This design comes from an exercise in tuning for a short achievable clock period and few clock cycles on the open sky130 flow, not from production work.
The RTL was checked by simulation tests, not by an equivalence proof against the original design.
Some runs may be left out. An edit can pass the tests and still lose a function that they never use.

run_1/pins.png
Pins as bars across the die edge, other pins in grey.
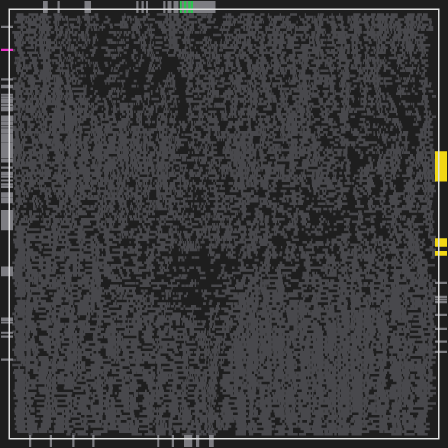
run_1/final_routing.png
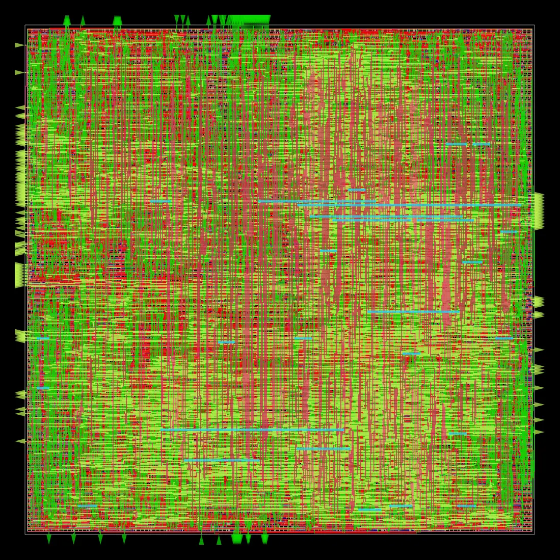
run_1/final_congestion.png
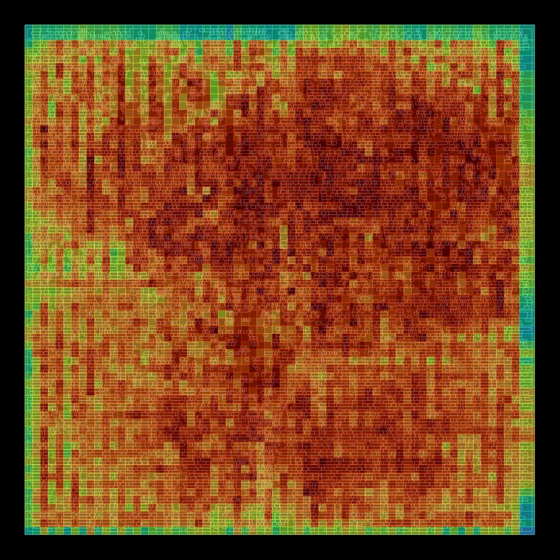
$ cat flow/config.mk
export PLATFORM = sky130hd
export DESIGN_NAME = ulsoc_core
export DESIGN_NICKNAME = ulsoc_core
export VERILOG_FILES = /design/flow/design.v
export SDC_FILE = /design/flow/constraint.sdc
export NUM_CORES = 8
export LEC_CHECK = 0
export CAP_MARGIN = 30
export CORE_MARGIN = 2
export CORE_UTILIZATION = 50
export SLEW_MARGIN = 30
export SYNTH_HIERARCHICAL = 1
$ cat flow/constraint.sdc
create_clock -name core_clock -period 9.0 [get_ports {clk}]
set_input_delay 1.8000 -clock core_clock [delete_from_list [all_inputs] [get_ports {clk}]]
set_output_delay 1.8000 -clock core_clock [all_outputs]
set_load 0.01 [all_outputs]
$ cat flow/design.v
module fe_pre
(
    input  wire [31:0] fi,           
    input  wire [8:0]  pc_lo,        
    output wire [8:0]  lo_j,
    output wire        cj,
    output wire [8:0]  lo_b,
    output wire        cb,
    output wire        pj,           
    output wire        pb            
);
ksa #(9, 0) u_j (.a(pc_lo), .b({fi[28:21], 1'b0}), .s(lo_j), .co(cj));
ksa #(9, 0) u_b (.a(pc_lo), .b({fi[28:25], fi[11:8], 1'b0}), .s(lo_b), .co(cb));
fe_dec u_dec (.fi(fi), .pj(pj), .pb(pb));
endmodule
module fe_dec
(
    input  wire [31:0] fi,
    output wire        pj,
    output wire        pb
);
assign pj = (fi[6:0] == 7'b1101111);
assign pb = (fi[6:0] == 7'b1100011) && fi[31];
endmodule
module fq_mux
(
    input  wire        pj, pb, cj, cb, sg,
    input  wire [8:0]  lo_j, lo_b,
    input  wire [31:0] seq,
    input  wire [31:9] hi, hip, him,
    output wire [31:0] fq
);
wire sq, h0, hp, hm;
fq_sel u_sel (.pj(pj), .pb(pb), .cj(cj), .cb(cb), .sg(sg), .sq(sq), .h0(h0), .hp(hp), .hm(hm));
wire [31:0] lo, hh;
ao3x32 u_lo (.s0(pj), .s1(pb), .s2(sq), .d0({23'd0, lo_j}), .d1({23'd0, lo_b}), .d2(seq), .y(lo));
ao4x32 u_hi (.s0(h0), .s1(hp), .s2(hm), .s3(sq), .d0({hi, 9'd0}), .d1({hip, 9'd0}), .d2({him, 9'd0}),
             .d3(seq), .y(hh));
assign fq = {hh[31:9], lo[8:0]};
endmodule
module fq_sel
(
    input  wire pj, pb, cj, cb, sg,
    output wire sq, h0, hp, hm
);
assign sq = !pj && !pb;
assign h0 = (pj && (cj == sg)) || (pb && cb);
assign hp = pj && cj && !sg;
assign hm = (pj && !cj && sg) || (pb && !cb);
endmodule
module inc4
(
    input  wire [31:0] a,
    output wire [31:0] s
);
assign s = {a[31:2] + 30'd1, a[1:0]};
endmodule
module fo_mux
(
    input  wire        s,
    input  wire [31:0] a,            
    input  wire [31:0] b,
    output wire [31:0] y
);
assign y = s ? a : b;
endmodule
module c_inv   (input wire a, output wire y);                 assign y = ~a;                    endmodule
module c_nand2 (input wire a, input wire b, output wire y);   assign y = ~(a & b);              endmodule
module c_nor2  (input wire a, input wire b, output wire y);   assign y = ~(a | b);              endmodule
module c_xor2  (input wire a, input wire b, output wire y);   assign y = a ^ b;                 endmodule
module c_xnor2 (input wire a, input wire b, output wire y);   assign y = ~(a ^ b);              endmodule
module c_nand2b(input wire a, input wire b, output wire y);   assign y = ~(a & ~b);             endmodule
module c_nor2b (input wire a, input wire b, output wire y);   assign y = ~(a | ~b);             endmodule
module c_aoi21 (input wire a1, input wire a2, input wire b1, output wire y); assign y = ~((a1 & a2) | b1); endmodule
module c_oai21 (input wire a1, input wire a2, input wire b1, output wire y); assign y = ~((a1 | a2) & b1); endmodule
module ksa #(parameter W = 32, parameter SUB = 0)
(
    input  wire [W-1:0] a,
    input  wire [W-1:0] b,
    output wire [W-1:0] s,
    output wire         co
);
localparam L = (W <= 2) ? 1 : (W <= 4) ? 2 : (W <= 8) ? 3 : (W <= 16) ? 4 : (W <= 32) ? 5 : 6;
wire [W-1:0] g [0:L];
wire [W-1:0] t [0:L];
wire [W-1:0] p;                  
genvar l, i;
generate
    for (i = 0; i < W; i = i + 1) begin : l0
        if (SUB) begin : sb
            c_xnor2 ux (.a(a[i]), .b(b[i]), .y(p[i]));
            if (i == 0) begin : ci
                c_nor2b ug (.a(a[i]), .b(b[i]), .y(g[0][i]));
            end
            else begin : nci
                c_nand2b ug (.a(a[i]), .b(b[i]), .y(g[0][i]));
            end
            c_nor2b ut (.a(a[i]), .b(b[i]), .y(t[0][i]));
        end
        else begin : ad
            c_xor2  ux (.a(a[i]), .b(b[i]), .y(p[i]));
            c_nand2 ug (.a(a[i]), .b(b[i]), .y(g[0][i]));
            c_nor2  ut (.a(a[i]), .b(b[i]), .y(t[0][i]));
        end
    end
    for (l = 1; l <= L; l = l + 1) begin : lv
        localparam D = 1 << (l - 1);
        for (i = 0; i < W; i = i + 1) begin : bt
            if (i >= D) begin : m
                if (l % 2 == 1) begin : odd
                    c_oai21 ug (.a1(t[l-1][i]), .a2(g[l-1][i-D]), .b1(g[l-1][i]), .y(g[l][i]));
                    c_nor2  ut (.a(t[l-1][i]), .b(t[l-1][i-D]), .y(t[l][i]));
                end
                else begin : even
                    c_aoi21 ug (.a1(t[l-1][i]), .a2(g[l-1][i-D]), .b1(g[l-1][i]), .y(g[l][i]));
                    c_nand2 ut (.a(t[l-1][i]), .b(t[l-1][i-D]), .y(t[l][i]));
                end
            end
            else begin : pass
                c_inv ug (.a(g[l-1][i]), .y(g[l][i]));
                assign t[l][i] = 1'b0;
            end
        end
    end
    if (L % 2 == 1) begin : sp
        for (i = 1; i < W; i = i + 1) begin : s_
            c_xor2 us (.a(p[i]), .b(g[L][i-1]), .y(s[i]));
        end
        assign co = g[L][W-1];
    end
    else begin : sn
        for (i = 1; i < W; i = i + 1) begin : s_
            c_xnor2 us (.a(p[i]), .b(g[L][i-1]), .y(s[i]));
        end
        c_inv uco (.a(g[L][W-1]), .y(co));
    end
    if (SUB) begin : s0s
        c_inv us0 (.a(p[0]), .y(s[0]));
    end
    else begin : s0a
        assign s[0] = p[0];
    end
endgenerate
endmodule
module c_aoi22 (input wire a1, input wire a2, input wire b1, input wire b2, output wire y);
    assign y = ~((a1 & a2) | (b1 & b2));
endmodule
module c_nand4 (input wire a, input wire b, input wire c, input wire d, output wire y);
    assign y = ~(a & b & c & d);
endmodule
module c_nand3 (input wire a, input wire b, input wire c, output wire y);
    assign y = ~(a & b & c);
endmodule
module aomux #(parameter N = 33)
(
    input  wire [N-1:0]    sel,
    input  wire [32*N-1:0] d,
    output wire [31:0]     y
);
localparam N1 = (N + 1) / 2;         
localparam N2 = (N1 + 3) / 4;        
localparam N3 = (N2 + 1) / 2;        
genvar j, k;
generate
    for (j = 0; j < 32; j = j + 1) begin : bit_
        wire [4*N2-1:0] l1;
        wire [2*N3-1:0] l2;
        wire [2:0]      l3;
        for (k = 0; k < 4 * N2; k = k + 1) begin : a1
            if (2 * k + 1 < N) begin : two
                c_aoi22 u (.a1(sel[2*k]), .a2(d[32*(2*k)+j]), .b1(sel[2*k+1]), .b2(d[32*(2*k+1)+j]), .y(l1[k]));
            end
            else if (2 * k < N) begin : one
                c_nand2 u (.a(sel[2*k]), .b(d[32*(2*k)+j]), .y(l1[k]));
            end
            else begin : none
                assign l1[k] = 1'b1;
            end
        end
        for (k = 0; k < 2 * N3; k = k + 1) begin : a2
            if (k < N2) begin : g
                c_nand4 u (.a(l1[4*k]), .b(l1[4*k+1]), .c(l1[4*k+2]), .d(l1[4*k+3]), .y(l2[k]));
            end
            else begin : none
                assign l2[k] = 1'b0;
            end
        end
        for (k = 0; k < 3; k = k + 1) begin : a3
            if (k < N3) begin : g
                c_nor2 u (.a(l2[2*k]), .b(l2[2*k+1]), .y(l3[k]));
            end
            else begin : none
                assign l3[k] = 1'b1;
            end
        end
        c_nand3 u4 (.a(l3[0]), .b(l3[1]), .c(l3[2]), .y(y[j]));
    end
endgenerate
endmodule
module ao3x32
(
    input  wire        s0, s1, s2,
    input  wire [31:0] d0, d1, d2,
    output wire [31:0] y
);
genvar j;
generate
    for (j = 0; j < 32; j = j + 1) begin : b
        wire x01, x2;
        c_aoi22 u0 (.a1(s0), .a2(d0[j]), .b1(s1), .b2(d1[j]), .y(x01));
        c_nand2 u1 (.a(s2), .b(d2[j]), .y(x2));
        c_nand2 u2 (.a(x01), .b(x2), .y(y[j]));
    end
endgenerate
endmodule
module ao4x32
(
    input  wire        s0, s1, s2, s3,
    input  wire [31:0] d0, d1, d2, d3,
    output wire [31:0] y
);
genvar j;
generate
    for (j = 0; j < 32; j = j + 1) begin : b
        wire x01, x23;
        c_aoi22 u0 (.a1(s0), .a2(d0[j]), .b1(s1), .b2(d1[j]), .y(x01));
        c_aoi22 u1 (.a1(s2), .a2(d2[j]), .b1(s3), .b2(d3[j]), .y(x23));
        c_nand2 u2 (.a(x01), .b(x23), .y(y[j]));
    end
endgenerate
endmodule
module rs_sel
(
    input  wire [4:0]  rs,
    input  wire [4:0]  n_rd,         
    input  wire        n_wr,
    input  wire        n_early,      
    input  wire [4:0]  w_rd,         
    input  wire        w_wr,
    input  wire [31:1] ok,           
    output wire [31:1] sel_rf,
    output wire        sel_wb,
    output wire        sel_ee,
    output wire        fa            
);
wire [31:1] n_oh = {31{n_wr}} & (31'd1 << (n_rd - 5'd1));
wire [31:1] w_oh = {31{w_wr}} & (31'd1 << (w_rd - 5'd1));
wire [31:1] m    = ok & ~n_oh & ~w_oh;
wire [3:0]  q0 = 4'd1 << rs[1:0];
wire [7:0]  q1 = 8'd1 << rs[4:2];
genvar k;
generate
    for (k = 1; k < 32; k = k + 1) begin : dk
        assign sel_rf[k] = q0[k % 4] & q1[k / 4] & m[k];
    end
endgenerate
wire hn = n_wr && (n_rd == rs);
wire hw = w_wr && (w_rd == rs);
assign sel_wb = hw && !hn;
assign sel_ee = hn && n_early;
assign fa     = hn && !n_early;
endmodule
module add32
(
    input  wire [31:0] a,
    input  wire [31:0] b,
    output wire [31:0] s
);
ksa #(32, 0) u_k (.a(a), .b(b), .s(s), .co());
endmodule
module addc
(
    input  wire [31:0] a,
    input  wire [31:0] b,
    output wire [31:0] s
);
assign s = a + b;
endmodule
module incdec23
(
    input  wire [22:0] a,
    output wire [22:0] p,
    output wire [22:0] m
);
assign p = a + 23'd1;
assign m = a - 23'd1;
endmodule
module rf_rd
(
    input  wire [31:1]   sel,
    input  wire          sel_wb,
    input  wire          sel_ee,
    input  wire [991:0]  rf,         
    input  wire [31:0]   wbd,
    input  wire [31:0]   eev,
    output wire [31:0]   v
);
aomux #(33) u_m (.sel({sel_ee, sel_wb, sel}), .d({eev, wbd, rf}), .y(v));
endmodule
module shf
(
    input  wire [31:0] a,
    input  wire [4:0]  shn,          
    output wire [31:0] sll,
    output wire [31:0] srl,
    output wire [31:0] sra
);
wire [4:0] sh = ~shn;
assign sll = a << sh;
assign srl = a >> sh;
assign sra = $signed(a) >>> sh;
endmodule
module cmp
(
    input  wire [31:0] a,
    input  wire [31:0] b,
    output wire        lt,
    output wire        ltu,
    output wire        eq
);
wire [31:0] du, ds;
wire        geu, ges;
ksa #(32, 1) u_u (.a(a), .b(b), .s(du), .co(geu));
ksa #(32, 1) u_s (.a({~a[31], a[30:0]}), .b({~b[31], b[30:0]}), .s(ds), .co(ges));
c_inv u_iu (.a(geu), .y(ltu));
c_inv u_is (.a(ges), .y(lt));
eqc u_eq (.a(a), .b(b), .eq(eq));
endmodule
module eqc
(
    input  wire [31:0] a,
    input  wire [31:0] b,
    output wire        eq
);
assign eq = (a == b);
endmodule
module brc
(
    input  wire        eq, lt, ltu,
    input  wire        m_eq1, m_eq0, m_lt1, m_lt0, m_ltu1, m_ltu0,
    output wire        mis
);
assign mis = (m_eq1 && eq) || (m_eq0 && !eq) ||
             (m_lt1 && lt) || (m_lt0 && !lt) ||
             (m_ltu1 && ltu) || (m_ltu0 && !ltu);
endmodule
module ldal
(
    input  wire [31:0] d,
    input  wire [3:0]  s_b,
    input  wire [1:0]  s_h,
    input  wire        s_w,
    input  wire        s_sx,
    output wire [31:0] v
);
wire [7:0]  bb = ({8{s_b[0]}} & d[7:0])   | ({8{s_b[1]}} & d[15:8]) |
                 ({8{s_b[2]}} & d[23:16]) | ({8{s_b[3]}} & d[31:24]);
wire [15:0] hh = ({16{s_h[0]}} & d[15:0]) | ({16{s_h[1]}} & d[31:16]);
wire        bs = s_sx && bb[7];
wire        hs = s_sx && hh[15];
assign v = ({32{s_w}} & d) | {{24{bs}}, bb} | {{16{hs}}, hh};
endmodule
module alu_ops
(
    input  wire [31:0] a,
    input  wire [31:0] b,
    input  wire [4:0]  shn,
    output wire [31:0] r_add, r_sub, r_sll, r_srl, r_sra, r_xor, r_or, r_and
);
ksa #(32, 0) u_add (.a(a), .b(b), .s(r_add), .co());
ksa #(32, 1) u_sub (.a(a), .b(b), .s(r_sub), .co());
shf u_shf (.a(a), .shn(shn), .sll(r_sll), .srl(r_srl), .sra(r_sra));
lgc u_lgc (.a(a), .b(b), .x(r_xor), .o(r_or), .n(r_and));
endmodule
module lgc
(
    input  wire [31:0] a,
    input  wire [31:0] b,
    output wire [31:0] x, o, n
);
assign x = a ^ b;
assign o = a | b;
assign n = a & b;
endmodule
module exsel
(
    input  wire [32*11-1:0] ops,     
    input  wire [10:0]      s,       
    input  wire [31:0]      ld_v,    
    input  wire             fa,
    input  wire             fbw,     
    input  wire             fbh,     
    input  wire             fbb,     
    input  wire [31:0]      d_a,
    input  wire [31:0]      d_b,
    output wire [31:0]      r,
    output wire [31:0]      a_nx,
    output wire [31:0]      b_nx
);
wire [32*11-1:0] ops_h, ops_b;
genvar k;
generate
    for (k = 0; k < 11; k = k + 1) begin : rp
        assign ops_h[32*k +: 32] = {2{ops[32*k +: 16]}};
        assign ops_b[32*k +: 32] = {4{ops[32*k +: 8]}};
    end
endgenerate
wire nfb = !(fbw || fbh || fbb);
aomux #(12) u_r (.sel({1'b1, s}), .d({ld_v, ops}), .y(r));
aomux #(13) u_a (.sel({!fa, fa, {11{fa}} & s}), .d({d_a, ld_v, ops}), .y(a_nx));
aomux #(37) u_b (.sel({nfb, fbb, fbh, fbw, {11{fbb}} & s, {11{fbh}} & s, {11{fbw}} & s}),
                 .d({d_b, {4{ld_v[7:0]}}, {2{ld_v[15:0]}}, ld_v, ops_b, ops_h, ops}), .y(b_nx));
endmodule
module ulsoc_core
(
    input  wire         clk,
    input  wire         rst_n,
    output wire [31:0]  imem_addr,
    input  wire [31:0]  imem_rdata,
    output wire [31:0]  dmem_addr,
    input  wire [31:0]  dmem_rdata,
    output wire         dmem_we,
    output wire [3:0]   dmem_wstrb,
    output wire [31:0]  dmem_wdata,
    output wire         wb_valid,
    output wire [4:0]   wb_rd,
    output wire [31:0]  wb_data
);
reg  [31:0]  fpc;                
reg          d_v;
reg  [31:0]  d_inst;
reg  [31:0]  d_pc;
reg  [31:0]  d_pc4;
reg          d_pred;
reg  [31:1]  d_rf1, d_rf2;       
reg          d_wb1, d_wb2;       
reg          d_ee1, d_ee2;       
reg          d_fa1, d_fa2;       
reg          d_lui, d_auipc, d_jal, d_jalr, d_br, d_load, d_store, d_opimm, d_opr;
reg          d_wr, d_early;
reg  [31:0]  d_aimm;             
reg          ex_v;
reg          ex_wr;              
reg  [4:0]   ex_rd;
reg  [31:0]  ex_a;
reg  [31:0]  ex_b;
reg  [31:0]  ex_addr;
reg          ex_st;
reg  [3:0]   ex_wstrb;
reg  [4:0]   ex_shn;             
reg  [31:0]  ex_alt;             
reg          ex_jalr;            
reg          m_eq1, m_eq0, m_lt1, m_lt0, m_ltu1, m_ltu0;
reg          s_add, s_sub, s_sll, s_slt, s_sltu, s_xor, s_srl, s_sra, s_or, s_and, s_pass;
reg  [3:0]   s_lb;               
reg  [1:0]   s_lh;               
reg          s_lw;
reg          s_lsx;              
reg          wb_v;
reg  [4:0]   wb_rd_q;
reg  [31:0]  wb_d;
reg  [31:0]  rf [1:31];
reg  [31:1]  rf_ok;
assign imem_addr = fpc;
wire [31:0] fi = imem_rdata;
wire [8:0]  f_lo_j, f_lo_b;
wire        f_cj, f_cb, f_pj, f_pb;
fe_pre u_fe_pre (.fi(fi), .pc_lo(fpc[8:0]), .lo_j(f_lo_j), .cj(f_cj), .lo_b(f_lo_b), .cb(f_cb),
                 .pj(f_pj), .pb(f_pb));
wire        f_immsg = fi[31];
wire [31:0] f_seq, f_fq;
wire [22:0] f_hip, f_him;
inc4     u_seq (.a(fpc), .s(f_seq));
incdec23 u_hid (.a(fpc[31:9]), .p(f_hip), .m(f_him));
fq_mux   u_fq  (.pj(f_pj), .pb(f_pb), .cj(f_cj), .cb(f_cb), .sg(f_immsg), .lo_j(f_lo_j), .lo_b(f_lo_b),
                .seq(f_seq), .hi(fpc[31:9]), .hip(f_hip), .him(f_him), .fq(f_fq));
wire [6:0] f_opc   = fi[6:0];
wire       f_lui   = (f_opc == 7'b0110111);
wire       f_auipc = (f_opc == 7'b0010111);
wire       f_jal   = (f_opc == 7'b1101111);
wire       f_jalr  = (f_opc == 7'b1100111);
wire       f_br    = (f_opc == 7'b1100011);
wire       f_load  = (f_opc == 7'b0000011);
wire       f_store = (f_opc == 7'b0100011);
wire       f_opimm = (f_opc == 7'b0010011);
wire       f_opr   = (f_opc == 7'b0110011);
wire [4:0]  d_rd  = d_inst[11:7];
wire [2:0]  d_f3  = d_inst[14:12];
wire        d_op  = d_opimm || d_opr;
wire [31:0] d_immi = {{20{d_inst[31]}}, d_inst[31:20]};
wire [31:0] d_immb = {{20{d_inst[31]}}, d_inst[7], d_inst[30:25], d_inst[11:8], 1'b0};
wire [31:0] d_immj = {{12{d_inst[31]}}, d_inst[19:12], d_inst[20], d_inst[30:21], 1'b0};
wire [31:0] d_immu = {d_inst[31:12], 12'b0};
wire [991:0] rf_bus;
genvar gi;
generate
    for (gi = 1; gi < 32; gi = gi + 1) begin : rfb
        assign rf_bus[32*(gi-1) +: 32] = rf[gi];
    end
endgenerate
wire [31:0] d_v1, d_v2;
rf_rd u_rd1 (.sel(d_rf1), .sel_wb(d_wb1), .sel_ee(d_ee1), .rf(rf_bus), .wbd(wb_d), .eev(ex_a), .v(d_v1));
rf_rd u_rd2 (.sel(d_rf2), .sel_wb(d_wb2), .sel_ee(d_ee2), .rf(rf_bus), .wbd(wb_d), .eev(ex_a), .v(d_v2));
wire d_stall = d_v && (d_load || d_store || d_jalr) && d_fa1;
wire d_jnear = (d_inst[19:12] == {8{d_inst[31]}}) && (d_inst[20] == d_inst[31]) &&
               (d_inst[30:29] == {2{d_inst[31]}});
wire d_bnear = (d_inst[7] == d_inst[31]) && (d_inst[30:29] == {2{d_inst[31]}});
wire d_far   = d_pred && (d_jal ? !d_jnear : !d_bnear);
wire d_redir = d_v && (d_stall || d_far);
wire [31:0] d_sum;
add32 u_dsum (.a(d_v1), .b(d_aimm), .s(d_sum));
wire [31:0] d_auipv, d_tb, d_tj;
wire [19:0] d_auih;
ksa #(20, 0) u_aui (.a(d_pc[31:12]), .b(d_inst[31:12]), .s(d_auih), .co());
assign d_auipv = {d_auih, d_pc[11:0]};
ksa #(32, 0) u_tb  (.a(d_pc), .b(d_immb), .s(d_tb), .co());
ksa #(32, 0) u_tj  (.a(d_pc), .b(d_immj), .s(d_tj), .co());
reg  [3:0]  d_wstrb;
always @(*) begin
    case (d_f3[1:0])
        2'd0:    d_wstrb = 4'b0001 << d_sum[1:0];
        2'd1:    d_wstrb = d_sum[1] ? 4'b1100 : 4'b0011;
        default: d_wstrb = 4'b1111;
    endcase
end
wire [31:0] d_aval = d_lui ? d_immu : d_auipc ? d_auipv : (d_jal || d_jalr) ? d_pc4 : d_v1;
wire [31:0] d_bval = d_opimm ? d_immi :
                     !d_store ? d_v2 :
                     (d_f3[1:0] == 2'd0) ? {4{d_v2[7:0]}} :
                     (d_f3[1:0] == 2'd1) ? {2{d_v2[15:0]}} : d_v2;
wire        c_lt, c_ltu, c_eq, ex_mis_c;
wire [31:0] ld_v, ex_res, ex_a_nx, ex_b_nx;
cmp  u_cmp (.a(ex_a), .b(ex_b), .lt(c_lt), .ltu(c_ltu), .eq(c_eq));
ldal u_ldal (.d(dmem_rdata), .s_b(s_lb), .s_h(s_lh), .s_w(s_lw), .s_sx(s_lsx), .v(ld_v));
brc  u_brc (.eq(c_eq), .lt(c_lt), .ltu(c_ltu), .m_eq1(m_eq1), .m_eq0(m_eq0), .m_lt1(m_lt1),
            .m_lt0(m_lt0), .m_ltu1(m_ltu1), .m_ltu0(m_ltu0), .mis(ex_mis_c));
wire [31:0] r_add, r_sub, r_sll, r_srl, r_sra, r_xor, r_or, r_and;
alu_ops u_ops (.a(ex_a), .b(ex_b), .shn(ex_shn), .r_add(r_add), .r_sub(r_sub), .r_sll(r_sll),
               .r_srl(r_srl), .r_sra(r_sra), .r_xor(r_xor), .r_or(r_or), .r_and(r_and));
wire d_fbx = d_fa2 && d_store;
exsel u_exsel (.ops({{31'd0, c_ltu}, {31'd0, c_lt}, ex_a, r_and, r_or, r_xor, r_sra, r_srl, r_sll,
                     r_sub, r_add}),
               .s({s_sltu, s_slt, s_pass, s_and, s_or, s_xor, s_sra, s_srl, s_sll, s_sub, s_add}),
               .ld_v(ld_v), .fa(d_fa1 && (d_op || d_br)),
               .fbw(d_fa2 && (d_opr || d_br || (d_store && d_f3[1:0] == 2'd2))),
               .fbh(d_fbx && d_f3[1:0] == 2'd1), .fbb(d_fbx && d_f3[1:0] == 2'd0),
               .d_a(d_aval), .d_b(d_bval), .r(ex_res), .a_nx(ex_a_nx), .b_nx(ex_b_nx));
wire        ex_mis = ex_v && ex_mis_c;
assign dmem_addr  = ex_addr;
assign dmem_we    = ex_v && ex_st;
assign dmem_wstrb = ex_wstrb;
assign dmem_wdata = ex_b;
assign wb_valid = wb_v;
assign wb_rd    = wb_rd_q;
assign wb_data  = wb_d;
wire [31:1] rf_ok_nx = rf_ok | ({31{wb_v}} & (31'd1 << (wb_rd_q - 5'd1)));
wire [31:1] f_rf1, f_rf2;
wire        f_wb1, f_wb2, f_ee1, f_ee2, f_fa1, f_fa2;
rs_sel u_rs1 (.rs(fi[19:15]), .n_rd(d_rd), .n_wr(d_v && d_wr), .n_early(d_early),
              .w_rd(ex_rd), .w_wr(ex_v && ex_wr), .ok(rf_ok_nx),
              .sel_rf(f_rf1), .sel_wb(f_wb1), .sel_ee(f_ee1), .fa(f_fa1));
rs_sel u_rs2 (.rs(fi[24:20]), .n_rd(d_rd), .n_wr(d_v && d_wr), .n_early(d_early),
              .w_rd(ex_rd), .w_wr(ex_v && ex_wr), .ok(rf_ok_nx),
              .sel_rf(f_rf2), .sel_wb(f_wb2), .sel_ee(f_ee2), .fa(f_fa2));
wire ex_redir = ex_v && (ex_mis_c || ex_jalr);   
wire f_go = !ex_redir && !d_redir;   
wire [31:0] fpc_o, fpc_n;
fo_mux  u_fo (.s(d_redir), .a(d_tgt), .b(f_fq), .y(fpc_o));
fo_mux  u_fn (.s(ex_redir), .a(ex_tgt), .b(fpc_o), .y(fpc_n));
always @(posedge clk or negedge rst_n) begin
    if (!rst_n) begin
        fpc   <= 32'd0;
        d_v   <= 1'b0;
        ex_v  <= 1'b0;
        wb_v  <= 1'b0;
        rf_ok <= 31'd0;
    end
    else begin
        fpc   <= fpc_n;
        d_v   <= f_go;
        ex_v  <= d_v && !d_stall && !ex_redir;
        wb_v  <= ex_v && ex_wr;
        rf_ok <= rf_ok_nx;
    end
end
wire d_go = d_v && !d_stall;         
wire [31:0] d_tgt = d_stall ? d_pc : d_jal ? d_tj : d_tb;
wire [31:0] ex_tgt = ex_jalr ? {ex_addr[31:1], 1'b0} : ex_alt;
always @(posedge clk) begin
    d_inst  <= fi;
    d_pc    <= fpc;
    d_pc4   <= f_seq;
    d_pred  <= f_pj || f_pb;
    d_rf1   <= f_rf1;
    d_rf2   <= f_rf2;
    d_wb1   <= f_wb1;
    d_wb2   <= f_wb2;
    d_ee1   <= f_ee1;
    d_ee2   <= f_ee2;
    d_fa1   <= f_fa1;
    d_fa2   <= f_fa2;
    d_lui   <= f_lui;
    d_auipc <= f_auipc;
    d_jal   <= f_jal;
    d_jalr  <= f_jalr;
    d_br    <= f_br;
    d_load  <= f_load;
    d_store <= f_store;
    d_opimm <= f_opimm;
    d_opr   <= f_opr;
    d_wr    <= (fi[11:7] != 5'd0) && !f_br && !f_store;
    d_early <= f_lui || f_auipc || f_jal || f_jalr;
    d_aimm  <= {{20{fi[31]}}, fi[31:25], f_store ? fi[11:7] : fi[24:20]};
    ex_wr    <= d_wr;
    ex_rd    <= d_rd;
    ex_a     <= ex_a_nx;
    ex_b     <= ex_b_nx;
    ex_addr  <= d_sum;
    ex_st    <= d_store;
    ex_wstrb <= d_wstrb;
    ex_shn   <= ~ex_b_nx[4:0];
    ex_alt   <= d_pred ? d_pc4 : d_tb;
    ex_jalr  <= d_jalr;
    m_eq1  <= d_go && d_br && (d_f3[2:1] == 2'd0) && !(d_pred ^ d_f3[0]);
    m_eq0  <= d_go && d_br && (d_f3[2:1] == 2'd0) &&  (d_pred ^ d_f3[0]);
    m_lt1  <= d_go && d_br && (d_f3[2:1] == 2'd2) && !(d_pred ^ d_f3[0]);
    m_lt0  <= d_go && d_br && (d_f3[2:1] == 2'd2) &&  (d_pred ^ d_f3[0]);
    m_ltu1 <= d_go && d_br && (d_f3[2:1] == 2'd3) && !(d_pred ^ d_f3[0]);
    m_ltu0 <= d_go && d_br && (d_f3[2:1] == 2'd3) &&  (d_pred ^ d_f3[0]);
    s_add  <= d_op && d_f3 == 3'd0 && !(d_opr && d_inst[30]);
    s_sub  <= d_opr && d_f3 == 3'd0 && d_inst[30];
    s_sll  <= d_op && d_f3 == 3'd1;
    s_slt  <= d_op && d_f3 == 3'd2;
    s_sltu <= d_op && d_f3 == 3'd3;
    s_xor  <= d_op && d_f3 == 3'd4;
    s_srl  <= d_op && d_f3 == 3'd5 && !d_inst[30];
    s_sra  <= d_op && d_f3 == 3'd5 && d_inst[30];
    s_or   <= d_op && d_f3 == 3'd6;
    s_and  <= d_op && d_f3 == 3'd7;
    s_pass <= d_early;
    s_lb   <= {4{d_load && d_f3[1:0] == 2'd0}} & (4'b0001 << d_sum[1:0]);
    s_lh   <= {2{d_load && d_f3[1:0] == 2'd1}} & (d_sum[1] ? 2'b10 : 2'b01);
    s_lw   <= d_load && d_f3[1:0] == 2'd2;
    s_lsx  <= !d_f3[2];
    wb_rd_q <= ex_rd;
    wb_d    <= ex_res;
    if (wb_v)
        rf[wb_rd_q] <= wb_d;
end
endmodule
$ cat flow/flow/run.sh
#!/bin/bash
# Own layout flow: the standard synthesis unchanged, then the standard ORFS
# steps (floorplan to finish) with three repair settings changed:
#  - timing and design repair may resize a cell to any size of its function,
#    not only to sizes with the same footprint (MATCH_CELL_FOOTPRINT=0);
#  - the port buffers are sky130_fd_sc_hd__buf_4;
set -euo pipefail
bash standard.sh synth > synth.log 2>&1
bash standard.sh MATCH_CELL_FOOTPRINT=0 \
    "BUFFER_PORTS_ARGS=-buffer_cell sky130_fd_sc_hd__buf_4" \
    SETUP_SLACK_MARGIN=6 finish > layout.log 2>&1
test -s out/final.def
$ cat flow/standard.sh
#!/bin/bash
# synth_recipe.tcl (not shown) runs the flow's synth.tcl, then flattens the netlist and writes it again
# the make line also repeats each setting of config.mk as NAME=value (left out here)
make -C /OpenROAD-flow-scripts/flow DESIGN_CONFIG=/design/flow/config.mk WORK_HOME=/design/flow/orfs CLKGATE_MAP_FILE= SYNTH_SCRIPT=/design/flow/synth_recipe.tcl "${@:-finish}"
==> impl_metrics.py, run 1 <==
metrics = {
    "cts": {
        "cts_tree": "built",
        "htreeDepth": 4,
        "clock-sinks": 1439,
        "cts_buffer_depth": 3,
        "cts.clk_slew.worst_paths_ns": 0.06,
        "insertion_delay_ns": 0.88,
        "cts_made_buffers": 161,
    },
    "global_routing": {
        "busiest_layer": "met2",
        "overflow": 0,
        "grt_pass1_wl_um": 743000,
        "grt_max_degree": 67,
        "use_met3_pct": 25.9,
        "grt_pass1_vias": 92500,
        "antenna_found_initial": 51,
        "grt.met2_usage_pct": 71.4,
    },
    "sta": {
        "slew_headroom_pct": 20.9,
        "fmax_mhz": 277,
        "tightest_slew_ns": 1.19,
        "finalSetupViolCount": 0,
        "layout_worst_path_cycle_share_pct": 40.1,
        "fin_tns_setup_ns": 0,
        "timing.final.hold_violations": 0,
        "slew_violations": 0,
    },
    "status": {
        "status": "complete, no violations",
    },
    "die": {
        "core_area_um2": 202000,
        "pin_count": 205,
        "die_area_um2": 207000,
        "start_util_pct": 50.3,
        "dieWidth_um": 455,
        "num_rows": 165,
    },
    "min_path": {
        "hp-class": "flip-flop to flip-flop",
        "hold_end": "s_pass",
        "hold_depth": 0,
    },
    "detailed_routing": {
        "drtIter0Drc": 17300,
        "drt_first_pass_iters": 9,
        "drc": 0,
        "viasPerCell": 7.14,
    },
    "critical_path": {
        "worstReg2RegEnd": "ex_a[13]",
        "reg2reg_from": "d_rf1[13]",
        "crit_required_ns": 7.20,
        "rr_worst_depth": 13,
        "critPathCaptureType": "output pin",
        "crit_type": "flip-flop to output pin",
        "r2r_slack_ns": 5.56,
        "start_kind": "flip-flop",
        "cp_max_fo": 2,
    },
    "final_layout": {
        "drive_gt1_share_pct": 46.5,
        "final_cell_mix": "a22oi_2, edfxtp_1, conb_1, nand2_1, nor2_1",
        "layout_commonest_cell": "a22oi_2",
        "post-route-cell-area_um2": 133000,
        "nNetsFinal": 11600,
        "syn2layout_area_growth_pct": 30.4,
    },
    "logic_synthesis": {
        "ys_warn_count": 11,
        "syn_inst": 9412,
        "syn_avg_cell_area_um2": 10.8,
    },
    "job": {
        "maxCapViolCount": 0,
    },
    "placed_design": {
        "postPlaceCellArea_um2": 112000,
    },
}
Testbench counts for the RTL of run 1, summed over its fixed seeds: cycles 75,378.
Notes on pins.png above:
legend:
  rst_n:
    colour: magenta
    pins: 1
    direction: input
    edge: left
  dmem_wdata:
    colour: yellow
    pins: 32
    direction: output
    edge: right
  dmem_wstrb:
    colour: green
    pins: 4
    direction: output
    edge: top
all pins by edge: 86 left, 59 top, 40 right, 20 bottom
DIE HEIGHT: 455 um
I/O Buffers: 204

Notes on final_routing.png above:
WL final: 568000 um
overall routing resource usage: 51.4%
DR top layer: met5

Notes on final_congestion.png above:
final core utilization: 65.6%
WL per Instance: 39.7 um

run 1: routing by layer:
metal	vias to the layer above	share of wire (%)
met4	54	9.3
li1	40300	-
met2	9236	39
met5	-	0.20
met1	49900	34
met3	2678	17
run 1: state kept, by name (all words and copies together) (netlist names), 2 cells and up:
signal / cells
rf: 992
d_pc4: 32
d_pc: 32
ex_a: 32
ex_addr: 32
ex_alt: 32
ex_b: 32
fpc: 32
wb_d: 32
d_rf1: 31
d_rf2: 31
rf_ok: 31
d_inst: 19
d_aimm: 11
ex_rd: 5
ex_shn: 5
wb_rd_q: 5
ex_wstrb: 4
s_lb: 4
s_lh: 2
run 1: metrics by stage:
stage | worst slack, ns | util [%] | hold WS (ns) | instances
3_3_place_gp | 4.18 | 55.2 | 0.374 | 13300
4_1_cts | 5.57 | 62.5 | 0.394 | 14000
3_5_place_dp | 4.17 | 55.3 | 0.378 | 13300
5_1_grt | 5.41 | 65.6 | 0.406 | 14300
6_report | 5.39 | 65.6 | 0.392 | 14300
2_1_floorplan | 5.31 | - | 0.324 | 10300
run 1: how the worst max path moves through the flow:
stage | start | endpoint | slack (ns) | cells past startpoint
floorplan | imem_rdata[22] | fpc[10] | 5.31 | 12
global placement | ex_shn[0] | ex_shn[1] | 4.18 | 11
detailed placement | ex_shn[0] | ex_shn[1] | 4.17 | 11
CTS | wb_d[18] | wb_data[18] | 5.57 | 2
global route | wb_d[11] | wb_data[11] | 5.41 | 2
finish | wb_d[11] | wb_data[11] | 5.39 | 2
run 1: repair_timing:
item	4_1_cts	5_1_grt
setup endpoints to repair	330	303
hold buffers	0	0
gates resized for setup	1371	795
setup buffers	326	279
gates cloned	70	24
pin swaps	112	408
run 1: worst max-delay path, stage by stage (launching register included):
cell and delay (ns):
dfxtp_4 0.59, buf_12 0.21, buf_6 0.12
run 1: cell type report:
type	instances	area, um^2	area share, %
diodes	36	90.1	0.0679
clock buffers	200	4260	3.21
clock inverters	96	1170	0.881
inverters	347	1330	1.00
multi-input cells	8317	68700	51.8
flip-flops and latches	1439	39800	30.0
well taps	2672	3340	2.52
repair buffers	1202	13900	10.5
run_1/port_nets.png
(1 px per um)
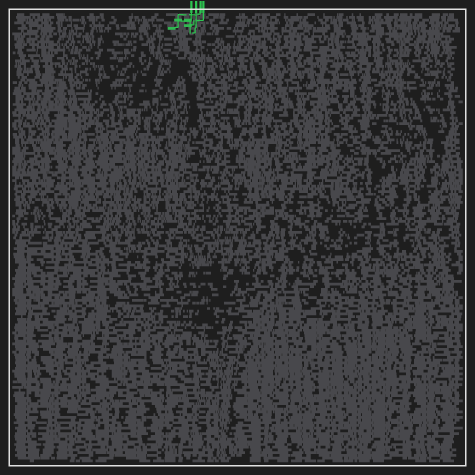

==> run 1 -> run 2 <==
--- a/flow/design.v
+++ b/flow/design.v
@@ -6,21 +6,23 @@
     output wire        cj,
     output wire [8:0]  lo_b,
     output wire        cb,
+    input  wire        flip,         
     output wire        pj,           
     output wire        pb            
 );
 ksa #(9, 0) u_j (.a(pc_lo), .b({fi[28:21], 1'b0}), .s(lo_j), .co(cj));
 ksa #(9, 0) u_b (.a(pc_lo), .b({fi[28:25], fi[11:8], 1'b0}), .s(lo_b), .co(cb));
-fe_dec u_dec (.fi(fi), .pj(pj), .pb(pb));
+fe_dec u_dec (.fi(fi), .flip(flip), .pj(pj), .pb(pb));
 endmodule
 module fe_dec
 (
     input  wire [31:0] fi,
+    input  wire        flip,
     output wire        pj,
     output wire        pb
 );
-assign pj = (fi[6:0] == 7'b1101111);
-assign pb = (fi[6:0] == 7'b1100011) && fi[31];
+assign pj = fi[6] && fi[5] && !fi[4] && fi[3];
+assign pb = fi[6] && fi[5] && !fi[4] && !fi[3] && !fi[2] && (fi[31] ^ flip);
 endmodule
 module fq_mux
 (
@@ -44,9 +46,9 @@
     output wire sq, h0, hp, hm
 );
 assign sq = !pj && !pb;
-assign h0 = (pj && (cj == sg)) || (pb && cb);
-assign hp = pj && cj && !sg;
-assign hm = (pj && !cj && sg) || (pb && !cb);
+assign h0 = (pj && (cj == sg)) || (pb && (cb == sg));
+assign hp = (pj && cj && !sg) || (pb && cb && !sg);
+assign hm = (pj && !cj && sg) || (pb && !cb && sg);
 endmodule
 module inc4
 (
@@ -64,6 +66,14 @@
 );
 assign y = s ? a : b;
 endmodule
+module bht_rd #(parameter N = 64, parameter B = 6)
+(
+    input  wire [N-1:0]         flip_bits,
+    input  wire [B-1:0]         idx,
+    output wire                 flip
+);
+assign flip = flip_bits[idx];
+endmodule
 module c_inv   (input wire a, output wire y);                 assign y = ~a;                    endmodule
 module c_nand2 (input wire a, input wire b, output wire y);   assign y = ~(a & b);              endmodule
 module c_nor2  (input wire a, input wire b, output wire y);   assign y = ~(a | b);              endmodule
@@ -151,52 +161,6 @@
 module c_nand3 (input wire a, input wire b, input wire c, output wire y);
     assign y = ~(a & b & c);
 endmodule
-module aomux #(parameter N = 33)
-(
-    input  wire [N-1:0]    sel,
-    input  wire [32*N-1:0] d,
-    output wire [31:0]     y
-);
-localparam N1 = (N + 1) / 2;         
-localparam N2 = (N1 + 3) / 4;        
-localparam N3 = (N2 + 1) / 2;        
-genvar j, k;
-generate
-    for (j = 0; j < 32; j = j + 1) begin : bit_
-        wire [4*N2-1:0] l1;
-        wire [2*N3-1:0] l2;
-        wire [2:0]      l3;
-        for (k = 0; k < 4 * N2; k = k + 1) begin : a1
-            if (2 * k + 1 < N) begin : two
-                c_aoi22 u (.a1(sel[2*k]), .a2(d[32*(2*k)+j]), .b1(sel[2*k+1]), .b2(d[32*(2*k+1)+j]), .y(l1[k]));
-            end
-            else if (2 * k < N) begin : one
-                c_nand2 u (.a(sel[2*k]), .b(d[32*(2*k)+j]), .y(l1[k]));
-            end
-            else begin : none
-                assign l1[k] = 1'b1;
-            end
-        end
-        for (k = 0; k < 2 * N3; k = k + 1) begin : a2
-            if (k < N2) begin : g
-                c_nand4 u (.a(l1[4*k]), .b(l1[4*k+1]), .c(l1[4*k+2]), .d(l1[4*k+3]), .y(l2[k]));
-            end
-            else begin : none
-                assign l2[k] = 1'b0;
-            end
-        end
-        for (k = 0; k < 3; k = k + 1) begin : a3
-            if (k < N3) begin : g
-                c_nor2 u (.a(l2[2*k]), .b(l2[2*k+1]), .y(l3[k]));
-            end
-            else begin : none
-                assign l3[k] = 1'b1;
-            end
-        end
-        c_nand3 u4 (.a(l3[0]), .b(l3[1]), .c(l3[2]), .y(y[j]));
-    end
-endgenerate
-endmodule
 module ao3x32
 (
     input  wire        s0, s1, s2,
@@ -229,6 +193,82 @@
     end
 endgenerate
 endmodule
+module aomuxb #(parameter N = 16)
+(
+    input  wire [32*N-1:0] sel,
+    input  wire [32*N-1:0] d,
+    output wire [31:0]     y
+);
+localparam N1 = (N + 1) / 2;         
+localparam N2 = (N1 + 3) / 4;        
+localparam N3 = (N2 + 1) / 2;        
+genvar j, k;
+generate
+    for (j = 0; j < 32; j = j + 1) begin : bit_
+        wire [N1-1:0] l1;
+        wire [N2-1:0] l2;
+        wire [N3-1:0] l3;
+        for (k = 0; k < N1; k = k + 1) begin : a1
+            if (2 * k + 1 < N) begin : two
+                c_aoi22 u (.a1(sel[32*(2*k)+j]), .a2(d[32*(2*k)+j]), .b1(sel[32*(2*k+1)+j]), .b2(d[32*(2*k+1)+j]), .y(l1[k]));
+            end
+            else begin : one
+                c_nand2 u (.a(sel[32*(2*k)+j]), .b(d[32*(2*k)+j]), .y(l1[k]));
+            end
+        end
+        for (k = 0; k < N2; k = k + 1) begin : a2
+            localparam G = (N1 - 4 * k) < 4 ? (N1 - 4 * k) : 4;
+            if (G == 4) begin : g4
+                c_nand4 u (.a(l1[4*k]), .b(l1[4*k+1]), .c(l1[4*k+2]), .d(l1[4*k+3]), .y(l2[k]));
+            end
+            else if (G == 3) begin : g3
+                c_nand3 u (.a(l1[4*k]), .b(l1[4*k+1]), .c(l1[4*k+2]), .y(l2[k]));
+            end
+            else if (G == 2) begin : g2
+                c_nand2 u (.a(l1[4*k]), .b(l1[4*k+1]), .y(l2[k]));
+            end
+            else begin : g1
+                c_inv u (.a(l1[4*k]), .y(l2[k]));
+            end
+        end
+        for (k = 0; k < N3; k = k + 1) begin : a3
+            if (2 * k + 1 < N2) begin : two
+                c_nor2 u (.a(l2[2*k]), .b(l2[2*k+1]), .y(l3[k]));
+            end
+            else begin : one
+                c_inv u (.a(l2[2*k]), .y(l3[k]));
+            end
+        end
+        if (N3 == 4) begin : f4
+            c_nand4 u4 (.a(l3[0]), .b(l3[1]), .c(l3[2]), .d(l3[3]), .y(y[j]));
+        end
+        else if (N3 == 3) begin : f3
+            c_nand3 u4 (.a(l3[0]), .b(l3[1]), .c(l3[2]), .y(y[j]));
+        end
+        else if (N3 == 2) begin : f2
+            c_nand2 u4 (.a(l3[0]), .b(l3[1]), .y(y[j]));
+        end
+        else begin : f1
+            c_inv u4 (.a(l3[0]), .y(y[j]));
+        end
+    end
+endgenerate
+endmodule
+module aomux #(parameter N = 33)
+(
+    input  wire [N-1:0]    sel,
+    input  wire [32*N-1:0] d,
+    output wire [31:0]     y
+);
+wire [32*N-1:0] sel32;
+genvar k;
+generate
+    for (k = 0; k < N; k = k + 1) begin : s
+        assign sel32[32*k +: 32] = {32{sel[k]}};
+    end
+endgenerate
+aomuxb #(N) u (.sel(sel32), .d(d), .y(y));
+endmodule
 module rs_sel
 (
     input  wire [4:0]  rs,
@@ -237,15 +277,19 @@
     input  wire        n_early,      
     input  wire [4:0]  w_rd,         
     input  wire        w_wr,
+    input  wire [4:0]  x_rd,         
+    input  wire        x_wr,
     input  wire [31:1] ok,           
     output wire [31:1] sel_rf,
     output wire        sel_wb,
+    output wire        sel_w2,
     output wire        sel_ee,
     output wire        fa            
 );
 wire [31:1] n_oh = {31{n_wr}} & (31'd1 << (n_rd - 5'd1));
 wire [31:1] w_oh = {31{w_wr}} & (31'd1 << (w_rd - 5'd1));
-wire [31:1] m    = ok & ~n_oh & ~w_oh;
+wire [31:1] x_oh = {31{x_wr}} & (31'd1 << (x_rd - 5'd1));
+wire [31:1] m    = ok & ~n_oh & ~w_oh & ~x_oh;
 wire [3:0]  q0 = 4'd1 << rs[1:0];
 wire [7:0]  q1 = 8'd1 << rs[4:2];
 genvar k;
@@ -256,7 +300,9 @@
 endgenerate
 wire hn = n_wr && (n_rd == rs);
 wire hw = w_wr && (w_rd == rs);
+wire hx = x_wr && (x_rd == rs);
 assign sel_wb = hw && !hn;
+assign sel_w2 = hx && !hw && !hn;
 assign sel_ee = hn && n_early;
 assign fa     = hn && !n_early;
 endmodule
@@ -289,13 +335,15 @@
 (
     input  wire [31:1]   sel,
     input  wire          sel_wb,
+    input  wire          sel_w2,
     input  wire          sel_ee,
     input  wire [991:0]  rf,         
     input  wire [31:0]   wbd,
+    input  wire [31:0]   w2d,
     input  wire [31:0]   eev,
     output wire [31:0]   v
 );
-aomux #(33) u_m (.sel({sel_ee, sel_wb, sel}), .d({eev, wbd, rf}), .y(v));
+aomux #(34) u_m (.sel({sel_ee, sel_wb, sel_w2, sel}), .d({eev, wbd, w2d, rf}), .y(v));
 endmodule
 module shf
 (
@@ -434,6 +482,7 @@
 reg          d_pred;
 reg  [31:1]  d_rf1, d_rf2;       
 reg          d_wb1, d_wb2;       
+reg          d_x1, d_x2;         
 reg          d_ee1, d_ee2;       
 reg          d_fa1, d_fa2;       
 reg          d_lui, d_auipc, d_jal, d_jalr, d_br, d_load, d_store, d_opimm, d_opr;
@@ -445,7 +494,7 @@
 reg  [31:0]  ex_a;
 reg  [31:0]  ex_b;
 reg  [31:0]  ex_addr;
-reg          ex_st;
+reg          ex_we;              
 reg  [3:0]   ex_wstrb;
 reg  [4:0]   ex_shn;             
 reg  [31:0]  ex_alt;             
@@ -459,13 +508,33 @@
 reg          wb_v;
 reg  [4:0]   wb_rd_q;
 reg  [31:0]  wb_d;
+reg          w2_v;
+reg  [4:0]   w2_rd;
+reg  [31:0]  w2_d;
+localparam BN = 64;
+localparam BB = 6;
+reg  [1:0]   bht [0:BN-1];
+reg  [BB-1:0] d_bidx, ex_bidx, bu_idx;
+reg  [BB-1:0] f_bidx;
+reg           f_flip;
+reg          ex_br, ex_pred, ex_sg, bu_we, bu_mis, bu_pred, bu_sg;
+wire         bu_agree = (bu_pred ^ bu_mis) == bu_sg;    
 reg  [31:0]  rf [1:31];
 reg  [31:1]  rf_ok;
 assign imem_addr = fpc;
 wire [31:0] fi = imem_rdata;
 wire [8:0]  f_lo_j, f_lo_b;
 wire        f_cj, f_cb, f_pj, f_pb;
-fe_pre u_fe_pre (.fi(fi), .pc_lo(fpc[8:0]), .lo_j(f_lo_j), .cj(f_cj), .lo_b(f_lo_b), .cb(f_cb),
+wire [BN-1:0] bht_flip;
+genvar bi;
+generate
+    for (bi = 0; bi < BN; bi = bi + 1) begin : bhf
+        assign bht_flip[bi] = bht[bi][1];
+    end
+endgenerate
+wire        f_flip_n;
+bht_rd #(BN, BB) u_bhr (.flip_bits(bht_flip), .idx(fpc[BB+1:2]), .flip(f_flip_n));
+fe_pre u_fe_pre (.fi(fi), .pc_lo(fpc[8:0]), .flip(f_flip), .lo_j(f_lo_j), .cj(f_cj), .lo_b(f_lo_b), .cb(f_cb),
                  .pj(f_pj), .pb(f_pb));
 wire        f_immsg = fi[31];
 wire [31:0] f_seq, f_fq;
@@ -499,8 +568,10 @@
     end
 endgenerate
 wire [31:0] d_v1, d_v2;
-rf_rd u_rd1 (.sel(d_rf1), .sel_wb(d_wb1), .sel_ee(d_ee1), .rf(rf_bus), .wbd(wb_d), .eev(ex_a), .v(d_v1));
-rf_rd u_rd2 (.sel(d_rf2), .sel_wb(d_wb2), .sel_ee(d_ee2), .rf(rf_bus), .wbd(wb_d), .eev(ex_a), .v(d_v2));
+rf_rd u_rd1 (.sel(d_rf1), .sel_wb(d_wb1), .sel_w2(d_x1), .sel_ee(d_ee1), .rf(rf_bus), .wbd(wb_d),
+             .w2d(w2_d), .eev(ex_a), .v(d_v1));
+rf_rd u_rd2 (.sel(d_rf2), .sel_wb(d_wb2), .sel_w2(d_x2), .sel_ee(d_ee2), .rf(rf_bus), .wbd(wb_d),
+             .w2d(w2_d), .eev(ex_a), .v(d_v2));
 wire d_stall = d_v && (d_load || d_store || d_jalr) && d_fa1;
 wire d_jnear = (d_inst[19:12] == {8{d_inst[31]}}) && (d_inst[20] == d_inst[31]) &&
                (d_inst[30:29] == {2{d_inst[31]}});
@@ -547,29 +618,36 @@
                .d_a(d_aval), .d_b(d_bval), .r(ex_res), .a_nx(ex_a_nx), .b_nx(ex_b_nx));
 wire        ex_mis = ex_v && ex_mis_c;
 assign dmem_addr  = ex_addr;
-assign dmem_we    = ex_v && ex_st;
+assign dmem_we    = ex_we;
 assign dmem_wstrb = ex_wstrb;
 assign dmem_wdata = ex_b;
 assign wb_valid = wb_v;
 assign wb_rd    = wb_rd_q;
 assign wb_data  = wb_d;
-wire [31:1] rf_ok_nx = rf_ok | ({31{wb_v}} & (31'd1 << (wb_rd_q - 5'd1)));
+wire [31:1] rf_ok_nx = rf_ok | ({31{w2_v}} & (31'd1 << (w2_rd - 5'd1)));
 wire [31:1] f_rf1, f_rf2;
-wire        f_wb1, f_wb2, f_ee1, f_ee2, f_fa1, f_fa2;
+wire        f_wb1, f_wb2, f_x1, f_x2, f_ee1, f_ee2, f_fa1, f_fa2;
 rs_sel u_rs1 (.rs(fi[19:15]), .n_rd(d_rd), .n_wr(d_v && d_wr), .n_early(d_early),
-              .w_rd(ex_rd), .w_wr(ex_v && ex_wr), .ok(rf_ok_nx),
-              .sel_rf(f_rf1), .sel_wb(f_wb1), .sel_ee(f_ee1), .fa(f_fa1));
+              .w_rd(ex_rd), .w_wr(ex_v && ex_wr), .x_rd(wb_rd_q), .x_wr(wb_v), .ok(rf_ok_nx),
+              .sel_rf(f_rf1), .sel_wb(f_wb1), .sel_w2(f_x1), .sel_ee(f_ee1), .fa(f_fa1));
 rs_sel u_rs2 (.rs(fi[24:20]), .n_rd(d_rd), .n_wr(d_v && d_wr), .n_early(d_early),
-              .w_rd(ex_rd), .w_wr(ex_v && ex_wr), .ok(rf_ok_nx),
-              .sel_rf(f_rf2), .sel_wb(f_wb2), .sel_ee(f_ee2), .fa(f_fa2));
+              .w_rd(ex_rd), .w_wr(ex_v && ex_wr), .x_rd(wb_rd_q), .x_wr(wb_v), .ok(rf_ok_nx),
+              .sel_rf(f_rf2), .sel_wb(f_wb2), .sel_w2(f_x2), .sel_ee(f_ee2), .fa(f_fa2));
 wire ex_redir = ex_v && (ex_mis_c || ex_jalr);   
 wire f_go = !ex_redir && !d_redir;   
 wire [31:0] fpc_o, fpc_n;
 fo_mux  u_fo (.s(d_redir), .a(d_tgt), .b(f_fq), .y(fpc_o));
 fo_mux  u_fn (.s(ex_redir), .a(ex_tgt), .b(fpc_o), .y(fpc_n));
+integer bk;
 always @(posedge clk or negedge rst_n) begin
     if (!rst_n) begin
         fpc   <= 32'd0;
+        ex_we <= 1'b0;
+        w2_v  <= 1'b0;
+        f_bidx <= {BB{1'b0}};
+        f_flip <= 1'b0;
+        bu_we <= 1'b0;
+        for (bk = 0; bk < BN; bk = bk + 1) bht[bk] <= 2'd1;
         d_v   <= 1'b0;
         ex_v  <= 1'b0;
         wb_v  <= 1'b0;
@@ -577,6 +655,19 @@
     end
     else begin
         fpc   <= fpc_n;
+        ex_we <= d_v && !d_stall && !ex_redir && d_store;
+        w2_v  <= wb_v;
+        f_bidx <= fpc[BB+1:2];
+        f_flip <= f_flip_n;
+        bu_we <= ex_v && ex_br;
+        for (bk = 0; bk < BN; bk = bk + 1) begin
+            if (bu_we && bu_idx == bk) begin
+                if (bu_agree && bht[bk] != 2'd0)
+                    bht[bk] <= bht[bk] - 2'd1;
+                else if (!bu_agree && bht[bk] != 2'd3)
+                    bht[bk] <= bht[bk] + 2'd1;
+            end
+        end
         d_v   <= f_go;
         ex_v  <= d_v && !d_stall && !ex_redir;
         wb_v  <= ex_v && ex_wr;
@@ -590,11 +681,14 @@
     d_inst  <= fi;
     d_pc    <= fpc;
     d_pc4   <= f_seq;
+    d_bidx  <= f_bidx;
     d_pred  <= f_pj || f_pb;
     d_rf1   <= f_rf1;
     d_rf2   <= f_rf2;
     d_wb1   <= f_wb1;
     d_wb2   <= f_wb2;
+    d_x1    <= f_x1;
+    d_x2    <= f_x2;
     d_ee1   <= f_ee1;
     d_ee2   <= f_ee2;
     d_fa1   <= f_fa1;
@@ -616,11 +710,18 @@
     ex_a     <= ex_a_nx;
     ex_b     <= ex_b_nx;
     ex_addr  <= d_sum;
-    ex_st    <= d_store;
     ex_wstrb <= d_wstrb;
     ex_shn   <= ~ex_b_nx[4:0];
     ex_alt   <= d_pred ? d_pc4 : d_tb;
     ex_jalr  <= d_jalr;
+    ex_br    <= d_br;
+    ex_pred  <= d_pred;
+    ex_sg    <= d_inst[31];
+    ex_bidx  <= d_bidx;
+    bu_idx   <= ex_bidx;
+    bu_mis   <= ex_mis_c;
+    bu_pred  <= ex_pred;
+    bu_sg    <= ex_sg;
     m_eq1  <= d_go && d_br && (d_f3[2:1] == 2'd0) && !(d_pred ^ d_f3[0]);
     m_eq0  <= d_go && d_br && (d_f3[2:1] == 2'd0) &&  (d_pred ^ d_f3[0]);
     m_lt1  <= d_go && d_br && (d_f3[2:1] == 2'd2) && !(d_pred ^ d_f3[0]);
@@ -644,7 +745,9 @@
     s_lsx  <= !d_f3[2];
     wb_rd_q <= ex_rd;
     wb_d    <= ex_res;
-    if (wb_v)
-        rf[wb_rd_q] <= wb_d;
+    w2_rd   <= wb_rd_q;
+    w2_d    <= wb_d;
+    if (w2_v)
+        rf[w2_rd] <= w2_d;
 end
 endmodule
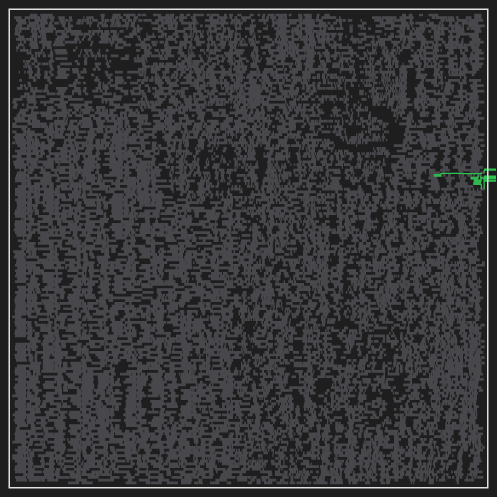
run_2/port_nets.png
(1 px per um)
legend:
  dmem_wstrb:
    colour: green
    bits: 4
    direction: output
    edge: right
    end_cells: 4
    buffers: 4
    wire: 85.8 um

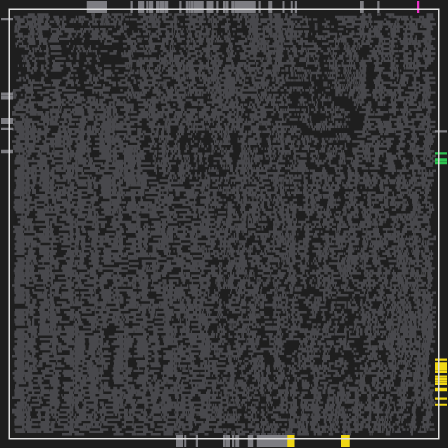
run_2/pins.png
Pins as bars across the die edge, other pins in grey.
legend:
  dmem_wstrb:
    colour: green
    pins: 4
    direction: output
    edge: right
  rst_n:
    colour: magenta
    pins: 1
    direction: input
    edge: top
  dmem_wdata:
    colour: yellow
    pins: 32
    direction: output
    edge: 16 right, 16 bottom
all pins by edge: 100 top, 72 bottom, 21 right, 12 left
die width: 477 um
DIE HEIGHT: 477 um

==> run 2 against run 1 <==
Against the previous run: still clean on timing, DRC and antenna; area after synthesis rose by 10%; largest cell class unchanged; cell count rose by 3.6%; critical path type unchanged; critical path depth fell by 1.
==> impl_metrics.py, run 2 <==
metrics = {
    "final_layout": {
        "drive_gt1_share_pct": 45.5,
        "top_register": "rf",
        "layout_commonest_cell": "a22oi_2",
        "final_cell_mix": "a22oi_2, edfxtp_1, nor2_1, nand2_1, buf_4",
        "largest_reg_flops": 992,
        "post-route-cell-area_um2": 139000,
        "syn2layout_area_growth_pct": 23.9,
        "reg.largest.list": "rf (992), bht (128)",
        "utilization_pct": 62.3,
        "nNetsFinal": 11800,
    },
    "sta": {
        "fin_tns_setup_ns": 0,
        "finalSetupViolCount": 0,
        "fmax_mhz": 293,
        "clock_skew_ns": 0.0829,
        "final.setup.worst_slack_ns": 5.58,
        "slew_violations": 0,
        "layout_worst_path_cycle_share_pct": 38.0,
        "slew_headroom_pct": 16.0,
        "timing.final.hold_violations": 0,
        "tightest_slew_ns": 1.26,
    },
    "critical_path": {
        "start_kind": "flip-flop",
        "critPathBufInv": 1,
        "cp_slowest_cell": "dfrtp_4",
        "cp_slowest_stage_delay_ns": 0.56,
        "crit_arrival_ns": 1.62,
        "path_cells": "buf_6",
        "critPathCaptureType": "output pin",
        "crit_required_ns": 7.20,
        "crit_type": "flip-flop to output pin",
        "cp_max_fo": 2,
        "cp_top_family": "flip-flops",
    },
    "global_routing": {
        "overflow": 0,
        "antenna_found_initial": 27,
        "grt_pass1_wl_um": 742000,
        "grt_pass1_vias": 96900,
        "grt_max_degree": 124,
        "grt_use_total_pct": 45.1,
    },
    "detailed_routing": {
        "drt_first_pass_iters": 10,
        "wirelength_um": 543000,
        "viasPerCell": 7.01,
        "drtIter0Drc": 14700,
        "drc": 0,
        "vias": 104000,
        "wl_per_cell_um": 36.7,
    },
    "cts": {
        "cts_buffer_depth": 3,
        "cts.clk_slew.worst_paths_ns": 0.07,
        "cts_tree": "built",
        "cts_made_buffers": 182,
        "htreeDepth": 4,
        "insertion_delay_ns": 0.92,
        "clock-sinks": 1639,
        "postCtsHoldBufs": 0,
    },
    "die": {
        "core_area_um2": 222000,
        "start_util_pct": 50.3,
        "num_rows": 173,
        "die_area_um2": 227000,
        "pin_count": 205,
    },
    "status": {
        "status": "complete, no violations",
    },
    "job": {
        "maxCapViolCount": 0,
    },
    "logic_synthesis": {
        "syn_inst": 10400,
        "ys_warn_count": 12,
        "syn_avg_cell_area_um2": 10.8,
    },
    "placed_design": {
        "postPlaceCellArea_um2": 120000,
        "place_ws_ns": 4.08,
        "dp_hpwl_um": 354000,
        "io_buffers": 204,
    },
    "min_path": {
        "hp-class": "flip-flop to flip-flop",
    },
}
Testbench counts for the RTL of run 2, summed over its fixed seeds: cycles 74,458.
## run 2: what timing repair did
item                                    in CTS  in global routing
pin swaps                                   72                325
endpoints found under the setup margin     369                344
gates resized for setup                   1198                846
gates cloned                                25                 14
buffers inserted                           233                257
## run 2: final timing paths
kind,start,end,slack (ns),cells after the start
max,fpc[29],imem_addr[29],5.58,1
min,d_bidx[5],ex_bidx[5],0.32,0
max reg2reg,d_rf1[23],ex_a[17],5.67,13
min reg2reg,d_bidx[5],ex_bidx[5],0.32,0
max in group asynchronous,rst_n,fpc[21],6.70,2
min in group asynchronous,rst_n,f_bidx[0],0.90,1
## run 2: through the flow
step                hold slack, ns  std cells
floorplan                    0.310      10700
global placement             0.310      13900
detailed placement           0.313      13900
CTS                          0.326      14500
global route                 0.333      14800
finish                       0.322      14800
## run 2: layout make-up
| class | count | area [um^2] | area share, % |
|---|---|---|---|
| antenna | 19 | 47.5 | 0.0343 |
| timing repair buffer | 1053 | 11100 | 8.03 |
| inverter | 643 | 2470 | 1.78 |
| clock buffer | 233 | 4910 | 3.54 |
| sequential | 1639 | 44600 | 32.2 |
| multi-input combinational | 8154 | 70500 | 50.8 |
| timing repair inverter | 2 | 36.3 | 0.0262 |
| tap | 2975 | 3720 | 2.69 |
| clock inverter | 102 | 1200 | 0.863 |
## run 2: routing by layer
| metal | global-route usage (%) | vias up | share of wire, % | routed length, um |
|---|---|---|---|---|
| li1 | - | 42600 | - | - |
| met1 | 56.9 | 51600 | 37 | 200000 |
| met2 | 66.0 | 7587 | 42 | 230000 |
| met3 | 14.2 | 2101 | 12 | 66400 |
| met4 | 29.8 | 16 | 8.5 | 46000 |
| met5 | 0 | - | 0.062 | 338 |
run_2/final_congestion.png
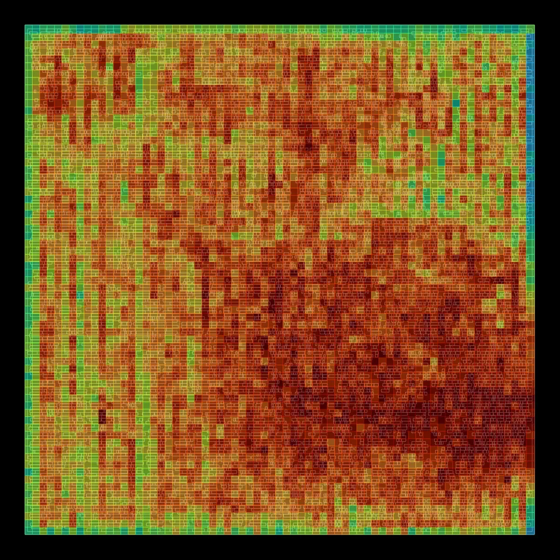

==> run 2 -> run 3 <==
--- a/flow/design.v
+++ b/flow/design.v
@@ -577,7 +577,10 @@
                (d_inst[30:29] == {2{d_inst[31]}});
 wire d_bnear = (d_inst[7] == d_inst[31]) && (d_inst[30:29] == {2{d_inst[31]}});
 wire d_far   = d_pred && (d_jal ? !d_jnear : !d_bnear);
-wire d_redir = d_v && (d_stall || d_far);
+wire d_jrf   = d_jalr && d_ee1;
+wire [31:0] d_jrs;
+ksa #(32, 0) u_jrs (.a(ex_a), .b(d_immi), .s(d_jrs), .co());
+wire d_redir = d_v && (d_stall || d_far || d_jrf);
 wire [31:0] d_sum;
 add32 u_dsum (.a(d_v1), .b(d_aimm), .s(d_sum));
 wire [31:0] d_auipv, d_tb, d_tj;
@@ -675,7 +678,7 @@
     end
 end
 wire d_go = d_v && !d_stall;         
-wire [31:0] d_tgt = d_stall ? d_pc : d_jal ? d_tj : d_tb;
+wire [31:0] d_tgt = d_stall ? d_pc : d_jrf ? {d_jrs[31:1], 1'b0} : d_jal ? d_tj : d_tb;
 wire [31:0] ex_tgt = ex_jalr ? {ex_addr[31:1], 1'b0} : ex_alt;
 always @(posedge clk) begin
     d_inst  <= fi;
@@ -713,7 +716,7 @@
     ex_wstrb <= d_wstrb;
     ex_shn   <= ~ex_b_nx[4:0];
     ex_alt   <= d_pred ? d_pc4 : d_tb;
-    ex_jalr  <= d_jalr;
+    ex_jalr  <= d_jalr && !d_jrf;
     ex_br    <= d_br;
     ex_pred  <= d_pred;
     ex_sg    <= d_inst[31];
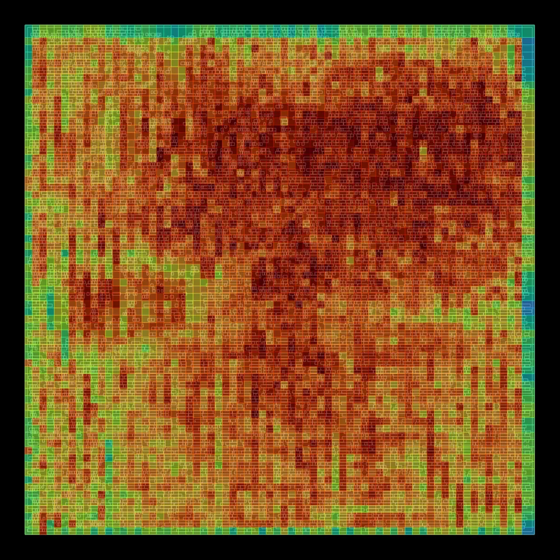
run_3/final_congestion.png
overall routing resource usage: 47.8%
met3 usage: 18.7%

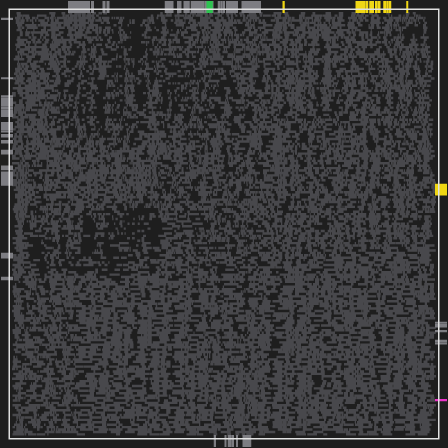
run_3/pins.png
Pins as bars across the die edge, other pins in grey.
legend:
  dmem_wdata:
    colour: yellow
    pins: 32
    direction: output
    edge: 23 top, 9 right
  dmem_wstrb:
    colour: green
    pins: 4
    direction: output
    edge: top
  rst_n:
    colour: magenta
    pins: 1
    direction: input
    edge: right
all pins by edge: 128 top, 48 left, 16 right, 13 bottom
die width: 481 um
DIE HEIGHT: 481 um

==> run 3 against run 2 <==
Against the previous run: fmax fell by 0.61%; critical path depth rose by 1; clock skew rose by 0.014 ns; clock-buffer cell count rose by 2; core utilization fell by 0.22 points; the layout now fails its checks (antenna violations); setup slack got worse by 0.021 ns; largest cell class unchanged; register-to-register slack got worse by 0.08 ns; cell area rose by 1.7%; global-route usage rose by 2.8 points; worst hold slack improved by 0.0041 ns.
==> impl_metrics.py, run 3 <==
metrics = {
    "status": {
        "status": "complete, but fails checks",
        "so.violations": "antenna violations",
    },
    "global_routing": {
        "grt_max_degree": 150,
        "grt_pass1_vias": 101000,
        "antenna_found_initial": 31,
    },
    "final_layout": {
        "reg.largest.list": "rf (992), bht (128)",
        "post-route-cell-area_um2": 141000,
        "syn2layout_area_growth_pct": 23.9,
        "top_register": "rf",
        "largest_reg_flops": 992,
        "drive_gt1_share_pct": 44.8,
        "final_cell_mix": "a22oi_2, edfxtp_1, nand2_1, nor2_1, inv_1",
        "layout_commonest_cell": "a22oi_2",
        "utilization_pct": 62.1,
        "register_area_um2": 44500,
        "multi_input_area_um2": 72600,
    },
    "detailed_routing": {
        "top_layer_used": "met5",
        "drt_first_pass_iters": 17,
        "met1_length_um": 214000,
        "wl_met3_um": 83900,
        "ant_nets": 1,
        "viasPerCell": 7.10,
        "drc": 0,
        "vias": 109000,
        "drtIter0Drc": 17200,
        "wl_met2_um": 233000,
    },
    "die": {
        "num_rows": 175,
        "core_area_um2": 227000,
        "start_util_pct": 50.1,
        "die_area_um2": 231000,
    },
    "cts": {
        "insertion_delay_ns": 0.91,
        "postCtsHoldBufs": 0,
        "root_buffer": "clkbuf_16",
        "cts_tree": "built",
        "cts.clk_slew.worst_paths_ns": 0.06,
        "clock-sinks": 1639,
        "htreeDepth": 4,
        "cts_made_buffers": 179,
    },
    "critical_path": {
        "crit_type": "flip-flop to output pin",
        "critPathCaptureType": "output pin",
        "worstReg2RegEnd": "fpc[7]",
        "start_kind": "flip-flop",
        "crit_required_ns": 7.20,
        "r2r_slack_ns": 5.59,
        "crit_arrival_ns": 1.64,
    },
    "job": {
        "maxCapViolCount": 0,
    },
    "min_path": {
        "hold_depth": 0,
        "hold_end": "bu_idx[1]",
        "hold_start": "ex_bidx[1]",
        "hp-class": "flip-flop to flip-flop",
    },
    "sta": {
        "clock_skew_ns": 0.0966,
        "fmax_mhz": 291,
        "fin_tns_setup_ns": 0,
        "layout_worst_path_cycle_share_pct": 38.2,
        "whs_ns": 0.326,
        "slew_violations": 0,
        "finalSetupViolCount": 0,
        "timing.final.hold_violations": 0,
        "final.setup.worst_slack_ns": 5.56,
    },
    "logic_synthesis": {
        "syn_inst": 10900,
        "syn_avg_cell_area_um2": 10.5,
    },
    "placed_design": {
        "place_ws_ns": 4.30,
        "io_buffers": 204,
    },
}
Testbench counts for the RTL of run 3, summed over its fixed seeds: cycles 73,674.
==> run 3: area by class of cell <==
| cell class | count | area share, % |
|---|---|---|
| Antenna cell | 32 | 0.0568 |
| Sequential cell | 1639 | 31.6 |
| Multi-Input combinational cell | 8650 | 51.5 |
| Tap cell | 3009 | 2.67 |
| Timing Repair Buffer | 1039 | 8.02 |
| Clock inverter | 102 | 0.955 |
| Clock buffer | 235 | 3.47 |
| Inverter | 637 | 1.71 |
==> run 3: worst max path at each step <==
stage / start / end / slack (ns) / cells past startpoint
floorplan: imem_rdata[4] / fpc[10] / 4.97 / 8
global placement: imem_rdata[4] / fpc[20] / 4.25 / 9
detailed placement: ex_shn[0] / wb_d[2] / 4.30 / 10
CTS: fpc[6] / imem_addr[6] / 5.57 / 2
global route: fpc[2] / imem_addr[2] / 5.58 / 2
finish: ex_b[28] / dmem_wdata[28] / 5.56 / 2
==> run 3: timing repair <==
item,4_1_cts,5_1_grt
pin swaps,137,271
gates cloned,37,18
buffers inserted,278,179
gates resized for setup,1201,731
setup endpoints to repair,337,298
==> run 3: metal layers <==
metal	GRT usage (%)	vias up
met5	0.456	-
met4	32.8	36
met3	18.7	2301
met2	66.4	8622
met1	60.6	54100
li1	-	44000
==> run 3: metrics by stage <==
step	std cells
3_3_place_gp	14500
2_1_floorplan	11200
4_1_cts	15100
5_1_grt	15300
6_report	15300
3_5_place_dp	14500
==> run 3: worst max-delay path, stage by stage (launching register included) <==
cell and delay [ns]:
dfxtp_4 0.48, buf_12 0.15, buf_6 0.09
run_3/port_nets.png
(1 px per um)
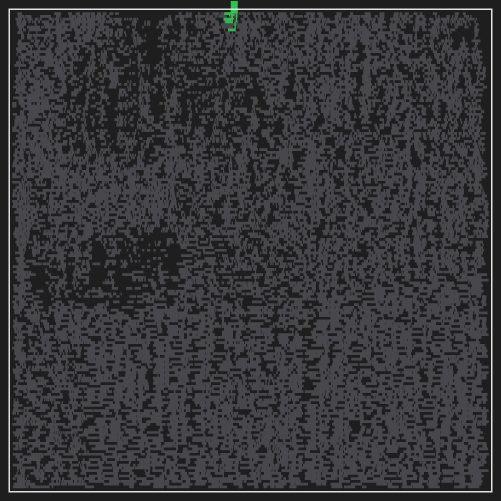

==> run 3 -> run 4 <==
--- a/flow/design.v
+++ b/flow/design.v
@@ -74,6 +74,36 @@
 );
 assign flip = flip_bits[idx];
 endmodule
+module fn_mux
+(
+    input  wire        ex_v, ex_jalr,
+    input  wire        eq, lt, ltu,
+    input  wire        m_eq1, m_eq0, m_lt1, m_lt0, m_ltu1, m_ltu0,
+    input  wire [31:0] ex_t,         
+    input  wire [31:0] other,        
+    output wire [31:0] y
+);
+genvar q;
+generate
+    for (q = 0; q < 8; q = q + 1) begin : sl
+        wire mis;
+        brc u_brc (.eq(eq), .lt(lt), .ltu(ltu), .m_eq1(m_eq1), .m_eq0(m_eq0), .m_lt1(m_lt1),
+                   .m_lt0(m_lt0), .m_ltu1(m_ltu1), .m_ltu0(m_ltu0), .mis(mis));
+        fn_sel u_s (.ex_v(ex_v), .ex_jalr(ex_jalr), .mis(mis), .a(ex_t[4*q +: 4]),
+                    .b(other[4*q +: 4]), .y(y[4*q +: 4]));
+    end
+endgenerate
+endmodule
+module fn_sel
+(
+    input  wire       ex_v, ex_jalr, mis,
+    input  wire [3:0] a,
+    input  wire [3:0] b,
+    output wire [3:0] y
+);
+wire s = ex_v && (mis || ex_jalr);
+assign y = s ? a : b;
+endmodule
 module c_inv   (input wire a, output wire y);                 assign y = ~a;                    endmodule
 module c_nand2 (input wire a, input wire b, output wire y);   assign y = ~(a & b);              endmodule
 module c_nor2  (input wire a, input wire b, output wire y);   assign y = ~(a | b);              endmodule
@@ -638,9 +668,13 @@
               .sel_rf(f_rf2), .sel_wb(f_wb2), .sel_w2(f_x2), .sel_ee(f_ee2), .fa(f_fa2));
 wire ex_redir = ex_v && (ex_mis_c || ex_jalr);   
 wire f_go = !ex_redir && !d_redir;   
+wire [31:0] d_tgt = d_stall ? d_pc : d_jrf ? {d_jrs[31:1], 1'b0} : d_jal ? d_tj : d_tb;
+wire [31:0] ex_tgt = ex_jalr ? {ex_addr[31:1], 1'b0} : ex_alt;
 wire [31:0] fpc_o, fpc_n;
 fo_mux  u_fo (.s(d_redir), .a(d_tgt), .b(f_fq), .y(fpc_o));
-fo_mux  u_fn (.s(ex_redir), .a(ex_tgt), .b(fpc_o), .y(fpc_n));
+fn_mux  u_fn (.ex_v(ex_v), .ex_jalr(ex_jalr), .eq(c_eq), .lt(c_lt), .ltu(c_ltu),
+              .m_eq1(m_eq1), .m_eq0(m_eq0), .m_lt1(m_lt1), .m_lt0(m_lt0), .m_ltu1(m_ltu1),
+              .m_ltu0(m_ltu0), .ex_t(ex_tgt), .other(fpc_o), .y(fpc_n));
 integer bk;
 always @(posedge clk or negedge rst_n) begin
     if (!rst_n) begin
@@ -678,8 +712,6 @@
     end
 end
 wire d_go = d_v && !d_stall;         
-wire [31:0] d_tgt = d_stall ? d_pc : d_jrf ? {d_jrs[31:1], 1'b0} : d_jal ? d_tj : d_tb;
-wire [31:0] ex_tgt = ex_jalr ? {ex_addr[31:1], 1'b0} : ex_alt;
 always @(posedge clk) begin
     d_inst  <= fi;
     d_pc    <= fpc;
==> flow/flow/run.sh (replaced) <==
#!/bin/bash
# Own layout flow: the standard synthesis unchanged, then the standard ORFS
# steps (floorplan to finish) with four repair settings changed:
#  - timing and design repair may resize a cell to any size of its function,
#    not only to sizes with the same footprint (MATCH_CELL_FOOTPRINT=0);
#  - the port buffers are sky130_fd_sc_hd__buf_4;
#  - antenna repair after detailed routing may take up to 10 rounds, not 5.
# Each make run's full output goes to a log file here; ORFS keeps its per-step
# logs under orfs/logs.
set -euo pipefail
bash standard.sh synth > synth.log 2>&1
bash standard.sh MATCH_CELL_FOOTPRINT=0 \
    "BUFFER_PORTS_ARGS=-buffer_cell sky130_fd_sc_hd__buf_4" \
    SETUP_SLACK_MARGIN=6 MAX_REPAIR_ANTENNAS_ITER_DRT=10 finish > layout.log 2>&1
test -s out/final.def
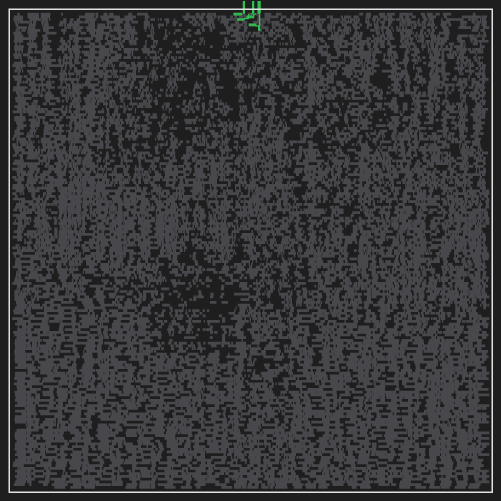
run_4/port_nets.png
(1 px per um)
legend:
  dmem_wstrb:
    colour: green
    bits: 4
    direction: output
    edge: top
    end_cells: 4
    buffers: 4
    wire: 55.5 um
boundary pin count: 205

==> run 4 against run 3 <==
Against the previous run: synthesized cell count up 0.36%; global-route usage is 1.0 points higher; fmax increased by 1.5%; setup slack improved by 0.050 ns; core utilization increased by 1.1 points; largest cell class unchanged; register-to-register slack better by 0.05 ns; cell area increased by 1.8%; cell count rose by 1.3%; now clean on timing, DRC and antenna; clock skew grew 0.030 ns.
==> impl_metrics.py, run 4 <==
metrics = {
    "status": {
        "status": "complete, no violations",
    },
    "logic_synthesis": {
        "syn_avg_cell_area_um2": 10.5,
        "syn_inst": 10900,
        "ys_warn_count": 12,
    },
    "job": {
        "maxCapViolCount": 0,
    },
    "cts": {
        "cts_tree": "built",
        "root_buffer": "clkbuf_16",
        "insertion_delay_ns": 0.94,
        "htreeDepth": 4,
        "cts.clk_slew.worst_paths_ns": 0.06,
        "clock-sinks": 1639,
        "cts_made_buffers": 182,
        "cts_buffer_depth": 3,
    },
    "critical_path": {
        "critPathCaptureType": "output pin",
        "crit_type": "flip-flop to output pin",
        "cp_slowest_cell": "dfrtp_2",
        "cp_slowest_stage_delay_ns": 0.54,
        "crit_required_ns": 7.20,
        "cp_top_family": "flip-flops",
        "path_cells": "buf_6",
        "critPathBufInv": 1,
        "start_kind": "flip-flop",
        "crit_arrival_ns": 1.59,
        "cp_max_fo": 1,
    },
    "detailed_routing": {
        "drc": 0,
        "drt_first_pass_iters": 17,
        "drtIter0Drc": 17400,
        "viasPerCell": 7.17,
        "wl_per_cell_um": 38.6,
        "ant_nets": 0,
    },
    "global_routing": {
        "grt.met2_usage_pct": 68.0,
        "antenna_found_initial": 55,
        "use_met3_pct": 21.0,
        "overflow": 0,
        "grt_max_degree": 126,
        "grt_pass1_vias": 102000,
        "grt_use_total_pct": 48.8,
        "grt_pass1_wl_um": 801000,
        "busiest_layer": "met2",
    },
    "final_layout": {
        "post-route-cell-area_um2": 143000,
        "fin_cells": 15500,
        "layout_commonest_cell": "a22oi_2",
        "top_register": "rf",
        "syn2layout_area_growth_pct": 25.9,
        "reg.largest.list": "rf (992), bht (128)",
        "utilization_pct": 63.2,
        "largest_reg_flops": 992,
        "final_cell_mix": "a22oi_2, edfxtp_1, nand2_1, nor2_1, buf_4",
        "nNetsFinal": 12500,
        "num-fill-cells": 18200,
        "drive_gt1_share_pct": 46.2,
    },
    "placed_design": {
        "place_inst": 14500,
        "io_buffers": 204,
        "postPlaceCellArea_um2": 123000,
        "dp_hpwl_um": 381000,
        "place_ws_ns": 4.30,
    },
    "die": {
        "start_util_pct": 50.2,
        "dieWidth_um": 481,
        "core_area_um2": 227000,
        "die_height_um": 481,
        "num_rows": 175,
        "die_area_um2": 232000,
    },
    "sta": {
        "final.setup.worst_slack_ns": 5.61,
        "clock_skew_ns": 0.127,
        "timing.final.hold_violations": 0,
        "slew_headroom_pct": 25.7,
        "tightest_slew_ns": 1.11,
        "fmax_mhz": 295,
        "layout_worst_path_cycle_share_pct": 37.7,
        "slew_violations": 0,
        "fin_tns_setup_ns": 0,
        "finalSetupViolCount": 0,
    },
    "min_path": {
        "hp-class": "flip-flop to flip-flop",
    },
}
Testbench counts for the RTL of run 4, summed over its fixed seeds: cycles 73,674.
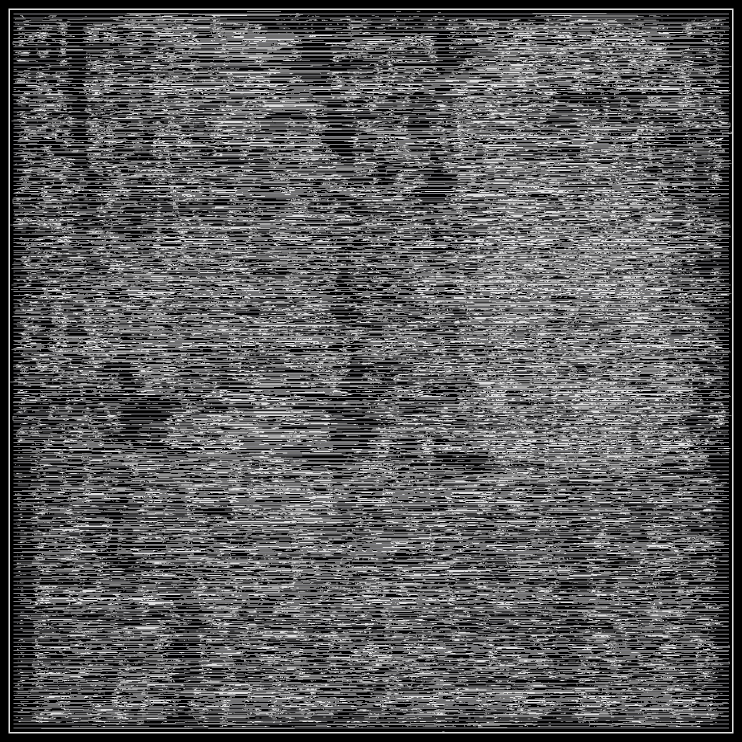
run_4/met1.png
(1.5 px per um) Supply wires on this layer in grey.
share of all routed wire: 35%
wire length on this layer: 212 mm
grt met1 use: 59.5%
via count: 111000
WL final: 600000 um

[run 4: final cells by class]
cell class,count,area (um^2),share of cell area (%)
antenna,48,120,0.0837
clock buffer,246,4970,3.46
clock inverter,85,1030,0.721
inverter,637,2430,1.70
multi-input combinational,8701,73700,51.4
sequential,1639,44500,31.0
tap,3009,3760,2.62
timing repair buffer,1174,12900,9.02
[run 4: metal layers]
layer  vias to the layer above  wire [um]
met1                     55100     212000
met5                         -        997
met4                        48      56300
met2                      9059     241000
met3                      2688      89500
li1                      44500          -
[run 4: final timing paths]
path                       startpoint          to  slack, ns  cells past startpoint
min in group asynchronous       rst_n  bht[12][1]       0.94                      1
setup reg to reg            ex_shn[0]    wb_d[19]       5.64                     11
hold reg to reg            ex_bidx[5]   bu_idx[5]       0.33                      0
setup / recovery                ex_we     dmem_we       5.61                      1
hold / removal             ex_bidx[5]   bu_idx[5]       0.33                      0
max in group asynchronous       rst_n   rf_ok[14]       6.77                      2
[run 4: stage by stage]
stage | hold slack [ns]
2_1_floorplan | 0.310
3_3_place_gp | 0.312
3_5_place_dp | 0.312
4_1_cts | 0.325
5_1_grt | 0.336
6_report | 0.326
[run 4: what timing repair did]
item                                     CTS  global route
endpoints found under the setup margin   324           310
gates resized for setup                 1450           890
setup buffers                            358           210
pin swaps                                236           425
hold buffers                               0             0
gates cloned                              49            27
run_4/pins.png
Pins as bars across the die edge, other pins in grey.
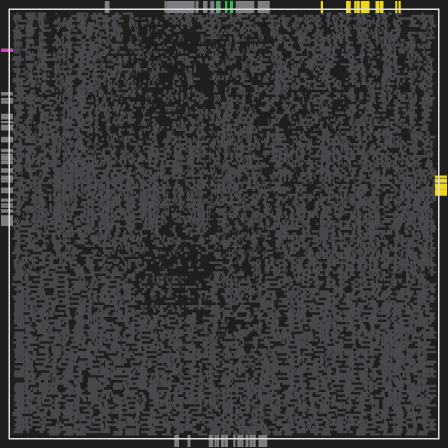

==> run 4 -> run 5 <==
--- a/flow/design.v
+++ b/flow/design.v
@@ -76,33 +76,42 @@
 endmodule
 module fn_mux
 (
-    input  wire        ex_v, ex_jalr,
+    input  wire        ex_v, ex_jalr, ex_dres,
     input  wire        eq, lt, ltu,
     input  wire        m_eq1, m_eq0, m_lt1, m_lt0, m_ltu1, m_ltu0,
+    input  wire        dres,
+    input  wire        d_eq, d_lt, d_ltu,
+    input  wire        dm_eq1, dm_eq0, dm_lt1, dm_lt0, dm_ltu1, dm_ltu0,
     input  wire [31:0] ex_t,         
+    input  wire [31:0] d_t,          
     input  wire [31:0] other,        
     output wire [31:0] y
 );
 genvar q;
 generate
     for (q = 0; q < 8; q = q + 1) begin : sl
-        wire mis;
+        wire mis, dmis;
         brc u_brc (.eq(eq), .lt(lt), .ltu(ltu), .m_eq1(m_eq1), .m_eq0(m_eq0), .m_lt1(m_lt1),
                    .m_lt0(m_lt0), .m_ltu1(m_ltu1), .m_ltu0(m_ltu0), .mis(mis));
-        fn_sel u_s (.ex_v(ex_v), .ex_jalr(ex_jalr), .mis(mis), .a(ex_t[4*q +: 4]),
-                    .b(other[4*q +: 4]), .y(y[4*q +: 4]));
+        brc u_dbrc (.eq(d_eq), .lt(d_lt), .ltu(d_ltu), .m_eq1(dm_eq1), .m_eq0(dm_eq0), .m_lt1(dm_lt1),
+                    .m_lt0(dm_lt0), .m_ltu1(dm_ltu1), .m_ltu0(dm_ltu0), .mis(dmis));
+        fn_sel u_s (.ex_v(ex_v), .ex_jalr(ex_jalr), .ex_dres(ex_dres), .mis(mis), .dres(dres),
+                    .dmis(dmis), .a(ex_t[4*q +: 4]), .d(d_t[4*q +: 4]), .b(other[4*q +: 4]),
+                    .y(y[4*q +: 4]));
     end
 endgenerate
 endmodule
 module fn_sel
 (
-    input  wire       ex_v, ex_jalr, mis,
+    input  wire       ex_v, ex_jalr, ex_dres, mis, dres, dmis,
     input  wire [3:0] a,
+    input  wire [3:0] d,
     input  wire [3:0] b,
     output wire [3:0] y
 );
-wire s = ex_v && (mis || ex_jalr);
-assign y = s ? a : b;
+wire se = ex_v && ((mis && !ex_dres) || ex_jalr);
+wire sd = dres && dmis;
+assign y = se ? a : sd ? d : b;
 endmodule
 module c_inv   (input wire a, output wire y);                 assign y = ~a;                    endmodule
 module c_nand2 (input wire a, input wire b, output wire y);   assign y = ~(a & b);              endmodule
@@ -529,6 +538,7 @@
 reg  [4:0]   ex_shn;             
 reg  [31:0]  ex_alt;             
 reg          ex_jalr;            
+reg          ex_dres;            
 reg          m_eq1, m_eq0, m_lt1, m_lt0, m_ltu1, m_ltu0;
 reg          s_add, s_sub, s_sll, s_slt, s_sltu, s_xor, s_srl, s_sra, s_or, s_and, s_pass;
 reg  [3:0]   s_lb;               
@@ -666,15 +676,34 @@
 rs_sel u_rs2 (.rs(fi[24:20]), .n_rd(d_rd), .n_wr(d_v && d_wr), .n_early(d_early),
               .w_rd(ex_rd), .w_wr(ex_v && ex_wr), .x_rd(wb_rd_q), .x_wr(wb_v), .ok(rf_ok_nx),
               .sel_rf(f_rf2), .sel_wb(f_wb2), .sel_w2(f_x2), .sel_ee(f_ee2), .fa(f_fa2));
-wire ex_redir = ex_v && (ex_mis_c || ex_jalr);   
-wire f_go = !ex_redir && !d_redir;   
+wire ex_redir = ex_v && ((ex_mis_c && !ex_dres) || ex_jalr);   
+wire dres = d_v && d_br && !d_far && ex_v && s_lw && (d_fa1 || d_fa2);
+wire [31:0] dr_a = d_fa1 ? dmem_rdata : d_v1;
+wire [31:0] dr_b = d_fa2 ? dmem_rdata : d_v2;
+wire        dc_lt, dc_ltu, dc_eq, dc_mis;
+cmp u_dcmp (.a(dr_a), .b(dr_b), .lt(dc_lt), .ltu(dc_ltu), .eq(dc_eq));
+wire dm_x   = d_pred ^ d_f3[0];
+wire dm_eq1 = (d_f3[2:1] == 2'd0) && !dm_x;
+wire dm_eq0 = (d_f3[2:1] == 2'd0) &&  dm_x;
+wire dm_lt1 = (d_f3[2:1] == 2'd2) && !dm_x;
+wire dm_lt0 = (d_f3[2:1] == 2'd2) &&  dm_x;
+wire dm_ltu1 = (d_f3[2:1] == 2'd3) && !dm_x;
+wire dm_ltu0 = (d_f3[2:1] == 2'd3) &&  dm_x;
+brc  u_dbrc (.eq(dc_eq), .lt(dc_lt), .ltu(dc_ltu), .m_eq1(dm_eq1), .m_eq0(dm_eq0), .m_lt1(dm_lt1),
+             .m_lt0(dm_lt0), .m_ltu1(dm_ltu1), .m_ltu0(dm_ltu0), .mis(dc_mis));
+wire d_bmis = dres && dc_mis;        
+wire [31:0] d_balt = d_pred ? d_pc4 : d_tb;
+wire f_go = !ex_redir && !d_redir && !d_bmis;   
 wire [31:0] d_tgt = d_stall ? d_pc : d_jrf ? {d_jrs[31:1], 1'b0} : d_jal ? d_tj : d_tb;
 wire [31:0] ex_tgt = ex_jalr ? {ex_addr[31:1], 1'b0} : ex_alt;
 wire [31:0] fpc_o, fpc_n;
 fo_mux  u_fo (.s(d_redir), .a(d_tgt), .b(f_fq), .y(fpc_o));
-fn_mux  u_fn (.ex_v(ex_v), .ex_jalr(ex_jalr), .eq(c_eq), .lt(c_lt), .ltu(c_ltu),
+fn_mux  u_fn (.ex_v(ex_v), .ex_jalr(ex_jalr), .ex_dres(ex_dres), .eq(c_eq), .lt(c_lt), .ltu(c_ltu),
               .m_eq1(m_eq1), .m_eq0(m_eq0), .m_lt1(m_lt1), .m_lt0(m_lt0), .m_ltu1(m_ltu1),
-              .m_ltu0(m_ltu0), .ex_t(ex_tgt), .other(fpc_o), .y(fpc_n));
+              .m_ltu0(m_ltu0), .dres(dres), .d_eq(dc_eq), .d_lt(dc_lt), .d_ltu(dc_ltu),
+              .dm_eq1(dm_eq1), .dm_eq0(dm_eq0), .dm_lt1(dm_lt1), .dm_lt0(dm_lt0),
+              .dm_ltu1(dm_ltu1), .dm_ltu0(dm_ltu0), .ex_t(ex_tgt), .d_t(d_balt),
+              .other(fpc_o), .y(fpc_n));
 integer bk;
 always @(posedge clk or negedge rst_n) begin
     if (!rst_n) begin
@@ -749,6 +778,7 @@
     ex_shn   <= ~ex_b_nx[4:0];
     ex_alt   <= d_pred ? d_pc4 : d_tb;
     ex_jalr  <= d_jalr && !d_jrf;
+    ex_dres  <= d_bmis;
     ex_br    <= d_br;
     ex_pred  <= d_pred;
     ex_sg    <= d_inst[31];
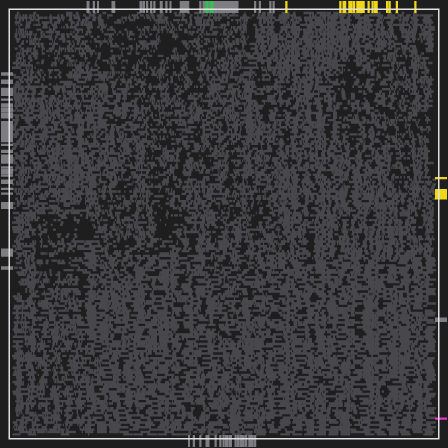
run_5/pins.png
Pins as bars across the die edge, other pins in grey.
legend:
  rst_n:
    colour: magenta
    pins: 1
    direction: input
    edge: right
  dmem_wstrb:
    colour: green
    pins: 4
    direction: output
    edge: top
  dmem_wdata:
    colour: yellow
    pins: 32
    direction: output
    edge: 23 top, 9 right
DIE HEIGHT: 489 um
die width: 489 um

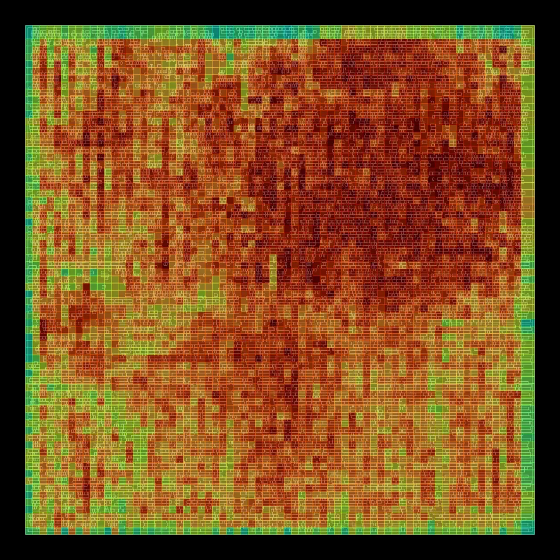
run_5/final_congestion.png
met3 usage: 20.6%
routing usage on met2: 67.2%
grt met1 use: 61.5%
final core utilization: 62.4%

==> run 5 against run 4 <==
Against the previous run: core utilization shrank 0.76 points; fmax shrank 24%; global-route usage grew 0.12 points; first-iteration DRC count grew 3.1%; non-clock buffer count shrank 60; largest cell class unchanged.
==> impl_metrics.py, run 5 <==
metrics = {
    "sta": {
        "slew_violations": 0,
        "rsz0062_at_grt": "yes",
        "finalSetupViolCount": 0,
        "slew_headroom_pct": 23.6,
        "clock_skew_ns": 0.129,
        "fin_tns_setup_ns": 0,
        "tightest_slew_ns": 1.15,
        "timing.final.hold_violations": 0,
        "final.min_clock_period_ns": 4.49,
        "layout_worst_path_cycle_share_pct": 49.9,
        "final.setup.worst_slack_ns": 4.51,
        "fmax_mhz": 223,
    },
    "critical_path": {
        "cp_max_fo": 16,
        "cp_top_family": "simple AND/OR/NAND/NOR gates",
        "cp_slowest_cell": "nand4_1",
        "reg2reg_from": "d_rf2[21]",
        "crit_type": "flip-flop to flip-flop",
        "critPathBufInv": 3,
        "r2r_slack_ns": 4.51,
        "path_cells": "buf_12, a22oi_2, nand4_1, nor2_2, nand3_4, mux2_4, buf_4, nor2b_4, nor2_2, nand2_1, nor2_1, nand2_1, o21ai_4, inv_6, mux2i_1, nand3_1, nand2_2, mux2_1, mux2_4",
        "crit_required_ns": 9.76,
        "worstReg2RegEnd": "fpc[16]",
        "cp_slowest_stage_delay_ns": 0.47,
        "rr_worst_depth": 19,
        "critPathCaptureType": "flip-flop",
        "start_kind": "flip-flop",
        "crit_arrival_ns": 5.25,
    },
    "final_layout": {
        "largest_reg_flops": 992,
        "final_cell_mix": "a22oi_2, edfxtp_1, nand2_1, nor2_1",
        "drive_gt1_share_pct": 43.9,
        "register_area_um2": 44500,
        "multi_input_area_um2": 76700,
        "reg.largest.list": "rf (992), bht (128)",
        "num-fill-cells": 19000,
        "syn2layout_area_growth_pct": 24.6,
        "layout_commonest_cell": "a22oi_2",
        "nNetsFinal": 13000,
        "top_register": "rf",
        "fin_cells": 16200,
    },
    "detailed_routing": {
        "drt_first_pass_iters": 12,
        "viasPerCell": 7.06,
        "wirelength_um": 611000,
        "wl_per_cell_um": 37.8,
        "drtIter0Drc": 18000,
        "vias": 114000,
        "ant_nets": 0,
        "drc": 0,
    },
    "cts": {
        "cts_made_buffers": 179,
        "cts.clk_slew.worst_paths_ns": 0.07,
        "postCtsHoldBufs": 0,
        "cts_buffer_depth": 3,
        "root_buffer": "clkbuf_16",
        "cts_tree": "built",
        "clock-sinks": 1640,
        "htreeDepth": 4,
        "insertion_delay_ns": 0.92,
    },
    "logic_synthesis": {
        "syn_area_um2": 118000,
        "syn_inst": 11400,
        "syn_avg_cell_area_um2": 10.3,
        "ys_warn_count": 12,
    },
    "global_routing": {
        "antenna_found_initial": 53,
        "grt_use_total_pct": 48.9,
        "grt_pass1_wl_um": 827000,
        "overflow": 0,
        "grt_pass1_vias": 105000,
        "grt_max_degree": 149,
    },
    "die": {
        "start_util_pct": 50.1,
        "num_rows": 178,
        "pin_count": 205,
        "core_area_um2": 235000,
        "die_area_um2": 239000,
    },
    "status": {
        "status": "complete, no violations",
    },
    "min_path": {
        "hold_start": "ex_bidx[2]",
        "hp-class": "flip-flop to flip-flop",
        "hold_depth": 0,
        "hold_end": "bu_idx[2]",
    },
    "placed_design": {
        "dp_hpwl_um": 387000,
        "place_ws_ns": 3.55,
        "place_congestion": 1.08,
        "place_inst": 15200,
        "io_buffers": 204,
    },
    "job": {
        "maxCapViolCount": 0,
    },
}
Testbench counts for the RTL of run 5, summed over its fixed seeds: cycles 72,663.
## run 5: worst reg2reg max path: stages (launching register included)
cell and delay (ns):
dfxtp_4 0.38, buf_12 0.18, a22oi_2 0.23, nand4_1 0.47, nor2_2 0.32, nand3_4 0.24
mux2_4 0.39, buf_4 0.16, nor2b_4 0.12, nor2_2 0.13, nand2_1 0.09, nor2_1 0.11
nand2_1 0.10, o21ai_4 0.25, inv_6 0.11, mux2i_1 0.19, nand3_1 0.14, nand2_2 0.18
mux2_1 0.35, mux2_4 0.26
## run 5: what timing repair did
action                     4_1_cts  5_1_grt
setup endpoints to repair      397      349
pin swaps                      232      264
setup buffers                  318      169
gates cloned                    68        7
gates resized for setup       1516      525
## run 5: how the worst max path moves through the flow
| stage | start | endpoint | slack, ns | cells after the start |
|---|---|---|---|---|
| after global routing | d_rf2[19] | fpc[26] | 4.48 | 19 |
| final | d_rf2[21] | fpc[16] | 4.51 | 19 |
| after floorplan | imem_rdata[4] | fpc[15] | 4.77 | 9 |
| after detailed placement | d_rf1[13] | fpc[18] | 3.55 | 15 |
| after global placement | d_rf1[13] | fpc[28] | 3.58 | 15 |
| after CTS | d_rf2[17] | fpc[25] | 4.80 | 16 |
## run 5: stage by stage
| stage | area [um^2] | hold WS [ns] |
|---|---|---|
| after floorplan | 119000 | 0.310 |
| after global placement | 126000 | 0.310 |
| after detailed placement | 127000 | 0.312 |
| after CTS | 143000 | 0.326 |
| after global routing | 146000 | 0.330 |
| final | 146000 | 0.326 |
## run 5: final cells by class
type	count	area share, %
Antenna cell	35	0.0598
Multi-Input combinational cell	9223	52.4
Sequential cell	1640	30.4
Clock inverter	111	1.00
Clock buffer	225	3.30
Timing Repair Buffer	1114	8.45
Timing Repair inverter	1	0.00513
Inverter	656	1.70
Tap cell	3150	2.69
## run 5: routing by layer
metal  vias up  routed length (um)  global-route usage, %
met2      9264              241000                   67.2
li1      46100                   -                      -
met5         -                1010                   1.23
met1     56100              223000                   61.5
met4        59               55600                   34.1
met3      2524               90100                   20.6
run_5/port_nets.png
(1 px per um)
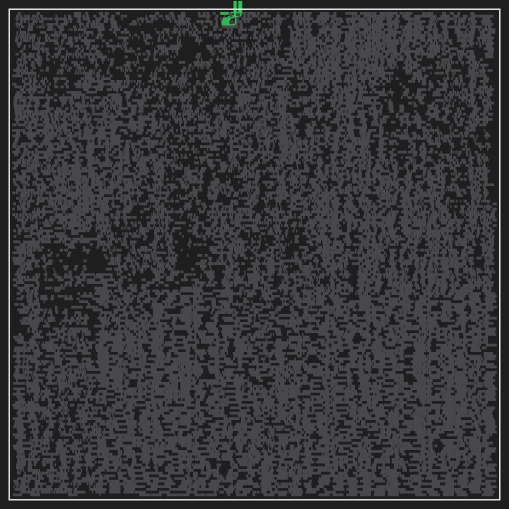

==> run 5 -> run 6 <==
--- a/flow/design.v
+++ b/flow/design.v
@@ -79,8 +79,8 @@
     input  wire        ex_v, ex_jalr, ex_dres,
     input  wire        eq, lt, ltu,
     input  wire        m_eq1, m_eq0, m_lt1, m_lt0, m_ltu1, m_ltu0,
-    input  wire        dres,
-    input  wire        d_eq, d_lt, d_ltu,
+    input  wire        ares,         
+    input  wire        a_eq, a_lt, a_ltu,
     input  wire        dm_eq1, dm_eq0, dm_lt1, dm_lt0, dm_ltu1, dm_ltu0,
     input  wire [31:0] ex_t,         
     input  wire [31:0] d_t,          
@@ -90,27 +90,27 @@
 genvar q;
 generate
     for (q = 0; q < 8; q = q + 1) begin : sl
-        wire mis, dmis;
+        wire mis, amis;
         brc u_brc (.eq(eq), .lt(lt), .ltu(ltu), .m_eq1(m_eq1), .m_eq0(m_eq0), .m_lt1(m_lt1),
                    .m_lt0(m_lt0), .m_ltu1(m_ltu1), .m_ltu0(m_ltu0), .mis(mis));
-        brc u_dbrc (.eq(d_eq), .lt(d_lt), .ltu(d_ltu), .m_eq1(dm_eq1), .m_eq0(dm_eq0), .m_lt1(dm_lt1),
-                    .m_lt0(dm_lt0), .m_ltu1(dm_ltu1), .m_ltu0(dm_ltu0), .mis(dmis));
-        fn_sel u_s (.ex_v(ex_v), .ex_jalr(ex_jalr), .ex_dres(ex_dres), .mis(mis), .dres(dres),
-                    .dmis(dmis), .a(ex_t[4*q +: 4]), .d(d_t[4*q +: 4]), .b(other[4*q +: 4]),
+        brc u_abrc (.eq(a_eq), .lt(a_lt), .ltu(a_ltu), .m_eq1(dm_eq1), .m_eq0(dm_eq0), .m_lt1(dm_lt1),
+                    .m_lt0(dm_lt0), .m_ltu1(dm_ltu1), .m_ltu0(dm_ltu0), .mis(amis));
+        fn_sel u_s (.ex_v(ex_v), .ex_jalr(ex_jalr), .ex_dres(ex_dres), .mis(mis), .ares(ares),
+                    .amis(amis), .a(ex_t[4*q +: 4]), .d(d_t[4*q +: 4]), .b(other[4*q +: 4]),
                     .y(y[4*q +: 4]));
     end
 endgenerate
 endmodule
 module fn_sel
 (
-    input  wire       ex_v, ex_jalr, ex_dres, mis, dres, dmis,
+    input  wire       ex_v, ex_jalr, ex_dres, mis, ares, amis,
     input  wire [3:0] a,
     input  wire [3:0] d,
     input  wire [3:0] b,
     output wire [3:0] y
 );
 wire se = ex_v && ((mis && !ex_dres) || ex_jalr);
-wire sd = dres && dmis;
+wire sd = ares && amis;
 assign y = se ? a : sd ? d : b;
 endmodule
 module c_inv   (input wire a, output wire y);                 assign y = ~a;                    endmodule
@@ -498,6 +498,22 @@
 aomux #(37) u_b (.sel({nfb, fbb, fbh, fbw, {11{fbb}} & s, {11{fbh}} & s, {11{fbw}} & s}),
                  .d({d_b, {4{ld_v[7:0]}}, {2{ld_v[15:0]}}, ld_v, ops_b, ops_h, ops}), .y(b_nx));
 endmodule
+module zsg
+(
+    input  wire [31:0] a,
+    input  wire [31:0] b,
+    input  wire [31:0] r_add,
+    input  wire [31:0] r_sub,
+    input  wire        eq,           
+    input  wire        s_add, s_sub, s_and,
+    output wire        z,
+    output wire        sg
+);
+wire z_add = ((a ^ b) == {a[30:0] | b[30:0], 1'b0});
+wire z_and = ((a & b) == 32'd0);
+assign z  = (s_add && z_add) || (s_sub && eq) || (s_and && z_and);
+assign sg = (s_add && r_add[31]) || (s_sub && r_sub[31]) || (s_and && a[31] && b[31]);
+endmodule
 module ulsoc_core
 (
     input  wire         clk,
@@ -677,11 +693,6 @@
               .w_rd(ex_rd), .w_wr(ex_v && ex_wr), .x_rd(wb_rd_q), .x_wr(wb_v), .ok(rf_ok_nx),
               .sel_rf(f_rf2), .sel_wb(f_wb2), .sel_w2(f_x2), .sel_ee(f_ee2), .fa(f_fa2));
 wire ex_redir = ex_v && ((ex_mis_c && !ex_dres) || ex_jalr);   
-wire dres = d_v && d_br && !d_far && ex_v && s_lw && (d_fa1 || d_fa2);
-wire [31:0] dr_a = d_fa1 ? dmem_rdata : d_v1;
-wire [31:0] dr_b = d_fa2 ? dmem_rdata : d_v2;
-wire        dc_lt, dc_ltu, dc_eq, dc_mis;
-cmp u_dcmp (.a(dr_a), .b(dr_b), .lt(dc_lt), .ltu(dc_ltu), .eq(dc_eq));
 wire dm_x   = d_pred ^ d_f3[0];
 wire dm_eq1 = (d_f3[2:1] == 2'd0) && !dm_x;
 wire dm_eq0 = (d_f3[2:1] == 2'd0) &&  dm_x;
@@ -689,10 +700,21 @@
 wire dm_lt0 = (d_f3[2:1] == 2'd2) &&  dm_x;
 wire dm_ltu1 = (d_f3[2:1] == 2'd3) && !dm_x;
 wire dm_ltu0 = (d_f3[2:1] == 2'd3) &&  dm_x;
-brc  u_dbrc (.eq(dc_eq), .lt(dc_lt), .ltu(dc_ltu), .m_eq1(dm_eq1), .m_eq0(dm_eq0), .m_lt1(dm_lt1),
-             .m_lt0(dm_lt0), .m_ltu1(dm_ltu1), .m_ltu0(dm_ltu0), .mis(dc_mis));
-wire d_bmis = dres && dc_mis;        
 wire [31:0] d_balt = d_pred ? d_pc4 : d_tb;
+wire ex_zs = ex_v && (s_add || s_sub || s_and);
+wire ares1 = d_fa1 && (d_inst[24:20] == 5'd0);      
+wire ares2 = d_fa2 && (d_inst[19:15] == 5'd0);      
+wire ares  = d_v && d_br && !d_far && ex_zs && (ares1 || ares2);
+wire r_z, r_sg;
+zsg  u_zsg (.a(ex_a), .b(ex_b), .r_add(r_add), .r_sub(r_sub), .eq(c_eq), .s_add(s_add),
+            .s_sub(s_sub), .s_and(s_and), .z(r_z), .sg(r_sg));
+wire az_eq  = r_z;
+wire az_lt  = ares1 ? r_sg : (!r_sg && !r_z);
+wire az_ltu = ares1 ? 1'b0 : !r_z;
+wire        da_mis;
+brc  u_abrc (.eq(az_eq), .lt(az_lt), .ltu(az_ltu), .m_eq1(dm_eq1), .m_eq0(dm_eq0), .m_lt1(dm_lt1),
+             .m_lt0(dm_lt0), .m_ltu1(dm_ltu1), .m_ltu0(dm_ltu0), .mis(da_mis));
+wire d_bmis = ares && da_mis;       
 wire f_go = !ex_redir && !d_redir && !d_bmis;   
 wire [31:0] d_tgt = d_stall ? d_pc : d_jrf ? {d_jrs[31:1], 1'b0} : d_jal ? d_tj : d_tb;
 wire [31:0] ex_tgt = ex_jalr ? {ex_addr[31:1], 1'b0} : ex_alt;
@@ -700,9 +722,10 @@
 fo_mux  u_fo (.s(d_redir), .a(d_tgt), .b(f_fq), .y(fpc_o));
 fn_mux  u_fn (.ex_v(ex_v), .ex_jalr(ex_jalr), .ex_dres(ex_dres), .eq(c_eq), .lt(c_lt), .ltu(c_ltu),
               .m_eq1(m_eq1), .m_eq0(m_eq0), .m_lt1(m_lt1), .m_lt0(m_lt0), .m_ltu1(m_ltu1),
-              .m_ltu0(m_ltu0), .dres(dres), .d_eq(dc_eq), .d_lt(dc_lt), .d_ltu(dc_ltu),
+              .m_ltu0(m_ltu0),
               .dm_eq1(dm_eq1), .dm_eq0(dm_eq0), .dm_lt1(dm_lt1), .dm_lt0(dm_lt0),
-              .dm_ltu1(dm_ltu1), .dm_ltu0(dm_ltu0), .ex_t(ex_tgt), .d_t(d_balt),
+              .dm_ltu1(dm_ltu1), .dm_ltu0(dm_ltu0), .ares(ares), .a_eq(az_eq), .a_lt(az_lt),
+              .a_ltu(az_ltu), .ex_t(ex_tgt), .d_t(d_balt),
               .other(fpc_o), .y(fpc_n));
 integer bk;
 always @(posedge clk or negedge rst_n) begin
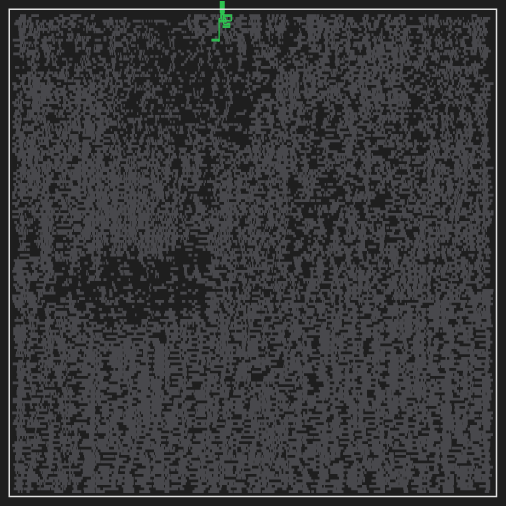
run_6/port_nets.png
(1 px per um)
legend:
  dmem_wstrb:
    colour: green
    bits: 4
    direction: output
    edge: top
    end_cells: 4
    buffers: 4
    wire: 101 um

==> run 6 against run 5 <==
Against the previous run: still clean; sequential cell count did not move; via count decreased by 0.52%; critical endpoint is now fpc[3]; largest cell class unchanged; highest routed layer unchanged.
==> impl_metrics.py, run 6 <==
metrics = {
    "min_path": {
        "hold_start": "ex_bidx[2]",
        "hold_depth": 0,
        "hp-class": "flip-flop to flip-flop",
        "hold_end": "bu_idx[2]",
    },
    "cts": {
        "cts_tree": "built",
        "cts_buffer_depth": 3,
        "htreeDepth": 4,
        "insertion_delay_ns": 0.95,
        "clock-sinks": 1640,
        "root_buffer": "clkbuf_16",
        "postCtsHoldBufs": 0,
        "cts_made_buffers": 181,
        "cts.clk_slew.worst_paths_ns": 0.07,
    },
    "sta": {
        "final.setup.worst_slack_ns": 4.52,
        "slew_violations": 0,
        "whs_ns": 0.301,
        "timing.final.hold_violations": 0,
        "clock_skew_ns": 0.137,
        "slew_headroom_pct": 21.5,
        "tightest_slew_ns": 1.17,
        "rsz0062_at_grt": "yes",
        "final.min_clock_period_ns": 4.48,
        "layout_worst_path_cycle_share_pct": 49.7,
        "fin_tns_setup_ns": 0,
        "fmax_mhz": 223,
        "finalSetupViolCount": 0,
    },
    "logic_synthesis": {
        "syn_area_um2": 116000,
        "ys_warn_count": 12,
        "syn_avg_cell_area_um2": 10.3,
        "syn_inst": 11300,
    },
    "final_layout": {
        "fin_cells": 15900,
        "largest_reg_flops": 992,
        "num-fill-cells": 18600,
        "syn2layout_area_growth_pct": 24.4,
        "top_register": "rf",
        "layout_commonest_cell": "a22oi_2",
        "reg.largest.list": "rf (992), bht (128)",
        "register_area_um2": 44500,
        "nNetsFinal": 12900,
        "multi_input_area_um2": 74900,
        "final_cell_mix": "a22oi_2, edfxtp_1, nand2_1, nor2_1, buf_4",
        "drive_gt1_share_pct": 43.8,
    },
    "critical_path": {
        "crit_arrival_ns": 5.19,
        "crit_type": "flip-flop to flip-flop",
        "worstReg2RegEnd": "fpc[3]",
        "rr_worst_depth": 14,
        "r2r_slack_ns": 4.52,
        "start_kind": "flip-flop",
        "crit_required_ns": 9.72,
        "reg2reg_from": "ex_a[5]",
        "cp_max_fo": 10,
        "critPathCaptureType": "flip-flop",
    },
    "placed_design": {
        "dp_hpwl_um": 395000,
        "place_ws_ns": 3.34,
        "place_inst": 14900,
        "place_congestion": 1.07,
        "io_buffers": 204,
    },
    "die": {
        "die_area_um2": 236000,
        "core_area_um2": 230000,
        "pin_count": 205,
        "dieWidth_um": 486,
        "num_rows": 176,
        "start_util_pct": 50.4,
        "die_height_um": 486,
    },
    "job": {
        "maxCapViolCount": 0,
    },
    "detailed_routing": {
        "drtIter0Drc": 18400,
        "vias": 113000,
        "drt_first_pass_iters": 10,
        "viasPerCell": 7.15,
        "wirelength_um": 612000,
        "ant_nets": 0,
        "drc": 0,
    },
    "global_routing": {
        "grt_pass1_vias": 104000,
        "grt_pass1_wl_um": 820000,
        "grt_max_degree": 159,
        "antenna_found_initial": 43,
        "overflow": 0,
    },
    "status": {
        "status": "complete, no violations",
    },
}
Testbench counts for the RTL of run 6, summed over its fixed seeds: cycles 72,258.
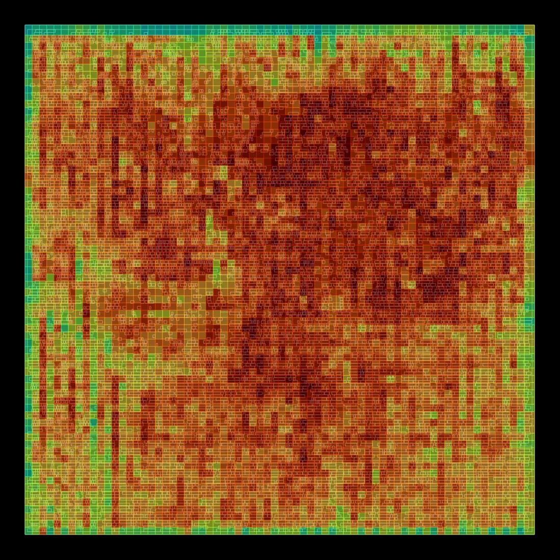
run_6/final_congestion.png
WL per Instance: 38.5 um
overall routing resource usage: 49.0%
routing usage on met2: 67.8%
final core utilization: 62.7%

## run 6: through the flow
step	util, %	area [um^2]
after detailed placement	54.2	125000
after global routing	62.7	144000
after floorplan	-	118000
final	62.7	144000
after global placement	54.1	125000
after CTS	60.5	139000
## run 6: final cells by class
cell class	count	area share (%)
antenna	25	0.0433
inverter	717	1.90
clock inverter	108	0.857
clock buffer	232	3.41
timing repair buffer	1125	8.49
multi-input combinational	8996	51.8
tap	3026	2.62
sequential	1640	30.8
## run 6: layer usage
layer  global-route usage, %  wire (um)
met4                    33.9      54800
met3                    20.2      93300
met2                    67.8     243000
met5                       0        550
met1                    61.6     220000
## run 6: repair_timing
item / CTS / global route
pin swaps: 164 / 294
gates resized for setup: 1382 / 656
cloned: 37 / 23
setup buffers: 323 / 203
hold endpoints to repair: 0 / 0
endpoints found under the setup margin: 383 / 326
## run 6: critical path, cell delays in order, from the launching register on
cell and delay (ns):
dfxtp_4 0.50, inv_1 0.08, ha_1 0.34, xor2_2 0.22, nand4_1 0.15, nor4_2 0.38
nand4_1 0.68, nand3_4 0.41, nor2_4 0.06, mux2_4 0.37, mux2i_1 0.19, nand3_1 0.15
nand2_4 0.16, mux2_4 0.32, mux2_4 0.26
## run 6: worst max-delay path by stage
stage,startpoint,end,depth (start not counted)
after floorplan,imem_rdata[4],fpc[15],9
after global placement,ex_a[28],fpc[30],14
after detailed placement,ex_a[28],fpc[0],14
after CTS,ex_b[29],fpc[2],14
after global routing,ex_b[29],fpc[9],15
final,ex_a[5],fpc[3],14
run_6/pins.png
Pins as bars across the die edge, other pins in grey.
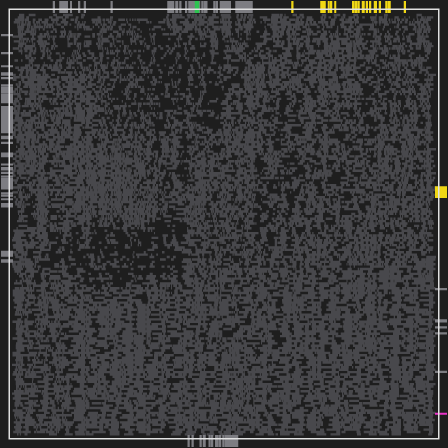

==> run 7: too many edits to list; what changed since run 6 <==
flow/design.v: 841 -> 857 lines; modules unchanged: 38
  fn_mux: edited, 27 -> 31 lines
  fn_sel: edited, 12 -> 12 lines
  ulsoc_core: edited, 325 -> 337 lines
==> module fn_sel as of run 7 <==
module fn_sel
(
    input  wire       ex_v, ex_jalr, ex_dres, mis, dres, dmis, ares, amis,
    input  wire [3:0] a,
    input  wire [3:0] d,
    input  wire [3:0] b,
    output wire [3:0] y
);
wire se = ex_v && ((mis && !ex_dres) || ex_jalr);
wire sd = (dres && dmis) || (ares && amis);
assign y = se ? a : sd ? d : b;
endmodule
==> module fn_mux as of run 7 <==
module fn_mux
(
    input  wire        ex_v, ex_jalr, ex_dres,
    input  wire        eq, lt, ltu,
    input  wire        m_eq1, m_eq0, m_lt1, m_lt0, m_ltu1, m_ltu0,
    input  wire        dres,         
    input  wire        d_eq, d_lt, d_ltu,
    input  wire        ares,         
    input  wire        a_eq, a_lt, a_ltu,
    input  wire        dm_eq1, dm_eq0, dm_lt1, dm_lt0, dm_ltu1, dm_ltu0,
    input  wire [31:0] ex_t,         
    input  wire [31:0] d_t,          
    input  wire [31:0] other,        
    output wire [31:0] y
);
genvar q;
generate
    for (q = 0; q < 8; q = q + 1) begin : sl
        wire mis, dmis, amis;
        brc u_brc (.eq(eq), .lt(lt), .ltu(ltu), .m_eq1(m_eq1), .m_eq0(m_eq0), .m_lt1(m_lt1),
                   .m_lt0(m_lt0), .m_ltu1(m_ltu1), .m_ltu0(m_ltu0), .mis(mis));
        brc u_dbrc (.eq(d_eq), .lt(d_lt), .ltu(d_ltu), .m_eq1(dm_eq1), .m_eq0(dm_eq0), .m_lt1(dm_lt1),
                    .m_lt0(dm_lt0), .m_ltu1(dm_ltu1), .m_ltu0(dm_ltu0), .mis(dmis));
        brc u_abrc (.eq(a_eq), .lt(a_lt), .ltu(a_ltu), .m_eq1(dm_eq1), .m_eq0(dm_eq0), .m_lt1(dm_lt1),
                    .m_lt0(dm_lt0), .m_ltu1(dm_ltu1), .m_ltu0(dm_ltu0), .mis(amis));
        fn_sel u_s (.ex_v(ex_v), .ex_jalr(ex_jalr), .ex_dres(ex_dres), .mis(mis), .dres(dres),
                    .dmis(dmis), .ares(ares), .amis(amis), .a(ex_t[4*q +: 4]), .d(d_t[4*q +: 4]), .b(other[4*q +: 4]),
                    .y(y[4*q +: 4]));
    end
endgenerate
endmodule
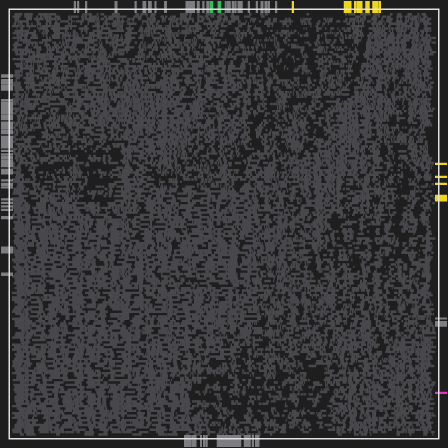
run_7/pins.png
Pins as bars across the die edge, other pins in grey.
legend:
  dmem_wdata:
    colour: yellow
    pins: 32
    direction: output
    edge: 24 top, 8 right
  rst_n:
    colour: magenta
    pins: 1
    direction: input
    edge: right
  dmem_wstrb:
    colour: green
    pins: 4
    direction: output
    edge: top
all pins by edge: 74 left, 71 top, 46 bottom, 14 right
die width: 493 um
DIE HEIGHT: 493 um

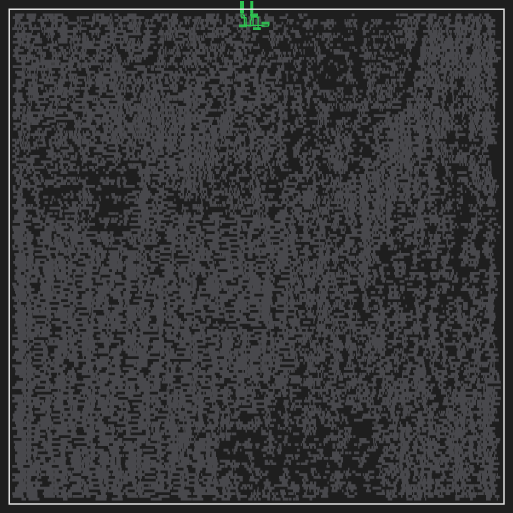
run_7/port_nets.png
(1 px per um)
legend:
  dmem_wstrb:
    colour: green
    bits: 4
    direction: output
    edge: top
    end_cells: 4
    buffers: 4
    wire: 130 um

==> run 7 against run 6 <==
Against the previous run: clock-buffer cell count up 9; global-route usage grew 3.5 points; core utilization shrank 0.27 points; first-iteration DRC count grew 4.7%; sequential cell count did not move; fmax rose by 8.2%; die area is 3.1% higher; sequential share of layout area decreased by 0.79 points; still clean on timing, DRC and antenna; highest routed layer unchanged; register-to-register slack gained 0.34 ns.
==> impl_metrics.py, run 7 <==
metrics = {
    "critical_path": {
        "path_cells": "buf_4, nor2_1, nor2_1, nand2_1, nor2_2, a21oi_2, inv_1, xor2_1, mux2i_1, nor2_1, a21oi_2, o21ai_1, mux2_4, mux2_4, mux2_4",
        "crit_type": "flip-flop to flip-flop",
        "start_kind": "flip-flop",
        "worstReg2RegEnd": "fpc[16]",
        "rr_worst_depth": 15,
        "cp_max_fo": 24,
        "cp_slowest_cell": "xor2_1",
        "critPathBufInv": 2,
        "r2r_slack_ns": 4.86,
        "critPathCaptureType": "flip-flop",
        "crit_arrival_ns": 4.91,
        "crit_required_ns": 9.77,
        "cp_top_family": "simple AND/OR/NAND/NOR gates",
        "reg2reg_from": "d_inst[7]",
        "cp_slowest_stage_delay_ns": 0.81,
    },
    "detailed_routing": {
        "drt_first_pass_iters": 31,
        "vias": 121000,
        "viasPerCell": 7.24,
        "drc": 0,
        "ant_nets": 0,
        "drtIter0Drc": 19300,
        "wirelength_um": 665000,
        "wl_per_cell_um": 39.9,
    },
    "logic_synthesis": {
        "syn_area_um2": 120000,
        "syn_avg_cell_area_um2": 10.1,
        "syn_inst": 11800,
        "ys_warn_count": 12,
    },
    "global_routing": {
        "grt_use_total_pct": 52.4,
        "grt_pass1_vias": 111000,
        "grt_pass1_wl_um": 897000,
        "overflow": 0,
        "grt_max_degree": 137,
        "antenna_found_initial": 69,
    },
    "die": {
        "pin_count": 205,
        "num_rows": 179,
        "die_area_um2": 243000,
        "core_area_um2": 238000,
        "start_util_pct": 50.3,
    },
    "cts": {
        "cts_buffer_depth": 3,
        "cts.clk_slew.worst_paths_ns": 0.07,
        "htreeDepth": 4,
        "root_buffer": "clkbuf_16",
        "insertion_delay_ns": 0.94,
        "clock-sinks": 1640,
        "cts_made_buffers": 181,
        "cts_tree": "built",
    },
    "min_path": {
        "hold_end": "d_bidx[5]",
        "hold_depth": 0,
        "hold_start": "f_bidx[5]",
        "hp-class": "flip-flop to flip-flop",
    },
    "final_layout": {
        "fin_cells": 16700,
        "reg.largest.list": "rf (992), bht (128)",
        "syn2layout_area_growth_pct": 24.1,
        "utilization_pct": 62.4,
        "nNetsFinal": 13500,
        "layout_commonest_cell": "a22oi_2",
        "post-route-cell-area_um2": 148000,
        "top_register": "rf",
        "drive_gt1_share_pct": 41.9,
        "final_cell_mix": "a22oi_2, nand2_1, edfxtp_1, nor2_1, buf_4",
        "largest_reg_flops": 992,
    },
    "job": {
        "maxCapViolCount": 0,
    },
    "placed_design": {
        "place_ws_ns": 3.30,
        "postPlaceCellArea_um2": 129000,
        "io_buffers": 204,
        "place_inst": 15600,
        "dp_hpwl_um": 416000,
        "place_congestion": 1.08,
    },
    "sta": {
        "tightest_slew_ns": 1.19,
        "final.min_clock_period_ns": 4.14,
        "slew_headroom_pct": 19.8,
        "timing.final.hold_violations": 0,
        "rsz0062_at_grt": "yes",
        "final.setup.worst_slack_ns": 4.86,
        "whs_ns": 0.315,
        "fmax_mhz": 242,
        "fin_tns_setup_ns": 0,
        "slew_violations": 0,
        "layout_worst_path_cycle_share_pct": 46.0,
        "clock_skew_ns": 0.113,
        "finalSetupViolCount": 0,
    },
    "status": {
        "status": "complete, no violations",
    },
}
Testbench counts for the RTL of run 7, summed over its fixed seeds: cycles 71,248.
run 7: cell types whose count changed in the layout (fill, tap and decap cells not counted), sizes merged, moves of 33 or more:
cell / previous run / this run
nor2b: 150 / 213
nand2: 986 / 1066
nor2: 1182 / 1216
nand2b: 130 / 192
buf: 1077 / 1228
o21ai: 841 / 936
a22oi: 2124 / 2196
mux2i: 184 / 217
run 7: area by class of cell:
class	instances	area, um^2
clock inverter	102	1440
inverter	711	2700
clock buffer	241	4990
fill	19400	89400
tap	3167	3960
timing repair inverter	1	6.26
antenna	51	128
timing repair buffer	1254	13200
sequential	1640	44600
multi-input combinational	9516	77400
run 7: metal layers:
| metal | global-route usage (%) | routed length, um |
|---|---|---|
| met4 | 40.4 | 68700 |
| met5 | 3.29 | 1860 |
| met3 | 27.4 | 105000 |
| met2 | 71.6 | 262000 |
| met1 | 61.2 | 227000 |
run 7: how the worst max path moves through the flow:
stage,cells after the start,endpoint,startpoint
after floorplan,8,fpc[10],imem_rdata[4]
after global placement,15,fpc[4],dmem_rdata[1]
after detailed placement,15,fpc[9],dmem_rdata[1]
after CTS,14,fpc[30],dmem_rdata[17]
after global routing,18,d_v,ex_a[6]
final,15,fpc[16],d_inst[7]
run 7: what timing repair did:
item | 4_1_cts | 5_1_grt
pin swaps | 207 | 256
endpoints found under the setup margin | 393 | 373
cloned | 27 | 5
buffers inserted | 505 | 177
hold buffers | 0 | 0
resized for setup | 1200 | 436

==> layout pictures side by side <==
The routed nets.
image #1
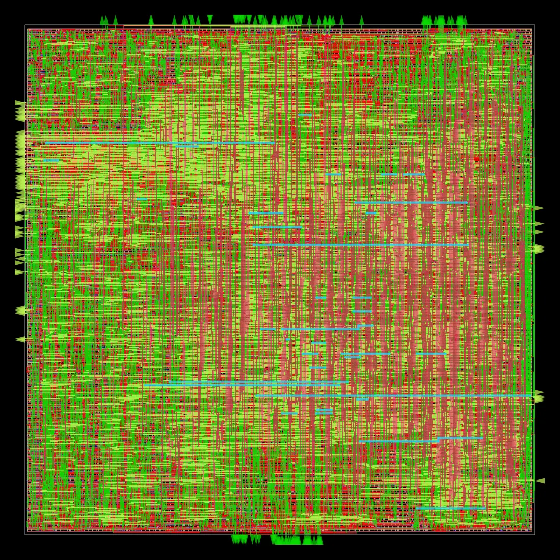
image #2
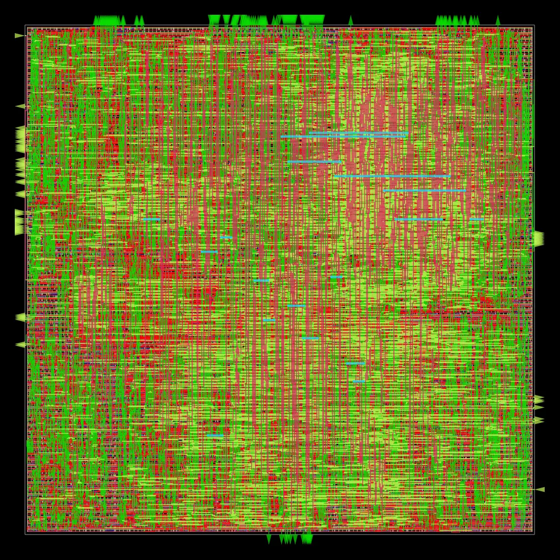
image #3
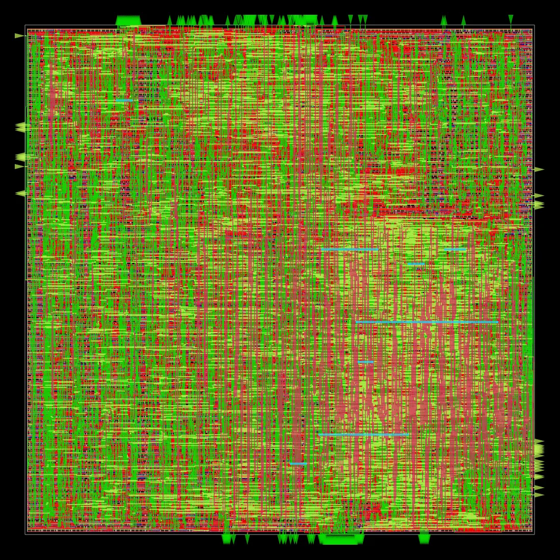
Run 7 is image #1.
Run 3 is image #2.
Run 2 is image #3.

## re-timing with driven ports
The results above use ideal ports. As a check the final layouts listed here were re-extracted and re-timed, cells and wires unchanged. Step 1, drivers: a clkbuf_16 drives clk and a buf_2 each remaining input, both assumed. Step 2 also shifts input and output timing later by t, the mid clock arrival at the registers, as if the neighbouring blocks saw the same clock. a / b / c = no drivers / after step 1 / after step 2; a / b = the first two.
run	t (ns)	slack for setup (ns)	pins driven straight from the clock port
run 1	0.953	5.393 / 5.294 / 4.803	1
run 2	0.960	5.583 / 5.501 / 4.758	1
run 3	0.964	5.562 / 5.463 / 4.812	1
run 4	0.975	5.611 / 5.505 / 4.748	1
run 5	0.962	4.513 / 4.513 / 3.947	1
run 6	0.980	4.523 / 4.523 / 4.115	1
run 7	0.974	4.861 / 4.571 / 3.597	1
The setup slack of run 7, which loses most, moves by -0.290 ns with the drivers and by -1.264 ns with both steps.
